What follows belongs to an exercise in optimizing a design on an open flow for small area; a production flow would make more cautious choices.
Only simulation tests tie the RTL to the original design; equivalence was not proved.
Not every run is shown, and edits may drop behaviour that the tests do not exercise.
No activity file was given, so power comes from the tool's default toggle rates.

==> run_1/routing.png <==
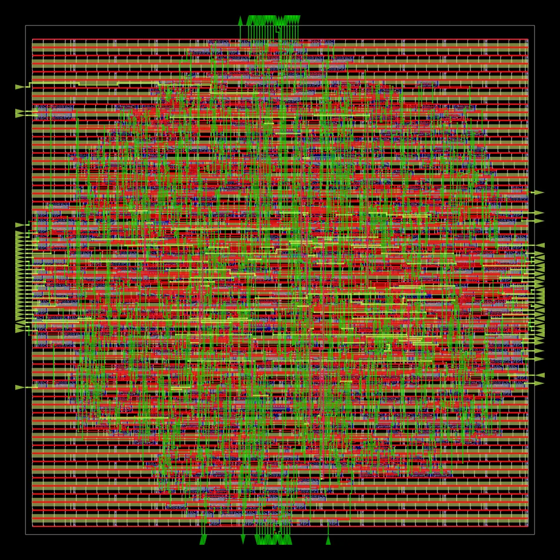
==> run_1/cell_density.png <==
Bar = 50 um. The die is cut into 17 by 17 equal tiles; dark blue is low, red is high, 0 to 100% covered.
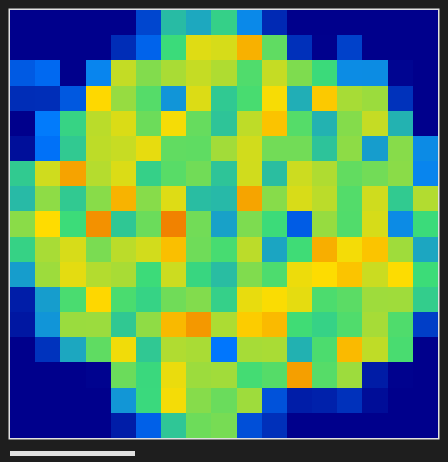
==> run_1/layer_met2.png <==
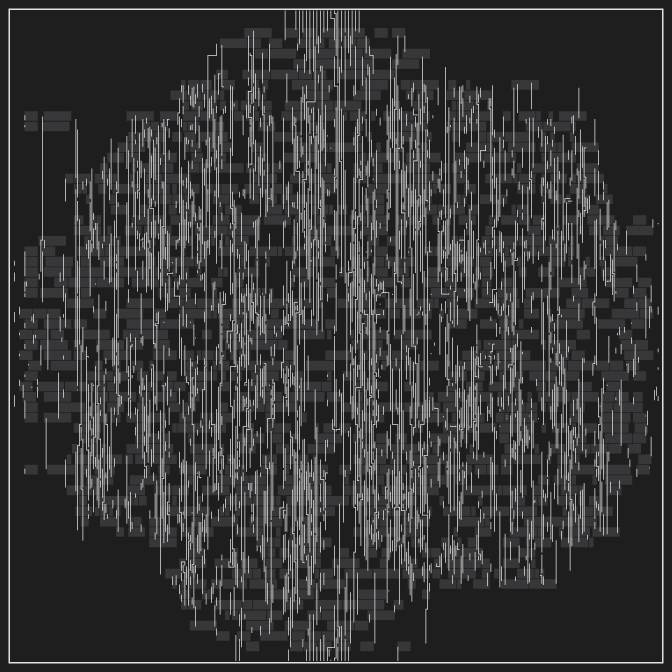
File: flow/config.mk
export PLATFORM = sky130hd
export DESIGN_NAME = matrix_alu_top
export DESIGN_NICKNAME = matrix_alu_top
export VERILOG_FILES = /design/flow/design.v
export SDC_FILE = /design/flow/constraint.sdc
export NUM_CORES = 4
export LEC_CHECK = 0
export CAP_MARGIN = 20
export CORE_MARGIN = 2
export CORE_UTILIZATION = 40
export SLEW_MARGIN = 20
File: flow/constraint.sdc
create_clock -name core_clock -period 5.2 [get_ports {clk}]
set_input_delay 1.0400 -clock core_clock [delete_from_list [all_inputs] [get_ports {clk}]]
set_output_delay 1.0400 -clock core_clock [all_outputs]
set_load 0.01 [all_outputs]
File: flow/design.v
module matrix_calculator(
    input wire op,
    input wire [31:0] A, B,
    output reg [31:0]C );
always @(*) begin
    if(~op) begin
        C[31:24] <= A[31:24] * B[31:24] + A[23:16] * B[15:8];
        C[23:16] <= A[31:24] * B[23:16] + A[23:16] * B[7:0];
        C[15:8] <= A[15:8] * B[31:24] + A[7:0] * B[15:8];
        C[7:0] <= A[15:8] * B[23:16] + A[7:0] * B[7:0];
    end
    else begin
        C[31:24] <= A[31:24] + B[31:24] ;
        C[23:16] <= A[23:16] + B[23:16] ;
        C[15:8] <= A[15:8] + B[15:8];
        C[7:0] <= A[7:0] + B[7:0];
    end
end
endmodule
module matrix_alu_top (
    input  wire        clk,
    input  wire        op,
    input  wire [31:0] A,
    input  wire [31:0] B,
    output reg  [31:0] C
);
reg        op_r;
reg [31:0] a_r, b_r;
wire [31:0] c_w;
always @(posedge clk) begin
    op_r <= op;
    a_r  <= A;
    b_r  <= B;
    C    <= c_w;
end
matrix_calculator alu (
    .op(op_r),
    .A(a_r),
    .B(b_r),
    .C(c_w)
);
endmodule
File: flow/run.sh
#!/bin/bash
# synth_recipe.tcl (not shown) runs the flow's synth.tcl, then flattens the netlist and writes it again
# the make line also repeats each setting of config.mk as NAME=value (left out here)
make -C /OpenROAD-flow-scripts/flow DESIGN_CONFIG=/design/flow/config.mk WORK_HOME=/design/flow/orfs CLKGATE_MAP_FILE= SYNTH_SCRIPT=/design/flow/synth_recipe.tcl finish
==> out/results.txt, run 1 <==
Crit Path Max Fanout = 8
crit path capture type = register
vias per cell = 4.71
Power Dens Cells = 376 nW/um2
largest class = multi-input gates
TNS Setup = 0 ns
multi-input logic area = 8250 um2
Async SR Flop Fraction = 0%
combinational share of power = 65.4%
final instance area = 13100 um2
top cell type's share of synthesized area = 23.1%
Simple-Gate Fraction of Synth Area = 14.2%
Non-Clock Inverter Count = 203
Switching Share = 40.3%
Clock group = 0.715 mW
Placed Instances = 1681
Post-synth EDFFs = 0
status = complete, no violations
CP Launch Point = b_r[17]
Fillers = 2628
DRC = 0
nets@finish = 1682
Synth cell types = 25
initial antenna violation count = 2
sequential area share after synthesis = 17.5%
Non-clock buffer share = 10.5%
max-slew violations = 0
first-pass GRT wire length = 45.6 mm
Clock Latency Late Sink = 0.36 ns
Comb. pwr = 3.22 mW
Final Hold Vio Count = 0
Site Rows = 60
syn avg cell area = 9.28 um2
final non-filler cell total = 1697
Worst Hold Slack = 0.759 ns
area delta synth->final = 18.0%
Max stage delay on crit path = 0.56 ns
CTS tree = built
mux contribution to synthesized area = 2.13%
Mapped Cells = 1195
die area = 29100 um2
most frequent cell after synthesis = inv_1
Post-DP HPWL = 24.2 mm
cell family with most CP delay = adder cells
top_reg_cell synth = dfxtp_1
die width = 171 um
Max Fclk = 202 MHz
CTS H-Tree Depth = 3
maximum vdd ir drop = 0.000169 V
synth top area cells = fa_1, ha_1, dfxtp_1
Worst Hold Class = reg -> reg
final sequential cell count = 97
met1 wire length = 13.5 mm
post-route ant nets = 0
Hold Path End = C[23]
reg2reg end = C[23]
largest net degree at the start of global routing = 43
Num CTS Buffers = 9
post-CTS sizing = 0
multi-input gates = 859
ant diodes = 0
GRT met3 Usage = 2.78%
# IOs = 98
TAP cells = 372
multi-input combinational area share = 63.0%
slowest CP cell = fa_1
Clock-cell share = 2.28%
dpl ws = 0.237 ns
setup ws final = 0.260 ns
gr usage total = 20.8%
1st-pass router iterations = 5
reg2reg setup slack = 0.26 ns
Seq area share = 14.9%
postcts setup bufs = 0
leakage = 6.26 nW
Placer Congestion = 0.891
fin util = 48.3%
Worst Setup EP = C[23]
largest family of logic cells by synthesized area = adder cells
crit path kind = reg -> reg
max_slew headroom = 52.0%
WP depth = 18
most common cell after layout, fill and taps aside = inv_1
Syn Std Cell Area = 11100 um2
Reg2Reg Depth = 18
period utilization = 95.0%
clock power share = 14.5%
max cap viols = 0
setup violators final = 0
Tot Pwr = 4.92 mW
minimum clock period = 4.94 ns
RSZ-0062 raised after global routing = false
Largest regs = C x32, a_r x32, b_r x32
clock buf count = 12
maximum root-to-sink buffer count = 2
Post-Syn Nets = 1557
drt first-iter violations = 408
Post-Synth XOR/XNOR Area = 12.6%
## Picture notes: routing.png
met3 wire length: 1.47 mm
drt wl/cell: 17.0 um
Vias: 7989

## Picture notes: cell_density.png
fullest tile = 85%
tiles over 75% full = 6.9%
mean over tiles = 43%
nearly empty tiles = 17%
Initial Util: 40.9%
CORE AREA: 27100 um2

## Picture notes: layer_met2.png
wire length on this layer = 13500 um
main direction = vertical
nets with wire on the layer = 1376
Total Wirelength: 28.9 mm
met2 Usage GRT: 34.5%

==> run_1/power_grid.png <==
Bar = 50 um. Pins as bars on the die edge. Tap cells in grey.
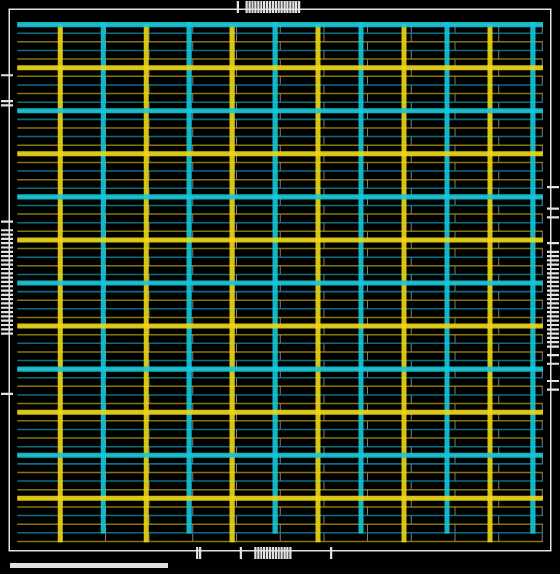

--- run 2 (changed files replaced; the others as in run 1) ---
==> flow/design.v <==
module matrix_calculator(
    input  wire        op,
    input  wire [31:0] A, B,
    output wire [31:0] C
);
    wire [7:0] a11 = A[31:24], a12 = A[23:16], a21 = A[15:8], a22 = A[7:0];
    wire [7:0] b11 = B[31:24], b12 = B[23:16], b21 = B[15:8], b22 = B[7:0];
    wire [7:0] g11 = {b11[7:1] & {7{~op}}, b11[0] | op};    
    wire [7:0] g22 = {b22[7:1] & {7{~op}}, b22[0] | op};    
    wire [7:0] g21 = b21 & {8{~op}};                        
    wire [7:0] g12 = b12 & {8{~op}};                        
    wire p1 = a11[0] & g11[0];
    wire p2 = a11[0] & g11[1];
    wire p3 = a11[0] & g11[2];
    wire p4 = a11[0] & g11[3];
    wire p5 = a11[0] & g11[4];
    wire p6 = a11[0] & g11[5];
    wire p7 = a11[0] & g11[6];
    wire p8 = a11[0] & g11[7];
    wire p9 = a11[1] & g11[0];
    wire p10 = a11[1] & g11[1];
    wire p11 = a11[1] & g11[2];
    wire p12 = a11[1] & g11[3];
    wire p13 = a11[1] & g11[4];
    wire p14 = a11[1] & g11[5];
    wire p15 = a11[1] & g11[6];
    wire p16 = a11[2] & g11[0];
    wire p17 = a11[2] & g11[1];
    wire p18 = a11[2] & g11[2];
    wire p19 = a11[2] & g11[3];
    wire p20 = a11[2] & g11[4];
    wire p21 = a11[2] & g11[5];
    wire p22 = a11[3] & g11[0];
    wire p23 = a11[3] & g11[1];
    wire p24 = a11[3] & g11[2];
    wire p25 = a11[3] & g11[3];
    wire p26 = a11[3] & g11[4];
    wire p27 = a11[4] & g11[0];
    wire p28 = a11[4] & g11[1];
    wire p29 = a11[4] & g11[2];
    wire p30 = a11[4] & g11[3];
    wire p31 = a11[5] & g11[0];
    wire p32 = a11[5] & g11[1];
    wire p33 = a11[5] & g11[2];
    wire p34 = a11[6] & g11[0];
    wire p35 = a11[6] & g11[1];
    wire p36 = a11[7] & g11[0];
    wire p37 = (a12[0] & g21[0]) | (op & b11[0]);
    wire p38 = a12[0] & g21[1];
    wire p39 = a12[0] & g21[2];
    wire p40 = a12[0] & g21[3];
    wire p41 = a12[0] & g21[4];
    wire p42 = a12[0] & g21[5];
    wire p43 = a12[0] & g21[6];
    wire p44 = a12[0] & g21[7];
    wire p45 = (a12[1] & g21[0]) | (op & b11[1]);
    wire p46 = a12[1] & g21[1];
    wire p47 = a12[1] & g21[2];
    wire p48 = a12[1] & g21[3];
    wire p49 = a12[1] & g21[4];
    wire p50 = a12[1] & g21[5];
    wire p51 = a12[1] & g21[6];
    wire p52 = (a12[2] & g21[0]) | (op & b11[2]);
    wire p53 = a12[2] & g21[1];
    wire p54 = a12[2] & g21[2];
    wire p55 = a12[2] & g21[3];
    wire p56 = a12[2] & g21[4];
    wire p57 = a12[2] & g21[5];
    wire p58 = (a12[3] & g21[0]) | (op & b11[3]);
    wire p59 = a12[3] & g21[1];
    wire p60 = a12[3] & g21[2];
    wire p61 = a12[3] & g21[3];
    wire p62 = a12[3] & g21[4];
    wire p63 = (a12[4] & g21[0]) | (op & b11[4]);
    wire p64 = a12[4] & g21[1];
    wire p65 = a12[4] & g21[2];
    wire p66 = a12[4] & g21[3];
    wire p67 = (a12[5] & g21[0]) | (op & b11[5]);
    wire p68 = a12[5] & g21[1];
    wire p69 = a12[5] & g21[2];
    wire p70 = (a12[6] & g21[0]) | (op & b11[6]);
    wire p71 = a12[6] & g21[1];
    wire p72 = (a12[7] & g21[0]) | (op & b11[7]);
    wire s73 = p1 ^ p37;
    wire c74 = p1 & p37;
    wire s75 = p2 ^ p38 ^ p45;
    wire c76 = (p2 & p38) | (p2 & p45) | (p38 & p45);
    wire s77 = p9 ^ c74 ^ s75;
    wire c78 = (p9 & c74) | (p9 & s75) | (c74 & s75);
    wire s79 = p10 ^ p16 ^ p3;
    wire c80 = (p10 & p16) | (p10 & p3) | (p16 & p3);
    wire s81 = p39 ^ p46 ^ p52;
    wire c82 = (p39 & p46) | (p39 & p52) | (p46 & p52);
    wire s83 = c76 ^ s79 ^ s81;
    wire c84 = (c76 & s79) | (c76 & s81) | (s79 & s81);
    wire s85 = c78 ^ s83;
    wire c86 = c78 & s83;
    wire s87 = p11 ^ p17 ^ p22;
    wire c88 = (p11 & p17) | (p11 & p22) | (p17 & p22);
    wire s89 = p4 ^ p40 ^ p47;
    wire c90 = (p4 & p40) | (p4 & p47) | (p40 & p47);
    wire s91 = p53 ^ p58 ^ c80;
    wire c92 = (p53 & p58) | (p53 & c80) | (p58 & c80);
    wire s93 = c82 ^ s87 ^ s89;
    wire c94 = (c82 & s87) | (c82 & s89) | (s87 & s89);
    wire s95 = c84 ^ s91 ^ s93;
    wire c96 = (c84 & s91) | (c84 & s93) | (s91 & s93);
    wire s97 = c86 ^ s95;
    wire c98 = c86 & s95;
    wire s99 = p12 ^ p18 ^ p23;
    wire c100 = (p12 & p18) | (p12 & p23) | (p18 & p23);
    wire s101 = p27 ^ p41 ^ p48;
    wire c102 = (p27 & p41) | (p27 & p48) | (p41 & p48);
    wire s103 = p5 ^ p54 ^ p59;
    wire c104 = (p5 & p54) | (p5 & p59) | (p54 & p59);
    wire s105 = p63 ^ c88 ^ c90;
    wire c106 = (p63 & c88) | (p63 & c90) | (c88 & c90);
    wire s107 = s101 ^ s103 ^ s99;
    wire c108 = (s101 & s103) | (s101 & s99) | (s103 & s99);
    wire s109 = c92 ^ c94 ^ s105;
    wire c110 = (c92 & c94) | (c92 & s105) | (c94 & s105);
    wire s111 = s107 ^ c96 ^ s109;
    wire c112 = (s107 & c96) | (s107 & s109) | (c96 & s109);
    wire s113 = c98 ^ s111;
    wire c114 = c98 & s111;
    wire s115 = p13 ^ p19 ^ p24;
    wire c116 = (p13 & p19) | (p13 & p24) | (p19 & p24);
    wire s117 = p28 ^ p31 ^ p42;
    wire c118 = (p28 & p31) | (p28 & p42) | (p31 & p42);
    wire s119 = p49 ^ p55 ^ p6;
    wire c120 = (p49 & p55) | (p49 & p6) | (p55 & p6);
    wire s121 = p60 ^ p64 ^ p67;
    wire c122 = (p60 & p64) | (p60 & p67) | (p64 & p67);
    wire s123 = c100 ^ c102 ^ c104;
    wire c124 = (c100 & c102) | (c100 & c104) | (c102 & c104);
    wire s125 = s115 ^ s117 ^ s119;
    wire c126 = (s115 & s117) | (s115 & s119) | (s117 & s119);
    wire s127 = s121 ^ c106 ^ c108;
    wire c128 = (s121 & c106) | (s121 & c108) | (c106 & c108);
    wire s129 = s123 ^ s125 ^ c110;
    wire c130 = (s123 & s125) | (s123 & c110) | (s125 & c110);
    wire s131 = s127 ^ c112 ^ s129;
    wire c132 = (s127 & c112) | (s127 & s129) | (c112 & s129);
    wire s133 = c114 ^ s131;
    wire c134 = c114 & s131;
    wire s135 = p14 ^ p20 ^ p25;
    wire c136 = (p14 & p20) | (p14 & p25) | (p20 & p25);
    wire s137 = p29 ^ p32 ^ p34;
    wire c138 = (p29 & p32) | (p29 & p34) | (p32 & p34);
    wire s139 = p43 ^ p50 ^ p56;
    wire c140 = (p43 & p50) | (p43 & p56) | (p50 & p56);
    wire s141 = p61 ^ p65 ^ p68;
    wire c142 = (p61 & p65) | (p61 & p68) | (p65 & p68);
    wire s143 = p7 ^ p70 ^ c116;
    wire c144 = (p7 & p70) | (p7 & c116) | (p70 & c116);
    wire s145 = c118 ^ c120 ^ c122;
    wire c146 = (c118 & c120) | (c118 & c122) | (c120 & c122);
    wire s147 = s135 ^ s137 ^ s139;
    wire c148 = (s135 & s137) | (s135 & s139) | (s137 & s139);
    wire s149 = s141 ^ c124 ^ c126;
    wire c150 = (s141 & c124) | (s141 & c126) | (c124 & c126);
    wire s151 = s143 ^ s145 ^ s147;
    wire c152 = (s143 & s145) | (s143 & s147) | (s145 & s147);
    wire s153 = c128 ^ s149 ^ s151;
    wire c154 = (c128 & s149) | (c128 & s151) | (s149 & s151);
    wire s155 = c130 ^ s153 ^ c132;
    wire c156 = (c130 & s153) | (c130 & c132) | (s153 & c132);
    wire s157 = c134 ^ s155;
    wire c158 = c134 & s155;
    assign C[31:24] = {p15 ^ p21 ^ p26 ^ p30 ^ p33 ^ p35 ^ p36 ^ p44 ^ p51 ^ p57 ^ p62 ^ p66 ^ p69 ^ p71 ^ p72 ^ p8 ^ c136 ^ c138 ^ c140 ^ c142 ^ c144 ^ c146 ^ c148 ^ c150 ^ c152 ^ c154 ^ c156 ^ c158, s157, s133, s113, s97, s85, s77, s73};
    wire p159 = a12[0] & g22[0];
    wire p160 = a12[0] & g22[1];
    wire p161 = a12[0] & g22[2];
    wire p162 = a12[0] & g22[3];
    wire p163 = a12[0] & g22[4];
    wire p164 = a12[0] & g22[5];
    wire p165 = a12[0] & g22[6];
    wire p166 = a12[0] & g22[7];
    wire p167 = a12[1] & g22[0];
    wire p168 = a12[1] & g22[1];
    wire p169 = a12[1] & g22[2];
    wire p170 = a12[1] & g22[3];
    wire p171 = a12[1] & g22[4];
    wire p172 = a12[1] & g22[5];
    wire p173 = a12[1] & g22[6];
    wire p174 = a12[2] & g22[0];
    wire p175 = a12[2] & g22[1];
    wire p176 = a12[2] & g22[2];
    wire p177 = a12[2] & g22[3];
    wire p178 = a12[2] & g22[4];
    wire p179 = a12[2] & g22[5];
    wire p180 = a12[3] & g22[0];
    wire p181 = a12[3] & g22[1];
    wire p182 = a12[3] & g22[2];
    wire p183 = a12[3] & g22[3];
    wire p184 = a12[3] & g22[4];
    wire p185 = a12[4] & g22[0];
    wire p186 = a12[4] & g22[1];
    wire p187 = a12[4] & g22[2];
    wire p188 = a12[4] & g22[3];
    wire p189 = a12[5] & g22[0];
    wire p190 = a12[5] & g22[1];
    wire p191 = a12[5] & g22[2];
    wire p192 = a12[6] & g22[0];
    wire p193 = a12[6] & g22[1];
    wire p194 = a12[7] & g22[0];
    wire p195 = (a11[0] & g12[0]) | (op & b12[0]);
    wire p196 = a11[0] & g12[1];
    wire p197 = a11[0] & g12[2];
    wire p198 = a11[0] & g12[3];
    wire p199 = a11[0] & g12[4];
    wire p200 = a11[0] & g12[5];
    wire p201 = a11[0] & g12[6];
    wire p202 = a11[0] & g12[7];
    wire p203 = (a11[1] & g12[0]) | (op & b12[1]);
    wire p204 = a11[1] & g12[1];
    wire p205 = a11[1] & g12[2];
    wire p206 = a11[1] & g12[3];
    wire p207 = a11[1] & g12[4];
    wire p208 = a11[1] & g12[5];
    wire p209 = a11[1] & g12[6];
    wire p210 = (a11[2] & g12[0]) | (op & b12[2]);
    wire p211 = a11[2] & g12[1];
    wire p212 = a11[2] & g12[2];
    wire p213 = a11[2] & g12[3];
    wire p214 = a11[2] & g12[4];
    wire p215 = a11[2] & g12[5];
    wire p216 = (a11[3] & g12[0]) | (op & b12[3]);
    wire p217 = a11[3] & g12[1];
    wire p218 = a11[3] & g12[2];
    wire p219 = a11[3] & g12[3];
    wire p220 = a11[3] & g12[4];
    wire p221 = (a11[4] & g12[0]) | (op & b12[4]);
    wire p222 = a11[4] & g12[1];
    wire p223 = a11[4] & g12[2];
    wire p224 = a11[4] & g12[3];
    wire p225 = (a11[5] & g12[0]) | (op & b12[5]);
    wire p226 = a11[5] & g12[1];
    wire p227 = a11[5] & g12[2];
    wire p228 = (a11[6] & g12[0]) | (op & b12[6]);
    wire p229 = a11[6] & g12[1];
    wire p230 = (a11[7] & g12[0]) | (op & b12[7]);
    wire s231 = p159 ^ p195;
    wire c232 = p159 & p195;
    wire s233 = p160 ^ p167 ^ p196;
    wire c234 = (p160 & p167) | (p160 & p196) | (p167 & p196);
    wire s235 = p203 ^ c232 ^ s233;
    wire c236 = (p203 & c232) | (p203 & s233) | (c232 & s233);
    wire s237 = p161 ^ p168 ^ p174;
    wire c238 = (p161 & p168) | (p161 & p174) | (p168 & p174);
    wire s239 = p197 ^ p204 ^ p210;
    wire c240 = (p197 & p204) | (p197 & p210) | (p204 & p210);
    wire s241 = c234 ^ s237 ^ s239;
    wire c242 = (c234 & s237) | (c234 & s239) | (s237 & s239);
    wire s243 = c236 ^ s241;
    wire c244 = c236 & s241;
    wire s245 = p162 ^ p169 ^ p175;
    wire c246 = (p162 & p169) | (p162 & p175) | (p169 & p175);
    wire s247 = p180 ^ p198 ^ p205;
    wire c248 = (p180 & p198) | (p180 & p205) | (p198 & p205);
    wire s249 = p211 ^ p216 ^ c238;
    wire c250 = (p211 & p216) | (p211 & c238) | (p216 & c238);
    wire s251 = c240 ^ s245 ^ s247;
    wire c252 = (c240 & s245) | (c240 & s247) | (s245 & s247);
    wire s253 = c242 ^ s249 ^ s251;
    wire c254 = (c242 & s249) | (c242 & s251) | (s249 & s251);
    wire s255 = c244 ^ s253;
    wire c256 = c244 & s253;
    wire s257 = p163 ^ p170 ^ p176;
    wire c258 = (p163 & p170) | (p163 & p176) | (p170 & p176);
    wire s259 = p181 ^ p185 ^ p199;
    wire c260 = (p181 & p185) | (p181 & p199) | (p185 & p199);
    wire s261 = p206 ^ p212 ^ p217;
    wire c262 = (p206 & p212) | (p206 & p217) | (p212 & p217);
    wire s263 = p221 ^ c246 ^ c248;
    wire c264 = (p221 & c246) | (p221 & c248) | (c246 & c248);
    wire s265 = s257 ^ s259 ^ s261;
    wire c266 = (s257 & s259) | (s257 & s261) | (s259 & s261);
    wire s267 = c250 ^ c252 ^ s263;
    wire c268 = (c250 & c252) | (c250 & s263) | (c252 & s263);
    wire s269 = s265 ^ c254 ^ s267;
    wire c270 = (s265 & c254) | (s265 & s267) | (c254 & s267);
    wire s271 = c256 ^ s269;
    wire c272 = c256 & s269;
    wire s273 = p164 ^ p171 ^ p177;
    wire c274 = (p164 & p171) | (p164 & p177) | (p171 & p177);
    wire s275 = p182 ^ p186 ^ p189;
    wire c276 = (p182 & p186) | (p182 & p189) | (p186 & p189);
    wire s277 = p200 ^ p207 ^ p213;
    wire c278 = (p200 & p207) | (p200 & p213) | (p207 & p213);
    wire s279 = p218 ^ p222 ^ p225;
    wire c280 = (p218 & p222) | (p218 & p225) | (p222 & p225);
    wire s281 = c258 ^ c260 ^ c262;
    wire c282 = (c258 & c260) | (c258 & c262) | (c260 & c262);
    wire s283 = s273 ^ s275 ^ s277;
    wire c284 = (s273 & s275) | (s273 & s277) | (s275 & s277);
    wire s285 = s279 ^ c264 ^ c266;
    wire c286 = (s279 & c264) | (s279 & c266) | (c264 & c266);
    wire s287 = s281 ^ s283 ^ c268;
    wire c288 = (s281 & s283) | (s281 & c268) | (s283 & c268);
    wire s289 = s285 ^ c270 ^ s287;
    wire c290 = (s285 & c270) | (s285 & s287) | (c270 & s287);
    wire s291 = c272 ^ s289;
    wire c292 = c272 & s289;
    wire s293 = p165 ^ p172 ^ p178;
    wire c294 = (p165 & p172) | (p165 & p178) | (p172 & p178);
    wire s295 = p183 ^ p187 ^ p190;
    wire c296 = (p183 & p187) | (p183 & p190) | (p187 & p190);
    wire s297 = p192 ^ p201 ^ p208;
    wire c298 = (p192 & p201) | (p192 & p208) | (p201 & p208);
    wire s299 = p214 ^ p219 ^ p223;
    wire c300 = (p214 & p219) | (p214 & p223) | (p219 & p223);
    wire s301 = p226 ^ p228 ^ c274;
    wire c302 = (p226 & p228) | (p226 & c274) | (p228 & c274);
    wire s303 = c276 ^ c278 ^ c280;
    wire c304 = (c276 & c278) | (c276 & c280) | (c278 & c280);
    wire s305 = s293 ^ s295 ^ s297;
    wire c306 = (s293 & s295) | (s293 & s297) | (s295 & s297);
    wire s307 = s299 ^ c282 ^ c284;
    wire c308 = (s299 & c282) | (s299 & c284) | (c282 & c284);
    wire s309 = s301 ^ s303 ^ s305;
    wire c310 = (s301 & s303) | (s301 & s305) | (s303 & s305);
    wire s311 = c286 ^ s307 ^ s309;
    wire c312 = (c286 & s307) | (c286 & s309) | (s307 & s309);
    wire s313 = c288 ^ s311 ^ c290;
    wire c314 = (c288 & s311) | (c288 & c290) | (s311 & c290);
    wire s315 = c292 ^ s313;
    wire c316 = c292 & s313;
    assign C[23:16] = {p166 ^ p173 ^ p179 ^ p184 ^ p188 ^ p191 ^ p193 ^ p194 ^ p202 ^ p209 ^ p215 ^ p220 ^ p224 ^ p227 ^ p229 ^ p230 ^ c294 ^ c296 ^ c298 ^ c300 ^ c302 ^ c304 ^ c306 ^ c308 ^ c310 ^ c312 ^ c314 ^ c316, s315, s291, s271, s255, s243, s235, s231};
    wire p317 = a21[0] & g11[0];
    wire p318 = a21[0] & g11[1];
    wire p319 = a21[0] & g11[2];
    wire p320 = a21[0] & g11[3];
    wire p321 = a21[0] & g11[4];
    wire p322 = a21[0] & g11[5];
    wire p323 = a21[0] & g11[6];
    wire p324 = a21[0] & g11[7];
    wire p325 = a21[1] & g11[0];
    wire p326 = a21[1] & g11[1];
    wire p327 = a21[1] & g11[2];
    wire p328 = a21[1] & g11[3];
    wire p329 = a21[1] & g11[4];
    wire p330 = a21[1] & g11[5];
    wire p331 = a21[1] & g11[6];
    wire p332 = a21[2] & g11[0];
    wire p333 = a21[2] & g11[1];
    wire p334 = a21[2] & g11[2];
    wire p335 = a21[2] & g11[3];
    wire p336 = a21[2] & g11[4];
    wire p337 = a21[2] & g11[5];
    wire p338 = a21[3] & g11[0];
    wire p339 = a21[3] & g11[1];
    wire p340 = a21[3] & g11[2];
    wire p341 = a21[3] & g11[3];
    wire p342 = a21[3] & g11[4];
    wire p343 = a21[4] & g11[0];
    wire p344 = a21[4] & g11[1];
    wire p345 = a21[4] & g11[2];
    wire p346 = a21[4] & g11[3];
    wire p347 = a21[5] & g11[0];
    wire p348 = a21[5] & g11[1];
    wire p349 = a21[5] & g11[2];
    wire p350 = a21[6] & g11[0];
    wire p351 = a21[6] & g11[1];
    wire p352 = a21[7] & g11[0];
    wire p353 = (a22[0] & g21[0]) | (op & b21[0]);
    wire p354 = a22[0] & g21[1];
    wire p355 = a22[0] & g21[2];
    wire p356 = a22[0] & g21[3];
    wire p357 = a22[0] & g21[4];
    wire p358 = a22[0] & g21[5];
    wire p359 = a22[0] & g21[6];
    wire p360 = a22[0] & g21[7];
    wire p361 = (a22[1] & g21[0]) | (op & b21[1]);
    wire p362 = a22[1] & g21[1];
    wire p363 = a22[1] & g21[2];
    wire p364 = a22[1] & g21[3];
    wire p365 = a22[1] & g21[4];
    wire p366 = a22[1] & g21[5];
    wire p367 = a22[1] & g21[6];
    wire p368 = (a22[2] & g21[0]) | (op & b21[2]);
    wire p369 = a22[2] & g21[1];
    wire p370 = a22[2] & g21[2];
    wire p371 = a22[2] & g21[3];
    wire p372 = a22[2] & g21[4];
    wire p373 = a22[2] & g21[5];
    wire p374 = (a22[3] & g21[0]) | (op & b21[3]);
    wire p375 = a22[3] & g21[1];
    wire p376 = a22[3] & g21[2];
    wire p377 = a22[3] & g21[3];
    wire p378 = a22[3] & g21[4];
    wire p379 = (a22[4] & g21[0]) | (op & b21[4]);
    wire p380 = a22[4] & g21[1];
    wire p381 = a22[4] & g21[2];
    wire p382 = a22[4] & g21[3];
    wire p383 = (a22[5] & g21[0]) | (op & b21[5]);
    wire p384 = a22[5] & g21[1];
    wire p385 = a22[5] & g21[2];
    wire p386 = (a22[6] & g21[0]) | (op & b21[6]);
    wire p387 = a22[6] & g21[1];
    wire p388 = (a22[7] & g21[0]) | (op & b21[7]);
    wire s389 = p317 ^ p353;
    wire c390 = p317 & p353;
    wire s391 = p318 ^ p325 ^ p354;
    wire c392 = (p318 & p325) | (p318 & p354) | (p325 & p354);
    wire s393 = p361 ^ c390 ^ s391;
    wire c394 = (p361 & c390) | (p361 & s391) | (c390 & s391);
    wire s395 = p319 ^ p326 ^ p332;
    wire c396 = (p319 & p326) | (p319 & p332) | (p326 & p332);
    wire s397 = p355 ^ p362 ^ p368;
    wire c398 = (p355 & p362) | (p355 & p368) | (p362 & p368);
    wire s399 = c392 ^ s395 ^ s397;
    wire c400 = (c392 & s395) | (c392 & s397) | (s395 & s397);
    wire s401 = c394 ^ s399;
    wire c402 = c394 & s399;
    wire s403 = p320 ^ p327 ^ p333;
    wire c404 = (p320 & p327) | (p320 & p333) | (p327 & p333);
    wire s405 = p338 ^ p356 ^ p363;
    wire c406 = (p338 & p356) | (p338 & p363) | (p356 & p363);
    wire s407 = p369 ^ p374 ^ c396;
    wire c408 = (p369 & p374) | (p369 & c396) | (p374 & c396);
    wire s409 = c398 ^ s403 ^ s405;
    wire c410 = (c398 & s403) | (c398 & s405) | (s403 & s405);
    wire s411 = c400 ^ s407 ^ s409;
    wire c412 = (c400 & s407) | (c400 & s409) | (s407 & s409);
    wire s413 = c402 ^ s411;
    wire c414 = c402 & s411;
    wire s415 = p321 ^ p328 ^ p334;
    wire c416 = (p321 & p328) | (p321 & p334) | (p328 & p334);
    wire s417 = p339 ^ p343 ^ p357;
    wire c418 = (p339 & p343) | (p339 & p357) | (p343 & p357);
    wire s419 = p364 ^ p370 ^ p375;
    wire c420 = (p364 & p370) | (p364 & p375) | (p370 & p375);
    wire s421 = p379 ^ c404 ^ c406;
    wire c422 = (p379 & c404) | (p379 & c406) | (c404 & c406);
    wire s423 = s415 ^ s417 ^ s419;
    wire c424 = (s415 & s417) | (s415 & s419) | (s417 & s419);
    wire s425 = c408 ^ c410 ^ s421;
    wire c426 = (c408 & c410) | (c408 & s421) | (c410 & s421);
    wire s427 = s423 ^ c412 ^ s425;
    wire c428 = (s423 & c412) | (s423 & s425) | (c412 & s425);
    wire s429 = c414 ^ s427;
    wire c430 = c414 & s427;
    wire s431 = p322 ^ p329 ^ p335;
    wire c432 = (p322 & p329) | (p322 & p335) | (p329 & p335);
    wire s433 = p340 ^ p344 ^ p347;
    wire c434 = (p340 & p344) | (p340 & p347) | (p344 & p347);
    wire s435 = p358 ^ p365 ^ p371;
    wire c436 = (p358 & p365) | (p358 & p371) | (p365 & p371);
    wire s437 = p376 ^ p380 ^ p383;
    wire c438 = (p376 & p380) | (p376 & p383) | (p380 & p383);
    wire s439 = c416 ^ c418 ^ c420;
    wire c440 = (c416 & c418) | (c416 & c420) | (c418 & c420);
    wire s441 = s431 ^ s433 ^ s435;
    wire c442 = (s431 & s433) | (s431 & s435) | (s433 & s435);
    wire s443 = s437 ^ c422 ^ c424;
    wire c444 = (s437 & c422) | (s437 & c424) | (c422 & c424);
    wire s445 = s439 ^ s441 ^ c426;
    wire c446 = (s439 & s441) | (s439 & c426) | (s441 & c426);
    wire s447 = s443 ^ c428 ^ s445;
    wire c448 = (s443 & c428) | (s443 & s445) | (c428 & s445);
    wire s449 = c430 ^ s447;
    wire c450 = c430 & s447;
    wire s451 = p323 ^ p330 ^ p336;
    wire c452 = (p323 & p330) | (p323 & p336) | (p330 & p336);
    wire s453 = p341 ^ p345 ^ p348;
    wire c454 = (p341 & p345) | (p341 & p348) | (p345 & p348);
    wire s455 = p350 ^ p359 ^ p366;
    wire c456 = (p350 & p359) | (p350 & p366) | (p359 & p366);
    wire s457 = p372 ^ p377 ^ p381;
    wire c458 = (p372 & p377) | (p372 & p381) | (p377 & p381);
    wire s459 = p384 ^ p386 ^ c432;
    wire c460 = (p384 & p386) | (p384 & c432) | (p386 & c432);
    wire s461 = c434 ^ c436 ^ c438;
    wire c462 = (c434 & c436) | (c434 & c438) | (c436 & c438);
    wire s463 = s451 ^ s453 ^ s455;
    wire c464 = (s451 & s453) | (s451 & s455) | (s453 & s455);
    wire s465 = s457 ^ c440 ^ c442;
    wire c466 = (s457 & c440) | (s457 & c442) | (c440 & c442);
    wire s467 = s459 ^ s461 ^ s463;
    wire c468 = (s459 & s461) | (s459 & s463) | (s461 & s463);
    wire s469 = c444 ^ s465 ^ s467;
    wire c470 = (c444 & s465) | (c444 & s467) | (s465 & s467);
    wire s471 = c446 ^ s469 ^ c448;
    wire c472 = (c446 & s469) | (c446 & c448) | (s469 & c448);
    wire s473 = c450 ^ s471;
    wire c474 = c450 & s471;
    assign C[15:8] = {p324 ^ p331 ^ p337 ^ p342 ^ p346 ^ p349 ^ p351 ^ p352 ^ p360 ^ p367 ^ p373 ^ p378 ^ p382 ^ p385 ^ p387 ^ p388 ^ c452 ^ c454 ^ c456 ^ c458 ^ c460 ^ c462 ^ c464 ^ c466 ^ c468 ^ c470 ^ c472 ^ c474, s473, s449, s429, s413, s401, s393, s389};
    wire p475 = a22[0] & g22[0];
    wire p476 = a22[0] & g22[1];
    wire p477 = a22[0] & g22[2];
    wire p478 = a22[0] & g22[3];
    wire p479 = a22[0] & g22[4];
    wire p480 = a22[0] & g22[5];
    wire p481 = a22[0] & g22[6];
    wire p482 = a22[0] & g22[7];
    wire p483 = a22[1] & g22[0];
    wire p484 = a22[1] & g22[1];
    wire p485 = a22[1] & g22[2];
    wire p486 = a22[1] & g22[3];
    wire p487 = a22[1] & g22[4];
    wire p488 = a22[1] & g22[5];
    wire p489 = a22[1] & g22[6];
    wire p490 = a22[2] & g22[0];
    wire p491 = a22[2] & g22[1];
    wire p492 = a22[2] & g22[2];
    wire p493 = a22[2] & g22[3];
    wire p494 = a22[2] & g22[4];
    wire p495 = a22[2] & g22[5];
    wire p496 = a22[3] & g22[0];
    wire p497 = a22[3] & g22[1];
    wire p498 = a22[3] & g22[2];
    wire p499 = a22[3] & g22[3];
    wire p500 = a22[3] & g22[4];
    wire p501 = a22[4] & g22[0];
    wire p502 = a22[4] & g22[1];
    wire p503 = a22[4] & g22[2];
    wire p504 = a22[4] & g22[3];
    wire p505 = a22[5] & g22[0];
    wire p506 = a22[5] & g22[1];
    wire p507 = a22[5] & g22[2];
    wire p508 = a22[6] & g22[0];
    wire p509 = a22[6] & g22[1];
    wire p510 = a22[7] & g22[0];
    wire p511 = (a21[0] & g12[0]) | (op & b22[0]);
    wire p512 = a21[0] & g12[1];
    wire p513 = a21[0] & g12[2];
    wire p514 = a21[0] & g12[3];
    wire p515 = a21[0] & g12[4];
    wire p516 = a21[0] & g12[5];
    wire p517 = a21[0] & g12[6];
    wire p518 = a21[0] & g12[7];
    wire p519 = (a21[1] & g12[0]) | (op & b22[1]);
    wire p520 = a21[1] & g12[1];
    wire p521 = a21[1] & g12[2];
    wire p522 = a21[1] & g12[3];
    wire p523 = a21[1] & g12[4];
    wire p524 = a21[1] & g12[5];
    wire p525 = a21[1] & g12[6];
    wire p526 = (a21[2] & g12[0]) | (op & b22[2]);
    wire p527 = a21[2] & g12[1];
    wire p528 = a21[2] & g12[2];
    wire p529 = a21[2] & g12[3];
    wire p530 = a21[2] & g12[4];
    wire p531 = a21[2] & g12[5];
    wire p532 = (a21[3] & g12[0]) | (op & b22[3]);
    wire p533 = a21[3] & g12[1];
    wire p534 = a21[3] & g12[2];
    wire p535 = a21[3] & g12[3];
    wire p536 = a21[3] & g12[4];
    wire p537 = (a21[4] & g12[0]) | (op & b22[4]);
    wire p538 = a21[4] & g12[1];
    wire p539 = a21[4] & g12[2];
    wire p540 = a21[4] & g12[3];
    wire p541 = (a21[5] & g12[0]) | (op & b22[5]);
    wire p542 = a21[5] & g12[1];
    wire p543 = a21[5] & g12[2];
    wire p544 = (a21[6] & g12[0]) | (op & b22[6]);
    wire p545 = a21[6] & g12[1];
    wire p546 = (a21[7] & g12[0]) | (op & b22[7]);
    wire s547 = p475 ^ p511;
    wire c548 = p475 & p511;
    wire s549 = p476 ^ p483 ^ p512;
    wire c550 = (p476 & p483) | (p476 & p512) | (p483 & p512);
    wire s551 = p519 ^ c548 ^ s549;
    wire c552 = (p519 & c548) | (p519 & s549) | (c548 & s549);
    wire s553 = p477 ^ p484 ^ p490;
    wire c554 = (p477 & p484) | (p477 & p490) | (p484 & p490);
    wire s555 = p513 ^ p520 ^ p526;
    wire c556 = (p513 & p520) | (p513 & p526) | (p520 & p526);
    wire s557 = c550 ^ s553 ^ s555;
    wire c558 = (c550 & s553) | (c550 & s555) | (s553 & s555);
    wire s559 = c552 ^ s557;
    wire c560 = c552 & s557;
    wire s561 = p478 ^ p485 ^ p491;
    wire c562 = (p478 & p485) | (p478 & p491) | (p485 & p491);
    wire s563 = p496 ^ p514 ^ p521;
    wire c564 = (p496 & p514) | (p496 & p521) | (p514 & p521);
    wire s565 = p527 ^ p532 ^ c554;
    wire c566 = (p527 & p532) | (p527 & c554) | (p532 & c554);
    wire s567 = c556 ^ s561 ^ s563;
    wire c568 = (c556 & s561) | (c556 & s563) | (s561 & s563);
    wire s569 = c558 ^ s565 ^ s567;
    wire c570 = (c558 & s565) | (c558 & s567) | (s565 & s567);
    wire s571 = c560 ^ s569;
    wire c572 = c560 & s569;
    wire s573 = p479 ^ p486 ^ p492;
    wire c574 = (p479 & p486) | (p479 & p492) | (p486 & p492);
    wire s575 = p497 ^ p501 ^ p515;
    wire c576 = (p497 & p501) | (p497 & p515) | (p501 & p515);
    wire s577 = p522 ^ p528 ^ p533;
    wire c578 = (p522 & p528) | (p522 & p533) | (p528 & p533);
    wire s579 = p537 ^ c562 ^ c564;
    wire c580 = (p537 & c562) | (p537 & c564) | (c562 & c564);
    wire s581 = s573 ^ s575 ^ s577;
    wire c582 = (s573 & s575) | (s573 & s577) | (s575 & s577);
    wire s583 = c566 ^ c568 ^ s579;
    wire c584 = (c566 & c568) | (c566 & s579) | (c568 & s579);
    wire s585 = s581 ^ c570 ^ s583;
    wire c586 = (s581 & c570) | (s581 & s583) | (c570 & s583);
    wire s587 = c572 ^ s585;
    wire c588 = c572 & s585;
    wire s589 = p480 ^ p487 ^ p493;
    wire c590 = (p480 & p487) | (p480 & p493) | (p487 & p493);
    wire s591 = p498 ^ p502 ^ p505;
    wire c592 = (p498 & p502) | (p498 & p505) | (p502 & p505);
    wire s593 = p516 ^ p523 ^ p529;
    wire c594 = (p516 & p523) | (p516 & p529) | (p523 & p529);
    wire s595 = p534 ^ p538 ^ p541;
    wire c596 = (p534 & p538) | (p534 & p541) | (p538 & p541);
    wire s597 = c574 ^ c576 ^ c578;
    wire c598 = (c574 & c576) | (c574 & c578) | (c576 & c578);
    wire s599 = s589 ^ s591 ^ s593;
    wire c600 = (s589 & s591) | (s589 & s593) | (s591 & s593);
    wire s601 = s595 ^ c580 ^ c582;
    wire c602 = (s595 & c580) | (s595 & c582) | (c580 & c582);
    wire s603 = s597 ^ s599 ^ c584;
    wire c604 = (s597 & s599) | (s597 & c584) | (s599 & c584);
    wire s605 = s601 ^ c586 ^ s603;
    wire c606 = (s601 & c586) | (s601 & s603) | (c586 & s603);
    wire s607 = c588 ^ s605;
    wire c608 = c588 & s605;
    wire s609 = p481 ^ p488 ^ p494;
    wire c610 = (p481 & p488) | (p481 & p494) | (p488 & p494);
    wire s611 = p499 ^ p503 ^ p506;
    wire c612 = (p499 & p503) | (p499 & p506) | (p503 & p506);
    wire s613 = p508 ^ p517 ^ p524;
    wire c614 = (p508 & p517) | (p508 & p524) | (p517 & p524);
    wire s615 = p530 ^ p535 ^ p539;
    wire c616 = (p530 & p535) | (p530 & p539) | (p535 & p539);
    wire s617 = p542 ^ p544 ^ c590;
    wire c618 = (p542 & p544) | (p542 & c590) | (p544 & c590);
    wire s619 = c592 ^ c594 ^ c596;
    wire c620 = (c592 & c594) | (c592 & c596) | (c594 & c596);
    wire s621 = s609 ^ s611 ^ s613;
    wire c622 = (s609 & s611) | (s609 & s613) | (s611 & s613);
    wire s623 = s615 ^ c598 ^ c600;
    wire c624 = (s615 & c598) | (s615 & c600) | (c598 & c600);
    wire s625 = s617 ^ s619 ^ s621;
    wire c626 = (s617 & s619) | (s617 & s621) | (s619 & s621);
    wire s627 = c602 ^ s623 ^ s625;
    wire c628 = (c602 & s623) | (c602 & s625) | (s623 & s625);
    wire s629 = c604 ^ s627 ^ c606;
    wire c630 = (c604 & s627) | (c604 & c606) | (s627 & c606);
    wire s631 = c608 ^ s629;
    wire c632 = c608 & s629;
    assign C[7:0] = {p482 ^ p489 ^ p495 ^ p500 ^ p504 ^ p507 ^ p509 ^ p510 ^ p518 ^ p525 ^ p531 ^ p536 ^ p540 ^ p543 ^ p545 ^ p546 ^ c610 ^ c612 ^ c614 ^ c616 ^ c618 ^ c620 ^ c622 ^ c624 ^ c626 ^ c628 ^ c630 ^ c632, s631, s607, s587, s571, s559, s551, s547};
endmodule
module matrix_alu_top (
    input  wire        clk,
    input  wire        op,
    input  wire [31:0] A,
    input  wire [31:0] B,
    output reg  [31:0] C
);
wire [31:0] c_w;
reg  [31:0] c_r;
always @(posedge clk) begin
    c_r <= c_w;
    C   <= c_r;
end
matrix_calculator alu (
    .op(op),
    .A(A),
    .B(B),
    .C(c_w)
);
endmodule
==> run_2/power_grid.png <==
Bar = 50 um. Pins as bars on the die edge. Tap cells in grey.
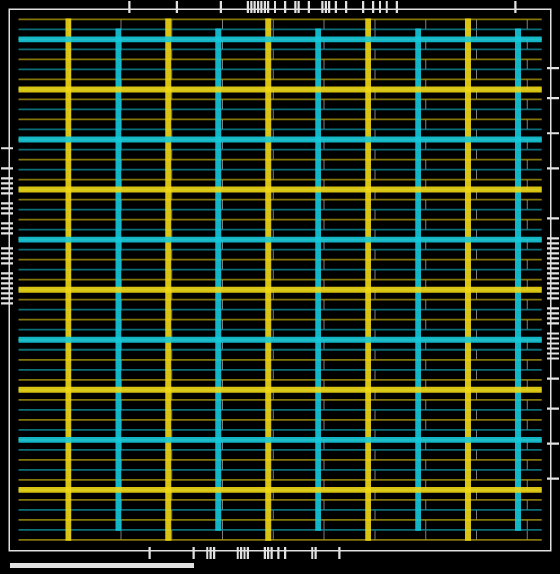
cyan -> VDD
yellow -> VSS
met4 straps = 10
signal pins = 98
met5 straps = 10
die width: 147 um
DIE HEIGHT: 147 um
maximum vdd ir drop: 0.000169 V
CORE AREA: 20100 um2

==> out/results.txt, run 2 <==
Syn Std Cell Area = 8150 um2 (-27%)
synth top area cells = fa_1, dfxtp_1, and2_1
Max Fclk = 184 MHz (-9.2%)
Max stage delay on crit path = 0.50 ns (-0.06 ns)
most common cell after layout, fill and taps aside = buf_4
CP Launch Point = op
DRC = 0 (unchanged)
Worst Setup EP = c_r[7]
met1 wire length = 10.5 mm (-22%)
drt wl/cell = 17.5 um (+2.4%)
minimum clock period = 5.44 ns (+0.503 ns)
final non-filler cell total = 1376 (-19%)
TAP cells = 270 (-27%)
slowest CP cell = fa_1
drt first-iter violations = 389 (-4.7%)
Clock Latency Late Sink = 0.35 ns (about the same)
Flop pwr share = 23.3%
cell family with most CP delay = adder cells
multi-input combinational area share = 58.0% (-5.0 points)
period utilization = 105% (+9.7 points)
setup ws final = -0.243 ns (-0.503 ns)
nets@finish = 1341 (-20%)
crit path capture type = register
fin util = 55.3% (+7.0 points)
Seq area share = 11.5% (-3.4 points)
Layout Check Failures = setup timing
Placed Area = 10600 um2
Comb. pwr = 1.97 mW (-39%)
Async SR Flop Fraction = 0% (unchanged)
vias per cell = 4.66 (-0.97%)
setup violators final = 4 (+4)
maximum root-to-sink buffer count = 2 (unchanged)
Switching Share = 35.6% (-4.7 points)
syn avg cell area = 9.35 um2 (+0.73%)
Worst Hold Slack = 0.323 ns (-0.437 ns)
RSZ-0062 raised after global routing = true
Largest regs = C x32, c_r x32
CTS H-Tree Depth = 3 (unchanged)
mux contribution to synthesized area = 0.369% (-1.8 points)
gr usage total = 23.8% (+2.9 points)
reg2reg setup slack = 4.79 ns (+4.53 ns)
top cell type's share of synthesized area = 36.4% (+13 points)
Synth cell types = 30 (+20%)
most frequent cell after synthesis = fa_1
Worst Hold Class = reg -> reg
Post-DP HPWL = 20.5 mm (-15%)
1st-pass router iterations = 6 (+1)
# IOs = 98 (unchanged)
first-pass GRT wire length = 38.3 mm (-16%)
WL met2 = 11.5 mm
largest net degree at the start of global routing = 14 (-67%)
leakage = 5.09 nW (-19%)
final sequential cell count = 64 (-34%)
initial antenna violation count = 0 (-2)
ant diodes = 0 (unchanged)
Post-Synth XOR/XNOR Area = 11.3% (-1.3 points)
WP depth = 22 (+4)
Fillers = 1832 (-30%)
postcts setup bufs = 11 (+11)
dpl ws = -1.05 ns (-1.29 ns)
Hold Path End = C[19]
Non-clock buffer share = 20.1% (+9.6 points)
Crit Path Max Fanout = 8 (unchanged)
Final Hold Vio Count = 0 (unchanged)
layout cells sized above 1 = 24.2%
Simple-Gate Fraction of Synth Area = 20.6% (+6.4 points)
post-route ant nets = 0 (unchanged)
Port Buffers = 97
clock buf count = 14 (+2)
reg2reg end = C[23]
Post-Syn Nets = 1109 (-29%)
Tot Pwr = 3.33 mW (-32%)
Site Rows = 52 (-13%)
crit path kind = in -> reg
area delta synth->final = 36.6%
largest family of logic cells by synthesized area = adder cells
max_slew headroom = 73.0% (+21 points)
CTS tree = built
TNS Setup = -0.819 ns (-0.819 ns)
sequential area share after synthesis = 15.7% (-1.8 points)
max-slew violations = 0 (unchanged)
top_reg_cell synth = dfxtp_1
post-CTS sizing = 69 (+69)
met3 wire length = 1.38 mm (-6.1%)
Placer Congestion = 0.899 (+0.98%)
Num CTS Buffers = 9 (unchanged)
Power Dens Cells = 299 nW/um2 (-20%)
largest class = multi-input gates
Placed Instances = 1347 (-20%)
combinational share of power = 59.2% (-6.2 points)
multi-input gates = 624 (-27%)
status = failed layout checks
max cap viols = 0 (unchanged)
final instance area = 11100 um2 (-15%)
Mapped Cells = 871 (-27%)
Clock group = 0.583 mW (-18%)
Initial Util = 40.5% (-0.42 points)
GRT met3 Usage = 3.66% (+0.89 points)
die area = 21500 um2 (-26%)
Non-Clock Inverter Count = 145 (-29%)
multi-input logic area = 6460 um2 (-22%)
Post-synth EDFFs = 0 (unchanged)
Clock-cell share = 2.46% (+0.18 points)
clock power share = 17.5% (+3.0 points)
met1 usage = 31.9%
Reg2Reg Depth = 0 (-18)
==> run_2/layer_met2.png <==
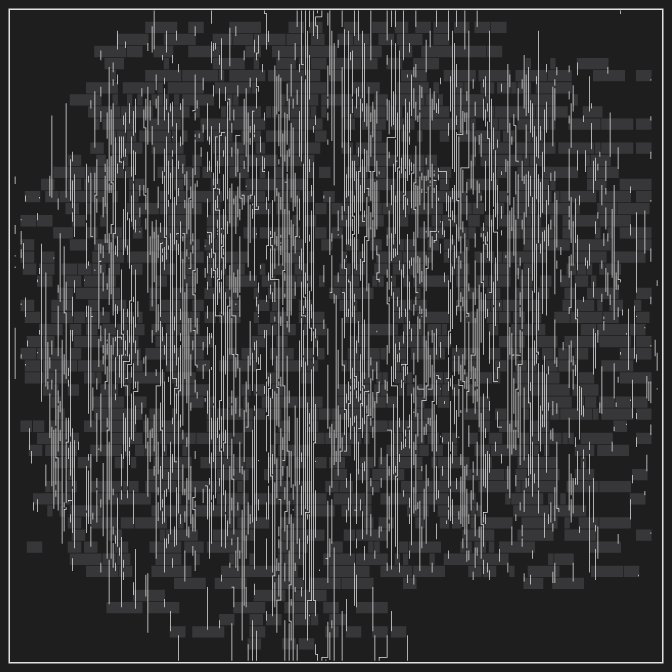
main direction = vertical
nets with wire on the layer = 1142
longest straight run = 56.8 um
met2 Usage GRT: 39.2%
Total Wirelength: 24.0 mm
Vias: 6415

==> run_2/io_fan.png <==
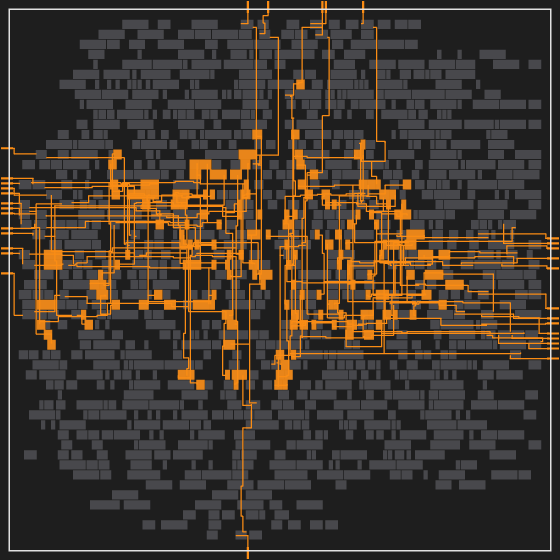

==> run 3: changes to the inputs <==
--- a/flow/design.v
+++ b/flow/design.v
@@ -653,16 +653,19 @@
     input  wire [31:0] B,
     output reg  [31:0] C
 );
+reg        op_r;
+reg [31:0] a_r, b_r;
 wire [31:0] c_w;
-reg  [31:0] c_r;
 always @(posedge clk) begin
-    c_r <= c_w;
-    C   <= c_r;
+    op_r <= op;
+    a_r  <= A;
+    b_r  <= B;
+    C    <= c_w;
 end
 matrix_calculator alu (
-    .op(op),
-    .A(A),
-    .B(B),
+    .op(op_r),
+    .A(a_r),
+    .B(b_r),
     .C(c_w)
 );
 endmodule
==> run_3/io_fan.png <==
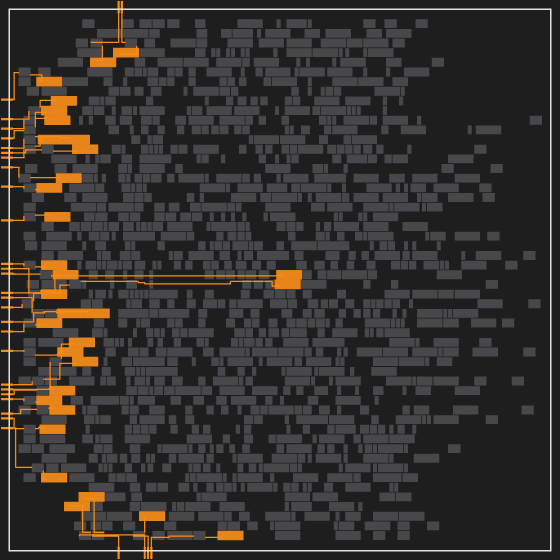
orange -> B  # bits 32, direction input, edge 26 west, 4 south, 2 north, end cells 32, wire 603 um
# IOs: 98
Port Buffers: 97

==> run_3/cell_density.png <==
Bar = 50 um. The die is cut into 15 by 15 equal tiles; dark blue is low, red is high, 0 to 100% covered.
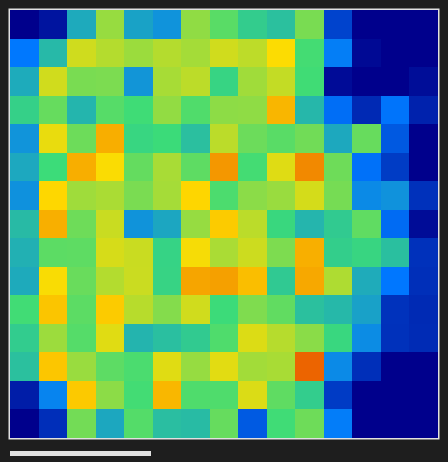
emptiest ninth of the die = north-east
mean over tiles = 46%
nearly empty tiles = 8.9%
fullest tile = 89%
CORE AREA: 21700 um2
fin util: 50.9%
Initial Util: 40.4%

==> out/results.txt, run 3 <==
WP depth = 17 (-23%)
TAP cells = 280 (+3.7%)
Max Fclk = 199 MHz (+8.2%)
ant diodes = 0 (unchanged)
nets@finish = 1292 (-3.7%)
vias per cell = 4.84 (+3.7%)
reg2reg end = C[31]
crit path capture type = register
Clock Latency Late Sink = 0.36 ns (about the same)
Num CTS Buffers = 9 (unchanged)
drt wl/cell = 19.4 um (+11%)
Synth cell types = 28 (-6.7%)
Non-clock buffer share = 14.8% (-5.3 points)
Placer Congestion = 0.984 (+9.4%)
Worst Setup EP = C[31]
Clock group = 0.706 mW (+21%)
Simple-Gate Fraction of Synth Area = 18.9% (-1.7 points)
Worst Hold Slack = 0.611 ns (+0.289 ns)
largest net degree at the start of global routing = 20 (+6)
postcts setup bufs = 0 (-11)
initial antenna violation count = 0 (unchanged)
cell family with most CP delay = adder cells
Non-Clock Inverter Count = 145 (unchanged)
Largest regs = C x32, a_r x32, b_r x32
syn avg cell area = 9.77 um2 (+4.5%)
Worst-path clk slew = 0.08 ns
Crit Path Max Fanout = 16 (+8)
DRC = 0 (unchanged)
Fillers = 2013 (+9.9%)
crit path kind = reg -> reg
most common cell after layout, fill and taps aside = fa_1
Tot Pwr = 3.54 mW (+6.3%)
leakage = 4.91 nW (-3.7%)
TNS Setup = 0 ns (+0.819 ns)
max cap viols = 0 (unchanged)
largest class = multi-input gates
Post-Syn Nets = 1136 (+2.4%)
top_reg_cell synth = dfxtp_1
CTS H-Tree Depth = 3 (unchanged)
Seq area share = 17.6% (+6.1 points)
Site Rows = 54 (+3.8%)
maximum vdd ir drop = 0.000168 V (-0.22%)
clock power share = 20.0% (+2.5 points)
Post-synth EDFFs = 0 (unchanged)
Flop pwr share = 27.8% (+4.5 points)
Placed Instances = 1319 (-2.1%)
Switching Share = 37.1% (+1.5 points)
max_slew headroom = 59.1% (-14 points)
Power Dens Cells = 321 nW/um2 (+7.2%)
area delta synth->final = 25.8%
Placed Area = 10600 um2 (-0.11%)
Total Wirelength = 26.0 mm (+8.4%)
setup ws final = 0.172 ns (+0.415 ns)
status = complete, no violations
setup violators final = 0 (-4)
top cell type's share of synthesized area = 33.8% (-2.6 points)
Comb. pwr = 1.85 mW (-6%)
synth top area cells = fa_1, dfxtp_1, and2_1
dpl ws = -0.0670 ns (+0.982 ns)
Post-DP HPWL = 21.0 mm (+2.3%)
Async SR Flop Fraction = 0% (unchanged)
combinational share of power = 52.3% (-6.9 points)
slowest CP cell = fa_1
Max stage delay on crit path = 0.49 ns (about the same)
1st-pass router iterations = 5 (-1)
met3 wire length = 2.39 mm (+73%)
sequential area share after synthesis = 22.1% (+6.4 points)
multi-input gates = 620 (-0.64%)
max-slew violations = 0 (unchanged)
die area = 23100 um2 (+7.5%)
minimum clock period = 5.03 ns (-0.415 ns)
period utilization = 96.7% (-8.0 points)
Worst Hold Class = reg -> reg
multi-input logic area = 6270 um2 (-2.9%)
layout cells sized above 1 = 12.3% (-12 points)
Reg2Reg Depth = 17 (+17)
first-pass GRT wire length = 40.0 mm (+4.4%)
final non-filler cell total = 1339 (-2.7%)
final instance area = 11000 um2 (-0.80%)
met1 wire length = 11.8 mm (+13%)
Syn Std Cell Area = 8770 um2 (+7.7%)
post-CTS sizing = 3 (-96%)
met1 usage = 34.0% (+2.1 points)
die width = 152 um (+3.7%)
mux contribution to synthesized area = 0.342% (-0.026 points)
Hold Path End = C[7]
Mapped Cells = 898 (+3.1%)
GRT met3 Usage = 4.42% (+0.76 points)
gr usage total = 23.1% (-0.70 points)
post-route ant nets = 0 (unchanged)
most frequent cell after synthesis = fa_1
maximum root-to-sink buffer count = 2 (unchanged)
DIE HEIGHT = 152 um (+3.7%)
multi-input combinational area share = 56.8% (-1.2 points)
met2 Usage GRT = 34.1% (-5.1 points)
Final Hold Vio Count = 0 (unchanged)
drt first-iter violations = 508 (+31%)
Post-Synth XOR/XNOR Area = 10.5% (-0.82 points)
CTS tree = built
Clock-cell share = 2.69% (+0.22 points)
reg2reg setup slack = 0.17 ns (-4.62 ns)
==> run_3/routing.png <==
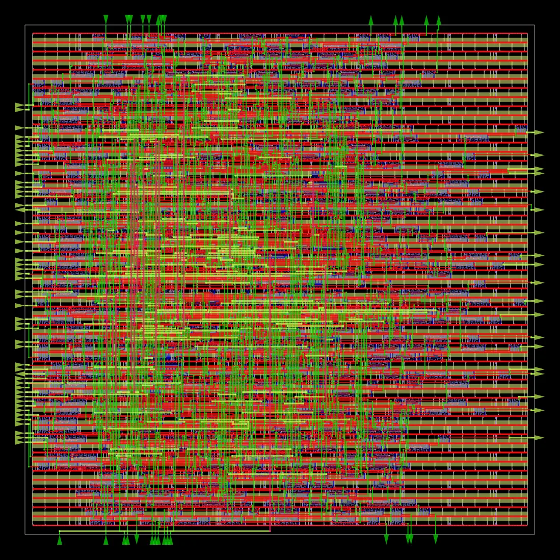

==> run 4: changes to the inputs <==
==> flow/flow/run.sh (new file) <==
#!/bin/bash
# Standard synthesis, then re-choose full-adder / gate output polarities to
# drop inverters (flow/fapol.py), then the standard layout with the
# smallest buffer on the ports.
set -euo pipefail
NET=orfs/results/sky130hd/matrix_alu_top/base/1_2_yosys.v
bash standard.sh synth > synth.log 2>&1
cp $NET synth_orig.v
python3 flow/fapol.py synth_orig.v $NET > fapol.log 2>&1
touch $NET
bash standard.sh synth > synth_odb.log 2>&1
export BUFFER_PORTS_ARGS="-buffer_cell sky130_fd_sc_hd__buf_1"
bash standard.sh finish > finish.log 2>&1
==> flow/flow/fapol.py (new file) <==
#!/usr/bin/env python3
"""Re-choose the polarity of full-adder cells (and of gates with a
complementary twin) in a mapped sky130hd netlist so that fewer inverters are
needed. A full adder is self-dual: fa(~a,~b,~c) = (~cout, ~sum).
usage: fapol.py IN.v OUT.v"""
import re, sys, random

PFX = 'sky130_fd_sc_hd__'
OUTPINS = {'X', 'Y', 'Q', 'Q_N', 'SUM', 'COUT', 'HI', 'LO'}
# complementary twins: (type, outpin) <-> (type, outpin), same inputs
TWINS = {}
AREA = {'inv_1': 3.7536, 'nand2_1': 3.7536, 'and2_1': 6.256, 'nor2_1': 3.7536,
        'or2_1': 6.256, 'xor2_1': 8.7584, 'xnor2_1': 8.7584, 'a21oi_1': 5.0048,
        'a21o_1': 7.5072, 'o21ai_0': 5.0048, 'o21a_1': 7.5072, 'a22oi_1': 7.5072,
        'a22o_1': 8.7584, 'nor2b_1': 6.256, 'or2b_1': 7.5072, 'nand2b_1': 6.256,
        'and2b_1': 7.5072, 'nand3_1': 5.0048, 'and3_1': 6.256, 'nor3_1': 5.0048,
        'or3_1': 6.256, 'o22ai_1': 6.256, 'o22a_1': 8.7584, 'xnor3_1': 22.5216,
        'xor3_1': 23.7728}
for a, b in [('and2_1', 'nand2_1'), ('or2_1', 'nor2_1'), ('xor2_1', 'xnor2_1'),
             ('a21o_1', 'a21oi_1'), ('o21a_1', 'o21ai_0'), ('a22o_1', 'a22oi_1'),
             ('or2b_1', 'nor2b_1'), ('and2b_1', 'nand2b_1'), ('and3_1', 'nand3_1'),
             ('or3_1', 'nor3_1'), ('o22a_1', 'o22ai_1'), ('xor3_1', 'xnor3_1')]:
    TWINS[a] = b
    TWINS[b] = a
INV = AREA['inv_1']
YOUT = {'nand2_1', 'nor2_1', 'xnor2_1', 'a21oi_1', 'o21ai_0', 'a22oi_1', 'nor2b_1',
        'nand2b_1', 'nand3_1', 'nor3_1', 'o22ai_1', 'inv_1'}

src = open(sys.argv[1]).read()
cell_re = re.compile(r'^  (' + PFX + r'\w+)\s+(\S+)\s*\((.*?)\n  \);\n', re.S | re.M)
pin_re = re.compile(r'\.(\w+)\(([^()]*)\)')

cells = []
for m in cell_re.finditer(src):
    t, n, body = m.group(1), m.group(2), m.group(3)
    pins = [(p, v.strip()) for p, v in pin_re.findall(body)]
    cells.append({'t': t[len(PFX):], 'n': n, 'pins': pins, 'span': m.span()})

def outpin(t, p):
    return p in OUTPINS

drv = {}
for i, c in enumerate(cells):
    for p, v in c['pins']:
        if v and outpin(c['t'], p):
            drv[v] = (i, p)

def is_inv(c):
    return c['t'].startswith('inv_') or c['t'].startswith('clkinv')

ports = set()
for m in re.finditer(r'^\s*(input|output)\s*(\[[^\]]*\])?\s*([^;]+);', src, re.M):
    for nm in m.group(3).split(','):
        ports.add(nm.strip())
def is_port_net(v):
    return v.split('[')[0].strip() in ports

def root(v):
    pol = 0
    seen = 0
    while v in drv and is_inv(cells[drv[v][0]]):
        c = cells[drv[v][0]]
        v = dict(c['pins'])['A']
        pol ^= 1
        seen += 1
        assert seen < 100
    return v, pol

flip_ok = [c['t'].startswith('fa_') or c['t'] in TWINS for c in cells]
loads = {}   # base signal -> list of (cell idx, pin, pol)
for i, c in enumerate(cells):
    if is_inv(c):
        continue
    for p, v in c['pins']:
        if not v or outpin(c['t'], p):
            continue
        s, pol = root(v)
        loads.setdefault(s, []).append((i, p, pol))
# inverters driving ports: keep them as they are
keep_inv = set()
for i, c in enumerate(cells):
    if is_inv(c) and is_port_net(dict(c['pins'])['Y']):
        keep_inv.add(i)
        s, pol = root(dict(c['pins'])['Y'])
        loads.setdefault(s, []).append((i, 'PORT', pol))

f = [0] * len(cells)

def provided(s):
    if s in drv:
        i, p = drv[s]
        if flip_ok[i]:
            return f[i]
    return 0

XORT = {'xor2_1', 'xnor2_1', 'xor3_1', 'xnor3_1'}
def wants(s):
    """set of polarities (relative to the logical signal s) the loads need"""
    w = set()
    for i, p, pol in loads.get(s, []):
        if cells[i]['t'] in XORT and p != 'PORT':
            continue   # an xor absorbs an inverted input by becoming an xnor
        if cells[i]['t'].startswith('fa_') and p != 'PORT':
            w.add(pol ^ f[i])
        else:
            w.add(pol)
    return w

def sig_cost(s):
    return INV if (provided(s) ^ 1) in wants(s) else 0.0

def cell_sigs(i):
    c = cells[i]
    out = set()
    for p, v in c['pins']:
        if not v:
            continue
        if outpin(c['t'], p):
            out.add(v)
        elif c['t'].startswith('fa_'):
            out.add(root(v)[0])
    return out

def cell_area(i):
    t = cells[i]['t']
    if t in TWINS and f[i]:
        return AREA[TWINS[t]]
    return AREA.get(t, 0.0)

sigs_of = [cell_sigs(i) if flip_ok[i] else set() for i in range(len(cells))]
def delta(i):
    ss = sigs_of[i]
    before = sum(sig_cost(s) for s in ss) + cell_area(i)
    f[i] ^= 1
    after = sum(sig_cost(s) for s in ss) + cell_area(i)
    f[i] ^= 1
    return after - before

allsigs = set(loads) | set(drv)
def total():
    return sum(sig_cost(s) for s in allsigs if not (s in drv and is_inv(cells[drv[s][0]]))) + \
        sum(cell_area(i) for i in range(len(cells)) if flip_ok[i])

flippable = [i for i in range(len(cells)) if flip_ok[i]]
start = total()
rnd = random.Random(1)
import math
cur = start
best = start; bestf = f[:]
T = 4.0
steps = 200000
for k in range(steps):
    T = 4.0 * (1 - k / steps) + 0.01
    i = flippable[rnd.randrange(len(flippable))]
    d = delta(i)
    if d <= 0 or rnd.random() < math.exp(-d / T):
        f[i] ^= 1
        cur += d
        if cur < best - 1e-9:
            best, bestf = cur, f[:]
f = bestf
print(f'fapol: cost {start:.1f} -> {best:.1f}, flipped {sum(f)} cells', file=sys.stderr)

# ---- rewrite ----
newinv = {}     # signal -> inverted net name
def inv_net(phys):
    if phys not in newinv:
        base = phys.strip()
        nm = '\\' + (base[1:] if base.startswith('\\') else base) + '_fpinv '
        newinv[phys] = nm
    return newinv[phys]

def net_for(s, want):
    """net carrying logical (s ^ want)"""
    if want == provided(s):
        return s
    return inv_net(s)

out_cells = []
for i, c in enumerate(cells):
    if is_inv(c) and i not in keep_inv:
        continue
    t = c['t']
    par = f[i] if flip_ok[i] and t in TWINS else 0
    if t in XORT:
        for p, v in c['pins']:
            if v and not outpin(t, p):
                s_, pol = root(v)
                par ^= pol ^ provided(s_)
    nt = TWINS[t] if par else t
    pins = []
    for p, v in c['pins']:
        np_ = p
        if t in TWINS and nt != t:
            # output pin names differ between X / Y twins
            if p in ('X', 'Y'):
                np_ = 'Y' if p == 'X' else 'X'
        if not v or outpin(t, p) or i in keep_inv:
            if i in keep_inv and p == 'A':
                s, pol = root(v)
                v = net_for(s, pol)
            pins.append((np_, v))
            continue
        s, pol = root(v)
        if t in XORT:
            pins.append((np_, s))
            continue
        w = pol ^ (f[i] if t.startswith('fa_') else 0)
        pins.append((np_, net_for(s, w)))
    out_cells.append((nt, c['n'], pins))

# fix output-pin name for twins: X-cells use X, Y-cells use Y
def fix_out(nt, pins):
    res = []
    for p, v in pins:
        if p in ('X', 'Y'):
            p = 'Y' if nt in YOUT else 'X'
        res.append((p, v))
    return res

def esc(v):
    v = v.strip()
    return v + ' ' if v.startswith('\\') else v

lines = []
for k, (s, nm) in enumerate(sorted(newinv.items())):
    lines.append(f'  wire {nm};')
body = []
for nt, n, pins in out_cells:
    if nt in TWINS:
        pins = fix_out(nt, pins)
    body.append(f'  {PFX}{nt} {n} (\n' + ',\n'.join(f'    .{p}({esc(v)})' for p, v in pins) + '\n  );\n')
for k, (s, nm) in enumerate(sorted(newinv.items())):
    body.append(f'  {PFX}inv_1 fpinv_{k} (\n    .A({esc(s)}),\n    .Y({esc(nm)})\n  );\n')

first = cells[0]['span'][0]
last = cells[-1]['span'][1]
head = src[:first]
tail = src[last:]
# drop nothing from head; add new wires before the first cell
out = head + '\n'.join(lines) + '\n' + ''.join(body) + tail
open(sys.argv[2], 'w').write(out)
==> flow/standard.sh (new file) <==
#!/bin/bash
# synth_recipe.tcl (not shown) runs the flow's synth.tcl, then flattens the netlist and writes it again
# the make line also repeats each setting of config.mk as NAME=value (left out here)
make -C /OpenROAD-flow-scripts/flow DESIGN_CONFIG=/design/flow/config.mk WORK_HOME=/design/flow/orfs CLKGATE_MAP_FILE= SYNTH_SCRIPT=/design/flow/synth_recipe.tcl "${@:-finish}"
removed: flow/run.sh
==> run_4/routing.png <==
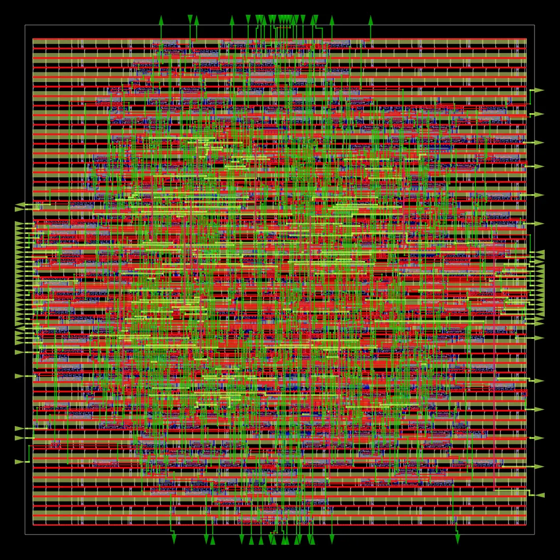
drt wl/cell: 18.6 um
met3 wire length: 1.69 mm
met1 wire length: 9.74 mm
Vias: 5919
Total Wirelength: 22.3 mm

==> out/results.txt, run 4 <==
1st-pass router iterations = 5 (unchanged)
largest net degree at the start of global routing = 29 (+45%)
CTS tree = built
Clock group = 0.654 mW (-7.4%)
TAP cells = 265 (-5.4%)
Flop pwr share = 31.2% (+3.4 points)
Hold Path End = C[15]
area delta synth->final = 20.6%
Clock-cell share = 2.92% (+0.23 points)
Fillers = 1861 (-7.6%)
die width = 145 um (-4.4%)
crit path kind = reg -> reg
Worst Hold Slack = 0.685 ns (+0.0734 ns)
final non-filler cell total = 1200 (-10%)
post-CTS sizing = 6 (+3)
slowest CP cell = fa_1
met2 Usage GRT = 34.7% (+0.61 points)
Non-Clock Inverter Count = 25 (-83%)
CTS H-Tree Depth = 3 (unchanged)
Mapped Cells = 778 (-13%)
status = complete, no violations
max-slew violations = 0 (unchanged)
Worst Setup EP = C[31]
multi-input logic area = 5950 um2 (-5.0%)
setup violators final = 0 (unchanged)
layout cells sized above 1 = 14.5% (+2.3 points)
Port Buffers = 97 (unchanged)
first-pass GRT wire length = 35.5 mm (-11%)
Reg2Reg Depth = 17 (unchanged)
GRT met3 Usage = 3.92% (-0.50 points)
period utilization = 96.0% (-0.72 points)
Placed Area = 9130 um2 (-14%)
max_slew headroom = 69.8% (+11 points)
Seq area share = 20.2% (+2.5 points)
most common cell after layout, fill and taps aside = nand2_1
die area = 21200 um2 (-8.6%)
Post-Syn Nets = 1016 (-11%)
Worst Hold Class = reg -> reg
Switching Share = 37.8% (+0.69 points)
dpl ws = -0.0559 ns (+0.0112 ns)
minimum clock period = 4.99 ns (-0.0376 ns)
gr usage total = 22.0% (-1.1 points)
Site Rows = 51 (-5.6%)
final instance area = 9650 um2 (-13%)
syn avg cell area = 10.3 um2 (+5.3%)
vias per cell = 4.93 (+2.0%)
initial antenna violation count = 0 (unchanged)
Largest regs = C x32, a_r x32, b_r x32
crit path capture type = register
Num CTS Buffers = 9 (unchanged)
fin util = 49.4% (-1.4 points)
Final Hold Vio Count = 0 (unchanged)
Placer Congestion = 0.909 (-7.7%)
Max stage delay on crit path = 0.59 ns (+0.10 ns)
largest class = multi-input gates
combinational share of power = 47.9% (-4.4 points)
met1 usage = 31.2% (-2.9 points)
Comb. pwr = 1.50 mW (-19%)
Syn Std Cell Area = 8000 um2 (-8.8%)
drt first-iter violations = 567 (+12%)
DRC = 0 (unchanged)
Placed Instances = 1174 (-11%)
Non-clock buffer share = 10.8% (-3.9 points)
==> run_4/power_grid.png <==
Bar = 50 um. Pins as bars on the die edge. Tap cells in grey.
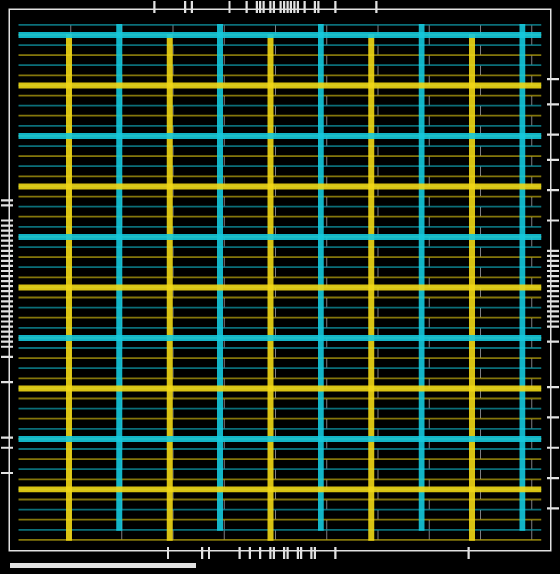
yellow -> VSS
cyan -> VDD
signal pins = 98
rows = 51
tap cells = 265
met1 rails = 52
met5 straps = 10
CORE AREA: 19500 um2
maximum vdd ir drop: 0.000158 V

==> run_4/cell_density.png <==
Bar = 50 um. The die is cut into 15 by 15 equal tiles; dark blue is low, red is high, 0 to 100% covered.
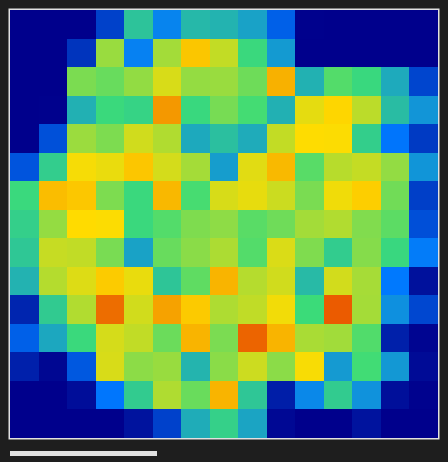

==> run 5: changes to the inputs <==
--- a/flow/design.v
+++ b/flow/design.v
@@ -653,19 +653,16 @@
     input  wire [31:0] B,
     output reg  [31:0] C
 );
-reg        op_r;
-reg [31:0] a_r, b_r;
 wire [31:0] c_w;
+reg  [31:0] c_r;
 always @(posedge clk) begin
-    op_r <= op;
-    a_r  <= A;
-    b_r  <= B;
-    C    <= c_w;
+    c_r <= c_w;
+    C   <= c_r;
 end
 matrix_calculator alu (
-    .op(op_r),
-    .A(a_r),
-    .B(b_r),
+    .op(op),
+    .A(A),
+    .B(B),
     .C(c_w)
 );
 endmodule
==> run_5/cell_density.png <==
Bar = 50 um. The die is cut into 14 by 14 equal tiles; dark blue is low, red is high, 0 to 100% covered.
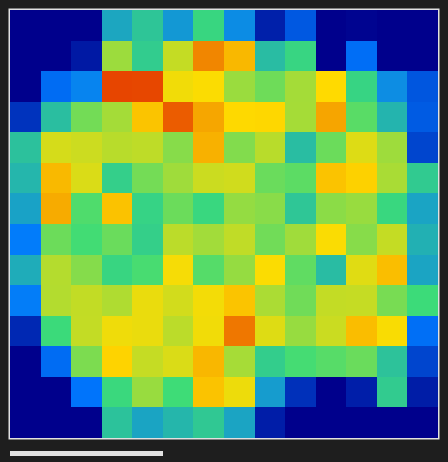
nearly empty tiles = 13%
tiles over 75% full = 12%
mean over tiles = 48%
fullest tile = 92%
fin util: 53.6%
Initial Util: 40.9%
CORE AREA: 18100 um2

==> run_5/layer_met2.png <==
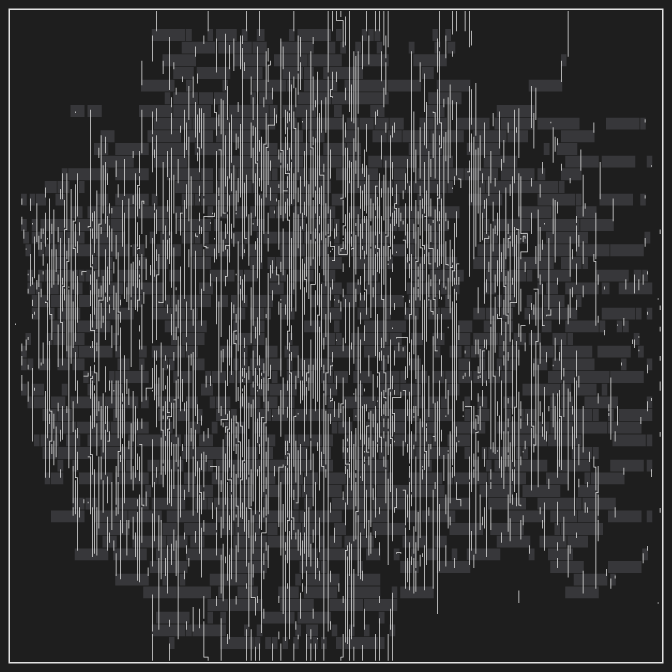
share of all routed wire = 48%
nets with wire on the layer = 1052
Vias: 6055
Total Wirelength: 22.2 mm
met2 Usage GRT: 40.2%

==> out/results.txt, run 5 <==
status = failed layout checks
Layout Check Failures = setup timing
crit path kind = in -> reg
area delta synth->final = 31.0%
drt first-iter violations = 398 (-30%)
GRT met3 Usage = 3.76% (-0.16 points)
Syn Std Cell Area = 7400 um2 (-7.5%)
largest class = multi-input gates
Hold Path End = C[10]
slowest CP cell = fa_1
DRC = 0 (unchanged)
syn avg cell area = 9.80 um2 (-4.7%)
dpl ws = -0.875 ns (-0.819 ns)
Switching Share = 37.5% (-0.31 points)
met3 wire length = 1.52 mm (-10%)
crit path capture type = register
Post-Syn Nets = 993 (-2.3%)
Worst Hold Class = reg -> reg
setup violators final = 4 (+4)
drt wl/cell = 18.3 um (-1.2%)
final non-filler cell total = 1211 (+0.92%)
Non-Clock Inverter Count = 29 (+16%)
Flop pwr share = 25.6% (-5.6 points)
minimum clock period = 5.35 ns (+0.362 ns)
layout cells sized above 1 = 26.3% (+12 points)
1st-pass router iterations = 23 (+18)
met1 usage = 31.5% (+0.30 points)
CTS H-Tree Depth = 3 (unchanged)
Placed Instances = 1181 (+0.60%)
Worst Setup EP = c_r[31]
maximum vdd ir drop = 0.000150 V (-5.4%)
final instance area = 9690 um2 (+0.38%)
Mapped Cells = 755 (-3.0%)
Placer Congestion = 0.933 (+2.6%)
Seq area share = 13.2% (-6.9 points)
max-slew violations = 0 (unchanged)
first-pass GRT wire length = 35.5 mm (-0.19%)
vias per cell = 5.00 (+1.4%)
setup ws final = -0.153 ns
Reg2Reg Depth = 0 (-17)
Placed Area = 9050 um2 (-0.84%)
combinational share of power = 55.5% (+7.6 points)
post-CTS sizing = 48 (+42)
met1 wire length = 9.24 mm (-5.2%)
multi-input logic area = 6130 um2 (+3.0%)
Port Buffers = 97 (unchanged)
die area = 19600 um2 (-7.3%)
Final Hold Vio Count = 0 (unchanged)
==> run_5/routing.png <==
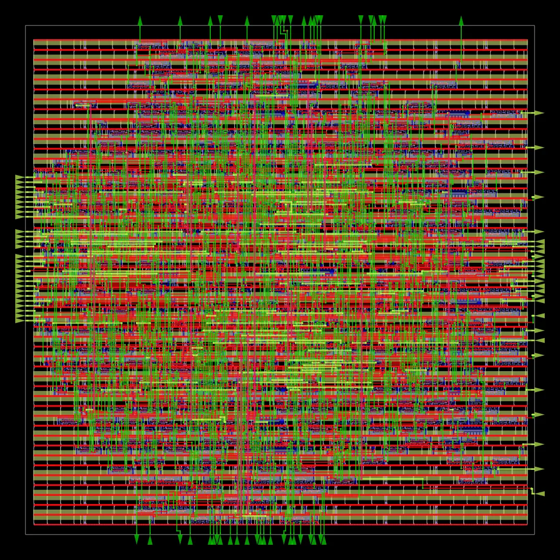

==> run 6: changes to the inputs <==
--- a/flow/design.v
+++ b/flow/design.v
@@ -653,16 +653,19 @@
     input  wire [31:0] B,
     output reg  [31:0] C
 );
+reg        op_r;
+reg [31:0] a_r, b_r;
 wire [31:0] c_w;
-reg  [31:0] c_r;
 always @(posedge clk) begin
-    c_r <= c_w;
-    C   <= c_r;
+    op_r <= op;
+    a_r  <= A;
+    b_r  <= B;
+    C    <= c_w;
 end
 matrix_calculator alu (
-    .op(op),
-    .A(A),
-    .B(B),
+    .op(op_r),
+    .A(a_r),
+    .B(b_r),
     .C(c_w)
 );
 endmodule
--- a/flow/flow/run.sh
+++ b/flow/flow/run.sh
@@ -10,4 +10,5 @@
 touch $NET
 bash standard.sh synth > synth_odb.log 2>&1
 export BUFFER_PORTS_ARGS="-buffer_cell sky130_fd_sc_hd__buf_1"
+export CTS_ARGS="-sink_clustering_enable -repair_clock_nets -dont_use_dummy_load -buf_list {sky130_fd_sc_hd__clkbuf_4 sky130_fd_sc_hd__clkbuf_8}"
 bash standard.sh finish > finish.log 2>&1
--- a/flow/config.mk
+++ b/flow/config.mk
@@ -5,7 +5,8 @@
 export SDC_FILE = /design/flow/constraint.sdc
 export NUM_CORES = 4
 export LEC_CHECK = 0
-export CAP_MARGIN = 20
+export CAP_MARGIN = 10
 export CORE_MARGIN = 2
 export CORE_UTILIZATION = 40
-export SLEW_MARGIN = 20
+export GPL_TIMING_DRIVEN = 0
+export SLEW_MARGIN = 10
==> run_6/routing.png <==
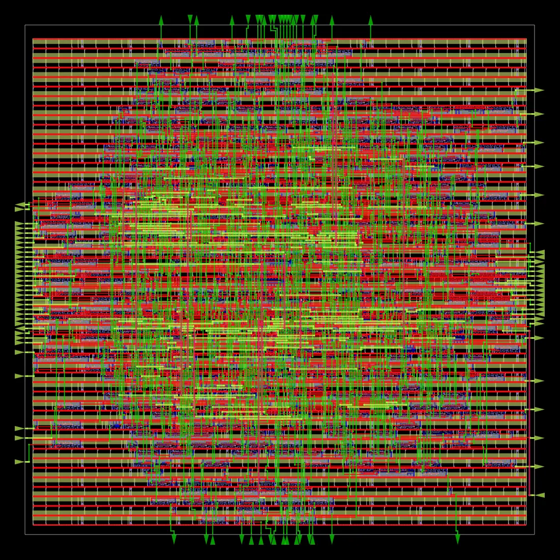
Total Wirelength: 22.1 mm
drt wl/cell: 19.0 um

==> run_6/io_fan.png <==
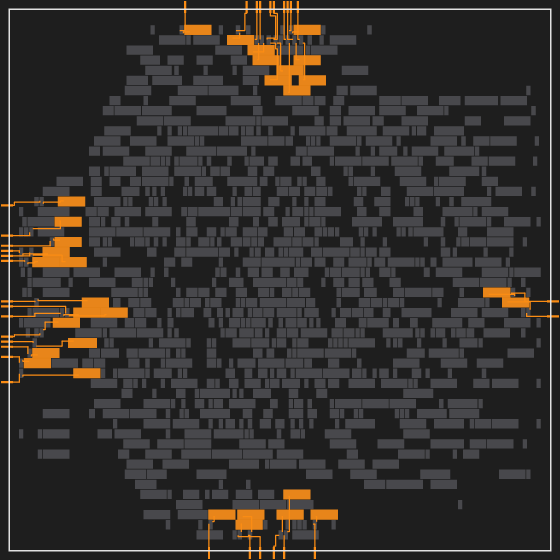
orange -> B  # bits 32, direction input, edge 14 west, 10 north, 6 south, 2 east, end cells 32, wire 453 um

==> out/results.txt, run 6 <==
status = failed layout checks
Layout Check Failures = setup timing
Reg2Reg Depth = 19 (+19)
vias per cell = 5.03 (+0.60%)
Non-Clock Inverter Count = 25 (-14%)
DRC = 0 (unchanged)
Clock group = 0.408 mW
fin util = 48.8% (-4.8 points)
met1 usage = 29.6% (-1.9 points)
CTS H-Tree Depth = 3 (unchanged)
area delta synth->final = 19.0%
Post-DP HPWL = 17.1 mm
minimum clock period = 5.20 ns (-0.151 ns)
final instance area = 9520 um2 (-1.8%)
cell family with most CP delay = adder cells
flip-flop and latch power = 0.989 mW
setup violators final = 1 (-3)
Mapped Cells = 778 (+3.0%)
Critical Path Start Type = register
Syn Std Cell Area = 8000 um2 (+8.2%)
final non-filler cell total = 1168 (-3.6%)
Placed Instances = 1140 (-3.5%)
GRT Max-Usage Layer = met2
Switching Share = 39.6% (+2.1 points)
CP cell instances = clkbuf_16 -> clkbuf_16 -> buf_12 -> nor2b_4 -> buf_6 -> nand2_2 -> fa_1 -> fa_1 -> fa_1 -> fa_1 -> fa_1 -> inv_2 -> ha_4 -> xor2_4 -> xor2_2 -> xor2_1 -> xor2_1 -> xor2_1 -> xor2_1
max_slew headroom = 55.4%
crit path capture type = register
Seq. cell area = 1950 um2
Final Hold Vio Count = 0 (unchanged)
syn avg cell area = 10.3 um2 (+5.0%)
CP Launch Point = op_r
Required @ worst endpoint = 5.50 ns
met3 wire length = 1.92 mm (+27%)
Port Buffers = 97 (unchanged)
crit path kind = reg -> reg
RSZ-0062 raised after global routing = true
YS warnings = 1
post-CTS sizing = 99 (+110%)
Data arrival, critical path = 5.50 ns
met1 wire length = 9.27 mm (+0.40%)
CP Buf/Inv Count = 5
hold buffer count at CTS = 0
multi-input logic area = 6170 um2 (+0.59%)
GRT met3 Usage = 5.42% (+1.7 points)
die area = 21200 um2 (+7.9%)
commonest non-fill, non-tap cells in the layout = nand2_1, fa_1, buf_1
max cap viols = 0
CTS tree = built
dpl ws = -0.794 ns (+0.0818 ns)
Worst Setup EP = C[7]
Post-Syn Nets = 1016 (+2.3%)
Placed Area = 8710 um2 (-3.8%)
combinational share of power = 53.4% (-2.1 points)
layout cells sized above 1 = 16.5% (-9.8 points)
max layer used = met4
largest net degree at the start of global routing = 21
Clock Skews = 0.0476 ns
max-slew violations = 0 (unchanged)
met2 Usage GRT = 34.7% (-5.5 points)
RR Startpoint = op_r
first-pass GRT wire length = 35.0 mm (-1.3%)
Hold Path End = a_r[16]
largest class = multi-input gates
setup ws final = -0.00135 ns (+0.151 ns)
Flop pwr share = 32.9% (+7.3 points)
Seq area share = 20.5% (+7.2 points)
drt first-iter violations = 525 (+32%)
most common cell after layout, fill and taps aside = nand2_1
slowest CP cell = fa_1
TNS Setup = -0.00135 ns
maximum vdd ir drop = 0.000180 V (+20%)
Num CTS Buffers = 9
CORE AREA = 19500 um2 (+8.0%)
internal power = 1.81 mW
Worst Hold Class = in -> reg
Placer Congestion = 0.901 (-3.4%)
Clock Latency Late Sink = 0.41 ns
1st-pass router iterations = 5 (-78%)
Vias = 5875 (-3.0%)
Initial Util = 41.0% (+0.072 points)
Max Fclk = 192 MHz
==> run_6/cell_density.png <==
Bar = 50 um. The die is cut into 15 by 15 equal tiles; dark blue is low, red is high, 0 to 100% covered.
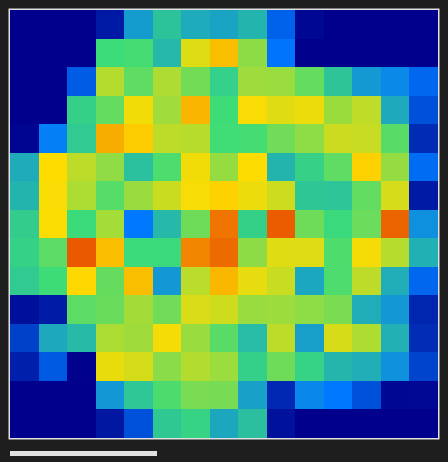

## Run 7: large edit since run 6, in outline
flow/design.v: 671 -> 778 lines; modules unchanged: 0
  matrix_calc_s1: new, 737 lines
  matrix_calc_s2: new, 24 lines
  matrix_alu_top: edited, 23 -> 17 lines
  removed: matrix_calculator
==> module matrix_alu_top as of run 7 <==
module matrix_alu_top (
    input  wire        clk,
    input  wire        op,
    input  wire [31:0] A,
    input  wire [31:0] B,
    output reg  [31:0] C
);
wire [39:0] s_w;
reg  [39:0] s_r;
wire [31:0] c_w;
always @(posedge clk) begin
    s_r <= s_w;
    C   <= c_w;
end
matrix_calc_s1 st1 (.op(op), .A(A), .B(B), .S(s_w));
matrix_calc_s2 st2 (.S(s_r), .C(c_w));
endmodule
==> module matrix_calc_s2 as of run 7 <==
module matrix_calc_s2(
    input  wire [39:0] S,
    output wire [31:0] C
);
    wire s133, s113, s97, s85, s77, s73, s318, s298, s282, s270, s262, s258, s503, s483, s467, s455, s447, s443, s688, s668, s652, s640, s632, s628, c134, s155, x183, c156, c319, s340, x368, c341, c504, s525, x553, c526, c689, s710, x738, c711;
    assign {c711, x738, s710, c689, c526, x553, s525, c504, c341, x368, s340, c319, c156, x183, s155, c134, s628, s632, s640, s652, s668, s688, s443, s447, s455, s467, s483, s503, s258, s262, s270, s282, s298, s318, s73, s77, s85, s97, s113, s133} = S;
    wire s157 = c134 ^ s155;
    wire c158 = c134 & s155;
    wire x184 = x183 ^ c156;
    wire x185 = x184 ^ c158;
    wire s342 = c319 ^ s340;
    wire c343 = c319 & s340;
    wire x369 = x368 ^ c341;
    wire x370 = x369 ^ c343;
    wire s527 = c504 ^ s525;
    wire c528 = c504 & s525;
    wire x554 = x553 ^ c526;
    wire x555 = x554 ^ c528;
    wire s712 = c689 ^ s710;
    wire c713 = c689 & s710;
    wire x739 = x738 ^ c711;
    wire x740 = x739 ^ c713;
    assign C = {x185, s157, s133, s113, s97, s85, s77, s73, x370, s342, s318, s298, s282, s270, s262, s258, x555, s527, s503, s483, s467, s455, s447, s443, x740, s712, s688, s668, s652, s640, s632, s628};
endmodule
--- a/flow/flow/run.sh
+++ b/flow/flow/run.sh
@@ -11,4 +11,3 @@
 bash standard.sh synth > synth_odb.log 2>&1
 export BUFFER_PORTS_ARGS="-buffer_cell sky130_fd_sc_hd__buf_1"
-export CTS_ARGS="-sink_clustering_enable -repair_clock_nets -dont_use_dummy_load -buf_list {sky130_fd_sc_hd__clkbuf_4 sky130_fd_sc_hd__clkbuf_8}"
 bash standard.sh finish > finish.log 2>&1
--- a/flow/config.mk
+++ b/flow/config.mk
@@ -6,7 +6,6 @@
 export NUM_CORES = 4
 export LEC_CHECK = 0
-export CAP_MARGIN = 10
+export CAP_MARGIN = 20
 export CORE_MARGIN = 2
 export CORE_UTILIZATION = 40
-export GPL_TIMING_DRIVEN = 0
-export SLEW_MARGIN = 10
+export SLEW_MARGIN = 20
==> run_7/cell_density.png <==
Bar = 50 um. The die is cut into 14 by 14 equal tiles; dark blue is low, red is high, 0 to 100% covered.
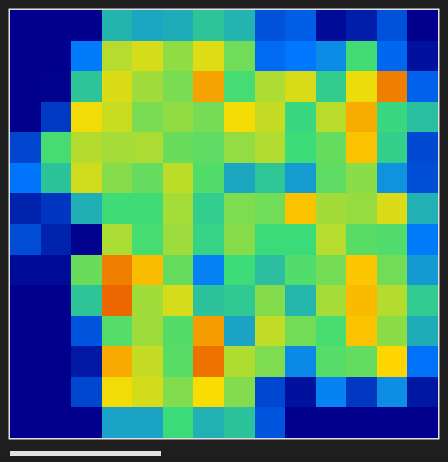
emptiest ninth of the die = south-west
mean over tiles = 42%
nearly empty tiles = 13%
tiles over 75% full = 7.7%
CORE AREA: 18600 um2
Initial Util: 40.7%
fin util: 47.2%

==> out/results.txt, run 7 <==
commonest non-fill, non-tap cells in the layout = nand2_1, fa_1, buf_1
setup violators final = 0 (-1)
Vias = 5847 (-0.48%)
Placer Congestion = 0.917 (+1.8%)
Data arrival, critical path = 4.87 ns (-0.63 ns)
Reg2Reg Depth = 3 (-16)
layout cells sized above 1 = 8.74% (-7.8 points)
Max Fclk = 216 MHz (+12%)
hold wc startpoint = s_r[7]
Clock Latency Late Sink = 0.34 ns (-0.07 ns)
drt first-iter violations = 484 (-7.8%)
crit path capture type = register
Placed Area = 8510 um2 (-2.2%)
Switching Share = 36.5% (-3.1 points)
gr usage total = 22.6%
RR Startpoint = s_r[24]
met1 usage = 29.3% (-0.29 points)
cell family with most CP delay = adder cells
met1 wire length = 8.92 mm (-3.8%)
drt wl/cell = 18.4 um (-3.1%)
CP cell instances = buf_2 -> buf_4 -> nor2b_1 -> nand2_1 -> fa_1 -> fa_1 -> fa_1 -> fa_1 -> xnor2_1 -> xnor2_1 -> xnor2_1 -> xor2_1 -> xnor2_1 -> xnor2_1
final instance area = 8790 um2 (-7.6%)
vias per cell = 5.04 (+0.12%)
Clock Skews = 0.00912 ns (-0.0385 ns)
DRC = 0 (unchanged)
Mapped Cells = 797 (+2.4%)
dpl ws = 0.240 ns (+1.03 ns)
CP Launch Point = op
Post-DP HPWL = 17.6 mm (+3.3%)
GRT Max-Usage Layer = met2
Clock group = 0.592 mW (+45%)
1st-pass router iterations = 5 (unchanged)
syn avg cell area = 9.52 um2 (-7.4%)
Syn Std Cell Area = 7590 um2 (-5.2%)
minimum clock period = 4.64 ns (-0.562 ns)
max cap viols = 0 (unchanged)
final non-filler cell total = 1161 (-0.60%)
max-slew violations = 0 (unchanged)
YS warnings = 1 (unchanged)
internal power = 1.80 mW (-0.59%)
hold buffer count at CTS = 0 (unchanged)
Total Wirelength = 21.3 mm (-3.7%)
Critical Path Start Type = primary input
Seq. cell area = 1440 um2 (-26%)
CP Buf/Inv Count = 2 (-3)
Port Buffers = 97 (unchanged)
CTS H-Tree Depth = 3 (unchanged)
area delta synth->final = 15.9%
met3 wire length = 1.64 mm (-15%)
most common cell after layout, fill and taps aside = nand2_1
flip-flop and latch power = 0.867 mW (-12%)
max_slew headroom = 52.6% (-2.8 points)
met2 Usage GRT = 37.7% (+3.0 points)
setup ws final = 0.560 ns (+0.562 ns)
Non-Clock Inverter Count = 38 (+52%)
maximum vdd ir drop = 0.000174 V (-3.3%)
post-CTS sizing = 0 (-100%)
multi-input logic area = 5810 um2 (-5.8%)
Required @ worst endpoint = 5.44 ns (-0.06 ns)
die area = 20100 um2 (-5.0%)
slowest CP cell = fa_1
Placed Instances = 1148 (+0.70%)
RSZ-0062 raised after global routing = false
combinational share of power = 48.5% (-4.9 points)
crit path kind = in -> reg
largest class = multi-input gates
Hold Path End = C[20]
Flop pwr share = 30.6% (-2.3 points)
Num CTS Buffers = 9 (unchanged)
first-pass GRT wire length = 33.9 mm (-3.0%)
CTS tree = built
GRT met3 Usage = 4.93% (-0.50 points)
largest net degree at the start of global routing = 23 (+9.5%)
status = complete, no violations
Worst Hold Class = reg -> reg
max layer used = met4
==> run_7/io_fan.png <==
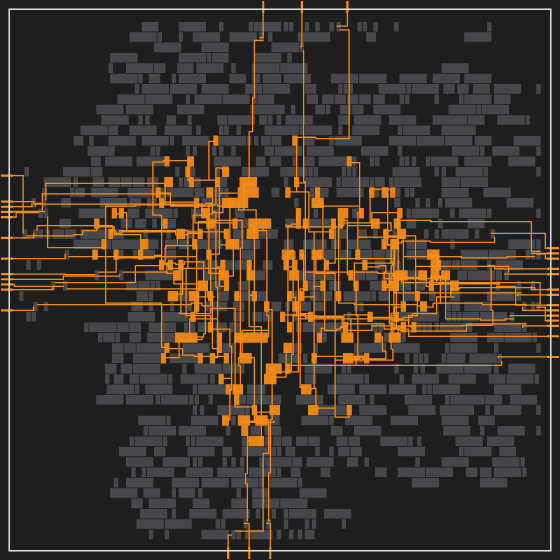
orange -> B  # bits 32, direction input, edge 14 east, 12 west, 3 south, 3 north, end cells 177, wire 3570 um

==> run_7/flops_by_reg.png <==
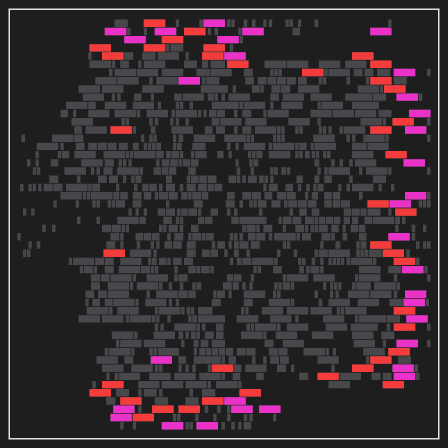

==> run 8: changes to the inputs <==
--- a/flow/design.v
+++ b/flow/design.v
@@ -1,7 +1,7 @@
 module matrix_calc_s1(
     input  wire        op,
     input  wire [31:0] A, B,
-    output wire [39:0] S
+    output wire [35:0] S
 );
     wire [7:0] a11 = A[31:24], a12 = A[23:16], a21 = A[15:8], a22 = A[7:0];
     wire [7:0] b11 = B[31:24], b12 = B[23:16], b21 = B[15:8], b22 = B[7:0];
@@ -190,6 +190,7 @@
     wire x181 = c150 ^ c152;
     wire x182 = x180 ^ x181;
     wire x183 = x182 ^ c154;
+    wire x184 = x183 ^ c156;
     wire p186 = a12[0] & g22[0];
     wire p187 = a12[0] & g22[1];
     wire p188 = a12[0] & g22[2];
@@ -371,6 +372,7 @@
     wire x366 = c335 ^ c337;
     wire x367 = x365 ^ x366;
     wire x368 = x367 ^ c339;
+    wire x369 = x368 ^ c341;
     wire p371 = a21[0] & g11[0];
     wire p372 = a21[0] & g11[1];
     wire p373 = a21[0] & g11[2];
@@ -552,6 +554,7 @@
     wire x551 = c520 ^ c522;
     wire x552 = x550 ^ x551;
     wire x553 = x552 ^ c524;
+    wire x554 = x553 ^ c526;
     wire p556 = a22[0] & g22[0];
     wire p557 = a22[0] & g22[1];
     wire p558 = a22[0] & g22[2];
@@ -733,29 +736,26 @@
     wire x736 = c705 ^ c707;
     wire x737 = x735 ^ x736;
     wire x738 = x737 ^ c709;
-    assign S = {c711, x738, s710, c689, c526, x553, s525, c504, c341, x368, s340, c319, c156, x183, s155, c134, s628, s632, s640, s652, s668, s688, s443, s447, s455, s467, s483, s503, s258, s262, s270, s282, s298, s318, s73, s77, s85, s97, s113, s133};
+    wire x739 = x738 ^ c711;
+    assign S = {x739, s710, c689, x554, s525, c504, x369, s340, c319, x184, s155, c134, s628, s632, s640, s652, s668, s688, s443, s447, s455, s467, s483, s503, s258, s262, s270, s282, s298, s318, s73, s77, s85, s97, s113, s133};
 endmodule
 module matrix_calc_s2(
-    input  wire [39:0] S,
+    input  wire [35:0] S,
     output wire [31:0] C
 );
-    wire s133, s113, s97, s85, s77, s73, s318, s298, s282, s270, s262, s258, s503, s483, s467, s455, s447, s443, s688, s668, s652, s640, s632, s628, c134, s155, x183, c156, c319, s340, x368, c341, c504, s525, x553, c526, c689, s710, x738, c711;
-    assign {c711, x738, s710, c689, c526, x553, s525, c504, c341, x368, s340, c319, c156, x183, s155, c134, s628, s632, s640, s652, s668, s688, s443, s447, s455, s467, s483, s503, s258, s262, s270, s282, s298, s318, s73, s77, s85, s97, s113, s133} = S;
+    wire s133, s113, s97, s85, s77, s73, s318, s298, s282, s270, s262, s258, s503, s483, s467, s455, s447, s443, s688, s668, s652, s640, s632, s628, c134, s155, x184, c319, s340, x369, c504, s525, x554, c689, s710, x739;
+    assign {x739, s710, c689, x554, s525, c504, x369, s340, c319, x184, s155, c134, s628, s632, s640, s652, s668, s688, s443, s447, s455, s467, s483, s503, s258, s262, s270, s282, s298, s318, s73, s77, s85, s97, s113, s133} = S;
     wire s157 = c134 ^ s155;
     wire c158 = c134 & s155;
-    wire x184 = x183 ^ c156;
     wire x185 = x184 ^ c158;
     wire s342 = c319 ^ s340;
     wire c343 = c319 & s340;
-    wire x369 = x368 ^ c341;
     wire x370 = x369 ^ c343;
     wire s527 = c504 ^ s525;
     wire c528 = c504 & s525;
-    wire x554 = x553 ^ c526;
     wire x555 = x554 ^ c528;
     wire s712 = c689 ^ s710;
     wire c713 = c689 & s710;
-    wire x739 = x738 ^ c711;
     wire x740 = x739 ^ c713;
     assign C = {x185, s157, s133, s113, s97, s85, s77, s73, x370, s342, s318, s298, s282, s270, s262, s258, x555, s527, s503, s483, s467, s455, s447, s443, x740, s712, s688, s668, s652, s640, s632, s628};
 endmodule
@@ -766,8 +766,8 @@
     input  wire [31:0] B,
     output reg  [31:0] C
 );
-wire [39:0] s_w;
-reg  [39:0] s_r;
+wire [35:0] s_w;
+reg  [35:0] s_r;
 wire [31:0] c_w;
 always @(posedge clk) begin
     s_r <= s_w;
==> flow/flow/run.sh (replaced) <==
#!/bin/bash
# Standard synthesis, then re-choose full-adder / gate output polarities to
# drop inverters (flow/fapol2.py), then the standard layout with the
# smallest buffer on the ports.
set -euo pipefail
NET=orfs/results/sky130hd/matrix_alu_top/base/1_2_yosys.v
bash standard.sh synth > synth.log 2>&1
cp $NET synth_orig.v
python3 flow/fapol2.py synth_orig.v $NET > fapol.log 2>&1
touch $NET
bash standard.sh synth > synth_odb.log 2>&1
export BUFFER_PORTS_ARGS="-buffer_cell sky130_fd_sc_hd__buf_1"
bash standard.sh finish > finish.log 2>&1
==> flow/flow/fapol2.py (new file) <==
#!/usr/bin/env python3
"""Re-choose signal polarities in a mapped sky130hd netlist to need fewer
inverters and smaller gates.

A full adder is self-dual, fa(~a,~b,~c) = (~cout, ~sum), so each one may run
on inverted signals. Two-input AND-type gates absorb inversions on any pin
(and2/nand2/nor2/or2/nor2b/nand2b), xor gates absorb input inversions, and a
few gates have a complementary twin. Half adders are split into an xor and an
AND-type gate (same area as ha_1). Inverters are then placed only where a
signal is still needed in the other polarity. The choice is made by
simulated annealing on area.
usage: fapol2.py IN.v OUT.v"""
import re, sys, random, math

PFX = 'sky130_fd_sc_hd__'
OUTPINS = {'X', 'Y', 'Q', 'Q_N', 'SUM', 'COUT', 'HI', 'LO'}
AREA = {'inv_1': 3.7536, 'nand2_1': 3.7536, 'and2_1': 6.256, 'nor2_1': 3.7536,
        'or2_1': 6.256, 'xor2_1': 8.7584, 'xnor2_1': 8.7584, 'a21oi_1': 5.0048,
        'a21o_1': 7.5072, 'o21ai_0': 5.0048, 'o21a_1': 7.5072, 'a22oi_1': 7.5072,
        'a22o_1': 8.7584, 'nor2b_1': 6.256, 'or2b_1': 7.5072, 'nand2b_1': 6.256,
        'and2b_1': 7.5072, 'nand3_1': 5.0048, 'and3_1': 6.256, 'nor3_1': 5.0048,
        'or3_1': 6.256, 'o22ai_1': 6.256, 'o22a_1': 8.7584, 'xnor3_1': 22.5216,
        'xor3_1': 23.7728}
INV = AREA['inv_1']
TWINS = {}
for a, b in [('a21o_1', 'a21oi_1'), ('o21a_1', 'o21ai_0'), ('a22o_1', 'a22oi_1'),
             ('and3_1', 'nand3_1'), ('or3_1', 'nor3_1'), ('o22a_1', 'o22ai_1')]:
    TWINS[a] = b
    TWINS[b] = a
YOUT = {'nand2_1', 'nor2_1', 'xnor2_1', 'a21oi_1', 'o21ai_0', 'a22oi_1', 'nor2b_1',
        'nand2b_1', 'nand3_1', 'nor3_1', 'o22ai_1', 'inv_1'}
# AND-type gates: type -> (pin a, pin b, la, lb, lo, out pin):
# out = lo ^ ((a ^ la) & (b ^ lb))
ANDT = {'and2_1': ('A', 'B', 0, 0, 0), 'nand2_1': ('A', 'B', 0, 0, 1),
        'nor2_1': ('A', 'B', 1, 1, 0), 'or2_1': ('A', 'B', 1, 1, 1),
        'nor2b_1': ('A', 'B_N', 1, 0, 0), 'or2b_1': ('A', 'B_N', 1, 0, 1),
        'and2b_1': ('A_N', 'B', 1, 0, 0), 'nand2b_1': ('A_N', 'B', 1, 0, 1)}
# realisation of (la, lb, lo): (type, pin for a, pin for b)
REAL = {(0, 0, 0): ('and2_1', 'A', 'B'), (0, 0, 1): ('nand2_1', 'A', 'B'),
        (1, 1, 0): ('nor2_1', 'A', 'B'), (1, 1, 1): ('or2_1', 'A', 'B'),
        (1, 0, 0): ('nor2b_1', 'A', 'B_N'), (1, 0, 1): ('nand2b_1', 'A_N', 'B'),
        (0, 1, 0): ('nor2b_1', 'B_N', 'A'), (0, 1, 1): ('nand2b_1', 'B', 'A_N')}
XORT = {'xor2_1': 0, 'xnor2_1': 1, 'xor3_1': 0, 'xnor3_1': 1}

src = open(sys.argv[1]).read()
cell_re = re.compile(r'^  (' + PFX + r'\w+)\s+(\S+)\s*\((.*?)\n  \);\n', re.S | re.M)
pin_re = re.compile(r'\.(\w+)\(([^()]*)\)')

cells = []
spans = []
for m in cell_re.finditer(src):
    t, n, body = m.group(1)[len(PFX):], m.group(2), m.group(3)
    pins = [(p, v.strip()) for p, v in pin_re.findall(body)]
    spans.append(m.span())
    if t.startswith('ha_'):
        d = dict(pins)
        cells.append({'t': 'xor2_1', 'n': n + '_hx', 'pins': [('A', d['A']), ('B', d['B']), ('X', d.get('SUM', ''))]})
        cells.append({'t': 'and2_1', 'n': n + '_ha', 'pins': [('A', d['A']), ('B', d['B']), ('X', d.get('COUT', ''))]})
    else:
        cells.append({'t': t, 'n': n, 'pins': pins})

drv = {}
for i, c in enumerate(cells):
    for p, v in c['pins']:
        if v and p in OUTPINS:
            drv[v] = (i, p)

def is_inv(c):
    return c['t'].startswith('inv_') or c['t'].startswith('clkinv')

ports = set()
for m in re.finditer(r'^\s*(input|output)\s*(\[[^\]]*\])?\s*([^;]+);', src, re.M):
    for nm in m.group(3).split(','):
        ports.add(nm.strip())
def is_port_net(v):
    return v.split('[')[0].strip() in ports

def root(v):
    pol = 0
    while v in drv and is_inv(cells[drv[v][0]]):
        v = dict(cells[drv[v][0]]['pins'])['A']
        pol ^= 1
    return v, pol

def kind(c):
    t = c['t']
    if t.startswith('fa_'):
        return 'fa'
    if t in ANDT:
        return 'and'
    if t in XORT:
        return 'xor'
    if t in TWINS:
        return 'twin'
    return 'fixed'

K = [kind(c) for c in cells]
flippable = [i for i, c in enumerate(cells) if not is_inv(c) and K[i] != 'fixed'
             and any(p in OUTPINS and v for p, v in c['pins'])]
flipset = set(flippable)

# loads: base signal -> list of (cell, pin, pol)
loads = {}
inpins = {}   # cell -> list of (pin, base, pol)
keep_inv = set()
for i, c in enumerate(cells):
    if is_inv(c):
        if is_port_net(dict(c['pins'])['Y']):
            keep_inv.add(i)
            s, pol = root(dict(c['pins'])['Y'])
            loads.setdefault(s, []).append((i, 'PORT', pol))
        continue
    inpins[i] = []
    for p, v in c['pins']:
        if not v or p in OUTPINS:
            continue
        s, pol = root(v)
        loads.setdefault(s, []).append((i, p, pol))
        inpins[i].append((p, s, pol))

f = [0] * len(cells)

def provided(s):
    if s in drv:
        i = drv[s][0]
        if i in flipset:
            return f[i]
    return 0

def sig_cost(s):
    prov = provided(s)
    for i, p, pol in loads.get(s, []):
        if p == 'PORT':
            w = pol
        elif K[i] in ('and', 'xor'):
            continue
        elif K[i] == 'fa':
            w = pol ^ f[i]
        else:
            w = pol
        if w != prov:
            return INV
    return 0.0

def and_flags(i):
    c = cells[i]
    pa, pb, la, lb, lo = ANDT[c['t']]
    d = {p: (s, pol) for p, s, pol in inpins[i]}
    sa, pola = d[pa]
    sb, polb = d[pb]
    return (la ^ pola ^ provided(sa), lb ^ polb ^ provided(sb), lo ^ f[i])

def cell_area(i):
    k = K[i]
    t = cells[i]['t']
    if k == 'and':
        return AREA[REAL[and_flags(i)][0]]
    if k == 'twin':
        return AREA[TWINS[t]] if f[i] else AREA[t]
    return 0.0

# neighbourhoods
outsig = {i: [v for p, v in cells[i]['pins'] if p in OUTPINS and v] for i in range(len(cells))}
aff_sigs, aff_cells = {}, {}
for i in flippable:
    ss = set(outsig[i])
    if K[i] == 'fa':
        ss |= {s for p, s, pol in inpins[i]}
    aff_sigs[i] = list(ss)
    cs = {i}
    for s in outsig[i]:
        for j, p, pol in loads.get(s, []):
            if p != 'PORT' and K[j] == 'and':
                cs.add(j)
    aff_cells[i] = list(cs)

def local(i):
    return sum(sig_cost(s) for s in aff_sigs[i]) + sum(cell_area(j) for j in aff_cells[i])

def delta(i):
    b = local(i)
    f[i] ^= 1
    a = local(i)
    f[i] ^= 1
    return a - b

allsig = set(loads)
def total():
    return sum(sig_cost(s) for s in allsig) + sum(cell_area(i) for i in range(len(cells)))

start = total()
rnd = random.Random(1)
cur = start
best, bestf = start, f[:]
steps = 400000
for k in range(steps):
    T = 4.0 * (1 - k / steps) + 0.01
    i = flippable[rnd.randrange(len(flippable))]
    d = delta(i)
    if d <= 0 or rnd.random() < math.exp(-d / T):
        f[i] ^= 1
        cur += d
        if cur < best - 1e-9:
            best, bestf = cur, f[:]
f = bestf
print(f'fapol2: cost {start:.1f} -> {total():.1f}, flipped {sum(f)} of {len(flippable)}', file=sys.stderr)

# ---- rewrite ----
def esc(v):
    v = v.strip()
    return v + ' ' if v.startswith('\\') else v

newinv = {}
def inv_net(s):
    if s not in newinv:
        base = s[1:] if s.startswith('\\') else s
        newinv[s] = '\\' + base + '_fpinv'
    return newinv[s]

def net_for(s, want):
    return s if want == provided(s) else inv_net(s)

body = []
def emit(t, n, pins):
    body.append(f'  {PFX}{t} {n} (\n' + ',\n'.join(f'    .{p}({esc(v)})' for p, v in pins) + '\n  );\n')

for i, c in enumerate(cells):
    t = c['t']
    if is_inv(c):
        if i in keep_inv:
            d = dict(c['pins'])
            s, pol = root(d['A'])
            emit(t, c['n'], [('A', net_for(s, pol)), ('Y', d['Y'])])
        continue
    k = K[i]
    if k == 'and':
        la, lb, lo = and_flags(i)
        nt, qa, qb = REAL[(la, lb, lo)]
        pa, pb = ANDT[t][0], ANDT[t][1]
        d = {p: s for p, s, pol in inpins[i]}
        out = outsig[i][0] if outsig[i] else ''
        emit(nt, c['n'], [(qa, d[pa]), (qb, d[pb]), ('Y' if nt in YOUT else 'X', out)])
        continue
    if k == 'xor':
        par = XORT[t] ^ f[i]
        for p, s, pol in inpins[i]:
            par ^= pol ^ provided(s)
        three = t.startswith('x') and t[-3] == '3' or '3_' in t
        nt = ('xnor3_1' if par else 'xor3_1') if '3' in t.split('_')[0] else ('xnor2_1' if par else 'xor2_1')
        pins = []
        for p, v in c['pins']:
            if p in OUTPINS:
                pins.append(('Y' if nt in YOUT else 'X', v))
            else:
                pins.append((p, root(v)[0]))
        emit(nt, c['n'], pins)
        continue
    nt = TWINS[t] if (k == 'twin' and f[i]) else t
    pins = []
    for p, v in c['pins']:
        if p in OUTPINS or not v:
            if k == 'twin' and f[i] and p in ('X', 'Y'):
                p = 'Y' if nt in YOUT else 'X'
            pins.append((p, v))
            continue
        s, pol = root(v)
        w = pol ^ (f[i] if k == 'fa' else 0)
        pins.append((p, net_for(s, w)))
    emit(nt, c['n'], pins)

for k_, (s, nm) in enumerate(sorted(newinv.items())):
    emit('inv_1', f'fpinv_{k_}', [('A', s), ('Y', nm)])

wires = ''.join(f'  wire {esc(nm)};\n' for s, nm in sorted(newinv.items()))
head = src[:spans[0][0]]
tail = src[spans[-1][1]:]
open(sys.argv[2], 'w').write(head + wires + ''.join(body) + tail)
removed: flow/flow/fapol.py
==> run_8/flops_by_reg.png <==
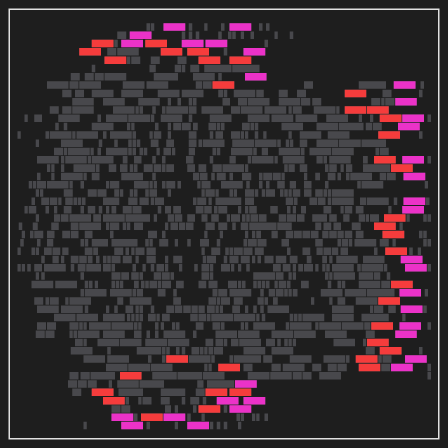
red -> s_r  # placed flops 36, where all over the die
magenta -> C  # placed flops 32, where all over the die
fin util: 50.3%
Seq area share: 15.0%
flip-flop and latch power: 0.818 mW
Seq. cell area: 1360 um2

==> run_8/cell_density.png <==
Bar = 50 um. The die is cut into 14 by 14 equal tiles; dark blue is low, red is high, 0 to 100% covered.
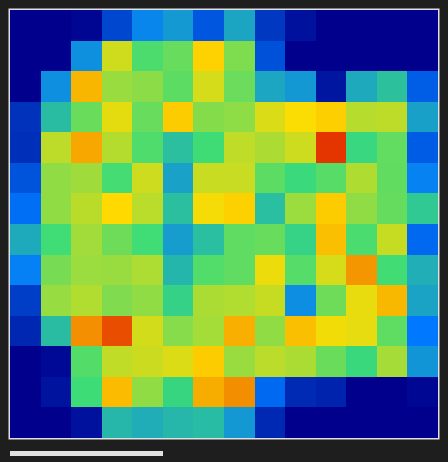
tiles over 75% full = 10%
emptiest ninth of the die = north-east
fullest tile = 94%
mean over tiles = 45%
nearly empty tiles = 14%
CORE AREA: 18100 um2
Initial Util: 41.0%

==> out/results.txt, run 8 <==
YS warnings = 1 (unchanged)
cell family with most CP delay = adder cells
commonest non-fill, non-tap cells in the layout = nand2_1, fa_1, buf_4
Flop pwr share = 27.9% (-2.7 points)
CTS H-Tree Depth = 3 (unchanged)
minimum clock period = 4.99 ns (+0.346 ns)
hold wc startpoint = s_r[8]
Reg2Reg Depth = 2 (-1)
setup ws final = 0.215 ns (-0.346 ns)
multi-input logic area = 5910 um2 (+1.7%)
Critical Path Start Type = primary input
Port Buffers = 97 (unchanged)
1st-pass router iterations = 5 (unchanged)
met2 Usage GRT = 36.3% (-1.4 points)
maximum vdd ir drop = 0.000167 V (-4.2%)
CP Launch Point = op
Required @ worst endpoint = 5.41 ns (-0.03 ns)
post-CTS sizing = 0 (unchanged)
setup violators final = 0 (unchanged)
max layer used = met4
met1 usage = 31.4% (+2.1 points)
final instance area = 9090 um2 (+3.4%)
GRT met3 Usage = 3.45% (-1.5 points)
hold buffer count at CTS = 0 (unchanged)
internal power = 1.87 mW (+3.6%)
drt wl/cell = 17.4 um (-5.2%)
Placer Congestion = 0.917 (about the same)
CP cell instances = buf_2 -> buf_4 -> nor2b_4 -> buf_4 -> nand2_2 -> fa_2 -> fa_2 -> fa_2 -> fa_2 -> fa_2 -> fa_2 -> xor2_1 -> xnor2_1 -> xnor2_1 -> xnor2_1 -> xnor2_1 -> xor2_1
dpl ws = -0.190 ns (-0.430 ns)
Post-DP HPWL = 17.7 mm (+0.39%)
max cap viols = 0 (unchanged)
syn avg cell area = 9.45 um2 (-0.73%)
drt first-iter violations = 533 (+10%)
Non-Clock Inverter Count = 8 (-79%)
status = complete, no violations
Mapped Cells = 785 (-1.5%)
Placed Instances = 1182 (+3.0%)
Worst Hold Class = reg -> reg
gr usage total = 22.4% (-0.21 points)
met1 wire length = 9.17 mm (+2.8%)
combinational share of power = 54.0% (+5.5 points)
slowest CP cell = fa_2
crit path capture type = register
die area = 19700 um2 (-2.2%)
GRT Max-Usage Layer = met2
most common cell after layout, fill and taps aside = nand2_1
Data arrival, critical path = 5.20 ns (+0.33 ns)
Num CTS Buffers = 9 (unchanged)
Clock Skews = 0.00265 ns (-0.00646 ns)
CTS tree = built
Clock group = 0.532 mW (-10%)
Total Wirelength = 20.8 mm (-2.3%)
CP Buf/Inv Count = 3 (+1)
area delta synth->final = 22.5%
Hold Path End = C[19]
layout cells sized above 1 = 15.5% (+6.8 points)
met3 wire length = 1.38 mm (-16%)
RSZ-0062 raised after global routing = false
Vias = 5960 (+1.9%)
final non-filler cell total = 1197 (+3.1%)
==> run_8/routing.png <==
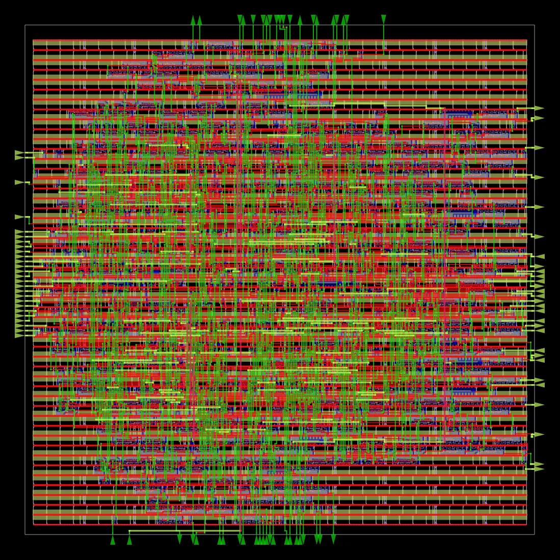

==> run 9: changes to the inputs <==
--- a/flow/flow/run.sh
+++ b/flow/flow/run.sh
@@ -10,4 +10,5 @@
 touch $NET
 bash standard.sh synth > synth_odb.log 2>&1
 export BUFFER_PORTS_ARGS="-buffer_cell sky130_fd_sc_hd__buf_1"
+export CTS_ARGS="-sink_clustering_enable -repair_clock_nets -dont_use_dummy_load -sink_clustering_size 24 -sink_clustering_max_diameter 80 -buf_list {sky130_fd_sc_hd__clkbuf_8}"
 bash standard.sh finish > finish.log 2>&1
==> run_9/routing.png <==
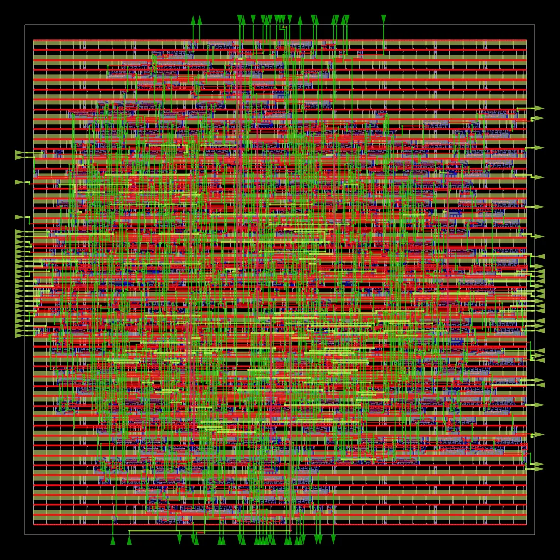
max layer used: met4
Total Wirelength: 20.7 mm
met1 wire length: 9.19 mm

==> run_9/power_grid.png <==
Bar = 50 um. Pins as bars on the die edge. Tap cells in grey.
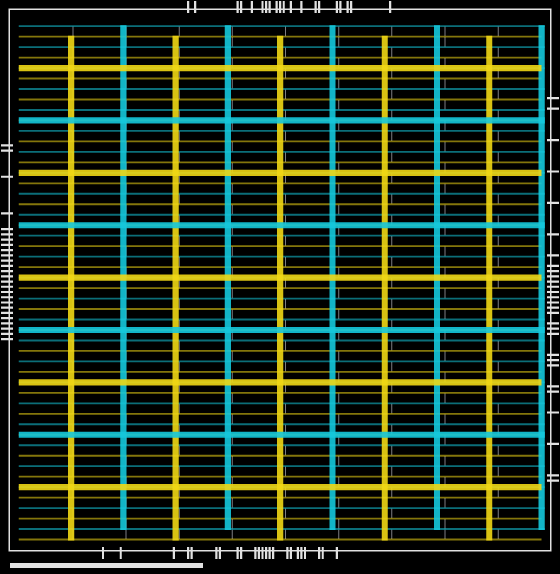
yellow -> VSS
cyan -> VDD
tap cells = 229
rows = 49
met5 straps = 9
met1 rails = 50
signal pins = 98
die width: 140 um
maximum vdd ir drop: 0.000153 V
DIE HEIGHT: 140 um

==> out/results.txt, run 9 <==
setup violators final = 0 (unchanged)
Non-Clock Inverter Count = 8 (unchanged)
max cap viols = 0 (unchanged)
post-CTS sizing = 0 (unchanged)
hold wc startpoint = s_r[20]
drt first-iter violations = 544 (+2.1%)
crit path capture type = register
Num CTS Buffers = 9 (unchanged)
minimum clock period = 4.96 ns (-0.0237 ns)
Hold Path End = C[3]
Worst Hold Class = reg -> reg
Mapped Cells = 785 (unchanged)
commonest non-fill, non-tap cells in the layout = nand2_1, fa_1, buf_4
CP cell instances = buf_2 -> buf_4 -> o21ai_0 -> buf_4 -> fa_1 -> fa_1 -> fa_1 -> fa_1 -> fa_1 -> fa_1 -> xnor2_1 -> xnor2_1 -> xnor2_1 -> xor2_1 -> xnor2_1
GRT Max-Usage Layer = met2
status = complete, no violations
Port Buffers = 97 (unchanged)
syn avg cell area = 9.45 um2 (unchanged)
CTS H-Tree Depth = 3 (unchanged)
setup ws final = 0.238 ns (+0.0237 ns)
Seq. cell area = 1360 um2 (unchanged)
RSZ-0062 raised after global routing = false
flip-flop and latch power = 0.817 mW (about the same)
slowest CP cell = fa_1
Flop pwr share = 30.0% (+2.1 points)
CORE AREA = 18100 um2 (unchanged)
dpl ws = -0.190 ns (unchanged)
met1 usage = 31.3% (-0.10 points)
Vias = 5901 (-0.99%)
multi-input logic area = 5910 um2 (about the same)
met2 Usage GRT = 36.3% (unchanged)
Initial Util = 41.0% (unchanged)
internal power = 1.69 mW (-9.4%)
gr usage total = 22.3% (-0.10 points)
CP Launch Point = op
final instance area = 8960 um2 (-1.5%)
Placer Congestion = 0.917 (unchanged)
YS warnings = 1 (unchanged)
drt wl/cell = 17.4 um (about the same)
Post-DP HPWL = 17.7 mm (unchanged)
Clock Skews = 0.0131 ns (+0.0105 ns)
CP Buf/Inv Count = 3 (unchanged)
layout cells sized above 1 = 15.1% (-0.44 points)

==> layout pictures side by side <==
I/O nets highlighted.
Plate I
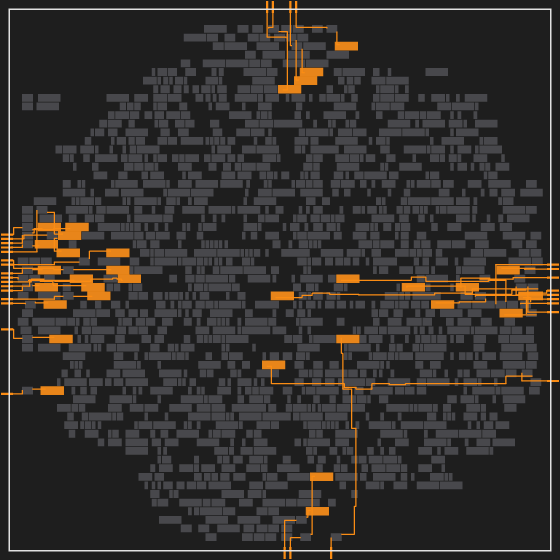
Plate II
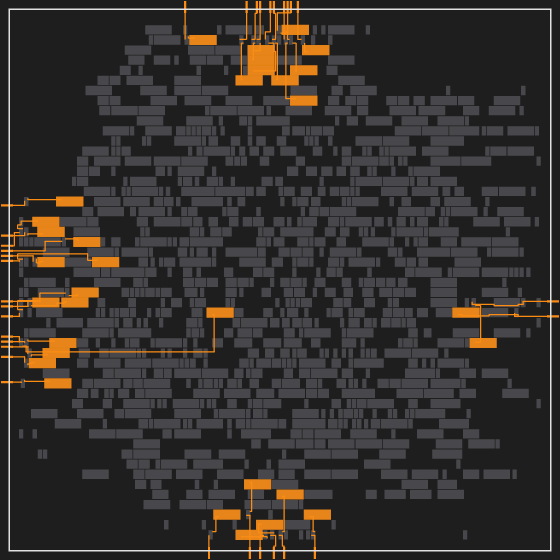
Plate III
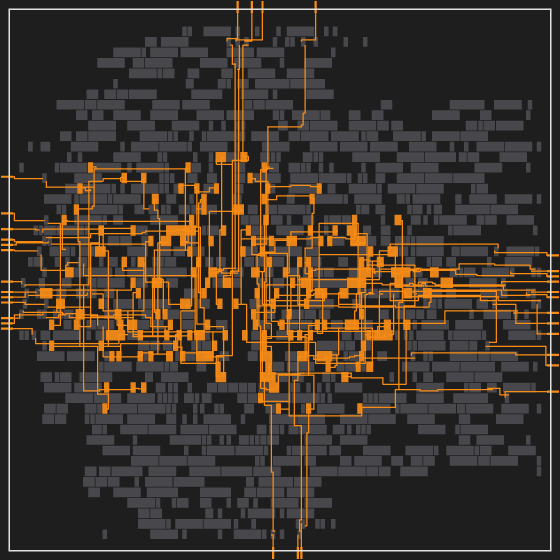
Plate IV
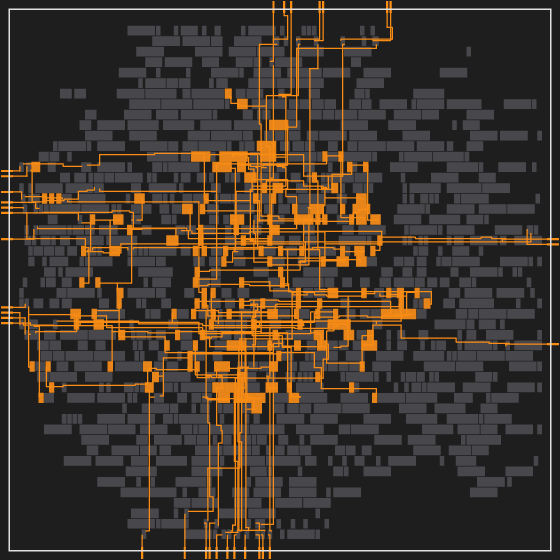
Plate IV: run 5
Plate II: run 4
Plate III: run 8
Plate I: run 1
The one with the most cells is Plate I.

Key to Plate II:
orange -> B  # bits 32, direction input, edge 14 west, 10 north, 6 south, 2 east, end cells 32, wire 555 um


## Gallery

Signal wires on met2.
shot_01.png
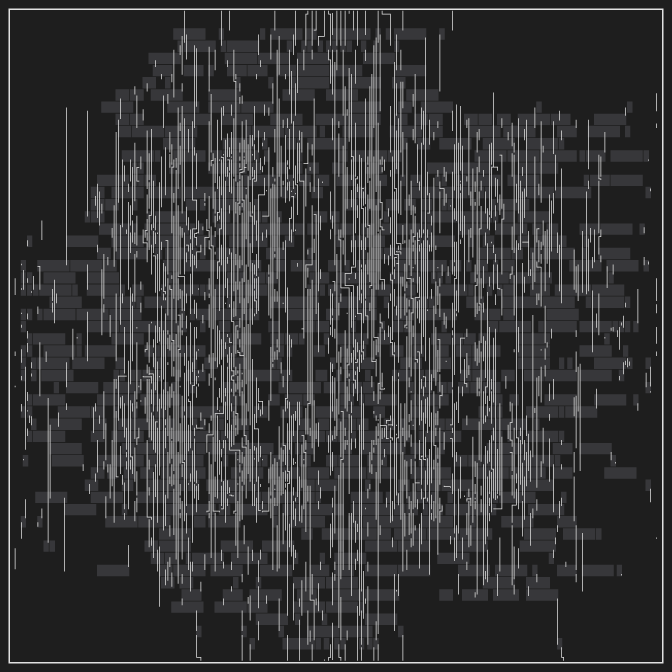
shot_02.png
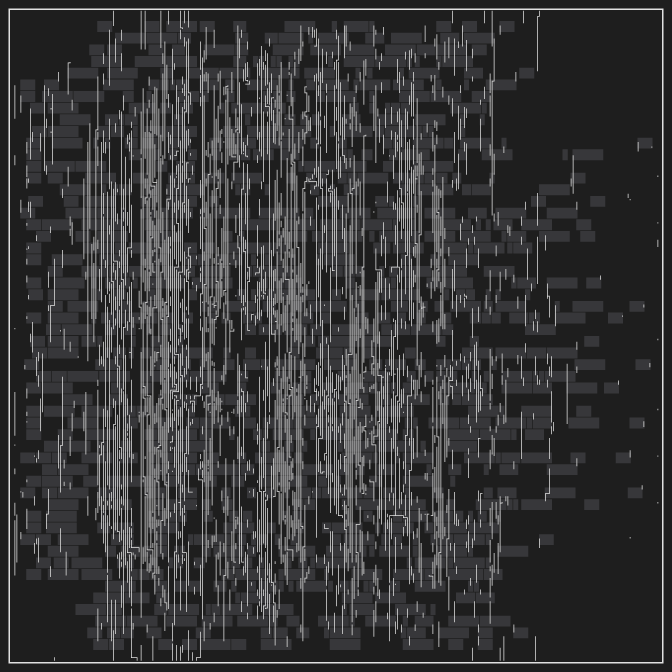
shot_03.png
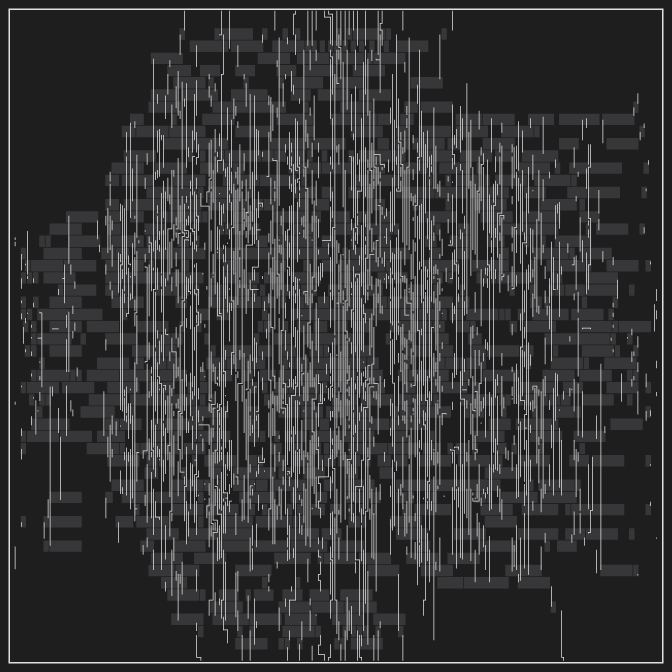
| picture | from |
|---|---|
| shot_02.png | run 3 |
| shot_03.png | run 6 |
| shot_01.png | run 4 |

what the ideal ports hide:
No port has a modelled driver above. Below, the same layouts with a new extraction and two added sets of constraints.
Step 1: set_driving_cell puts a clkbuf_16 on clk and a buf_2 on each other input, an assumption about the parent block.
Step 2 adds t to the input delays and takes it off the output delays; t is the mean of the earliest and latest rising clock arrival at the registers after step 1. Input paths then give back, and output paths get back, about the clock's delay inside the block.
Slacks: ideal / step 1 / step 2; pairs: ideal / step 1.
| run | t, ns | setup slack, ns | worst setup path after step 2 |
|---|---|---|---|
| run 1 | 0.403 | 0.260 / 0.260 / 0.260 | register to register |
| run 2 | 0.391 | -0.243 / -0.238 / -0.629 | input to register |
| run 3 | 0.402 | 0.172 / 0.172 / 0.172 | register to register |
| run 4 | 0.405 | 0.209 / 0.209 / 0.209 | register to register |
| run 5 | 0.383 | -0.153 / -0.258 / -0.641 | input to register |
| run 6 | 0.425 | -0.001 / -0.001 / -0.001 | register to register |
| run 7 | 0.384 | 0.560 / 0.578 / 0.194 | input to register |
| run 8 | 0.373 | 0.215 / 0.235 / -0.139 | input to register |
| run 9 | 0.386 | 0.238 / 0.250 / -0.135 | input to register |
With both steps, setup timing fails in run 8 and run 9, where it was met with ideal ports. The setup slack of run 5, which loses most, moves by -0.105 ns with the drivers and by -0.488 ns with both steps.
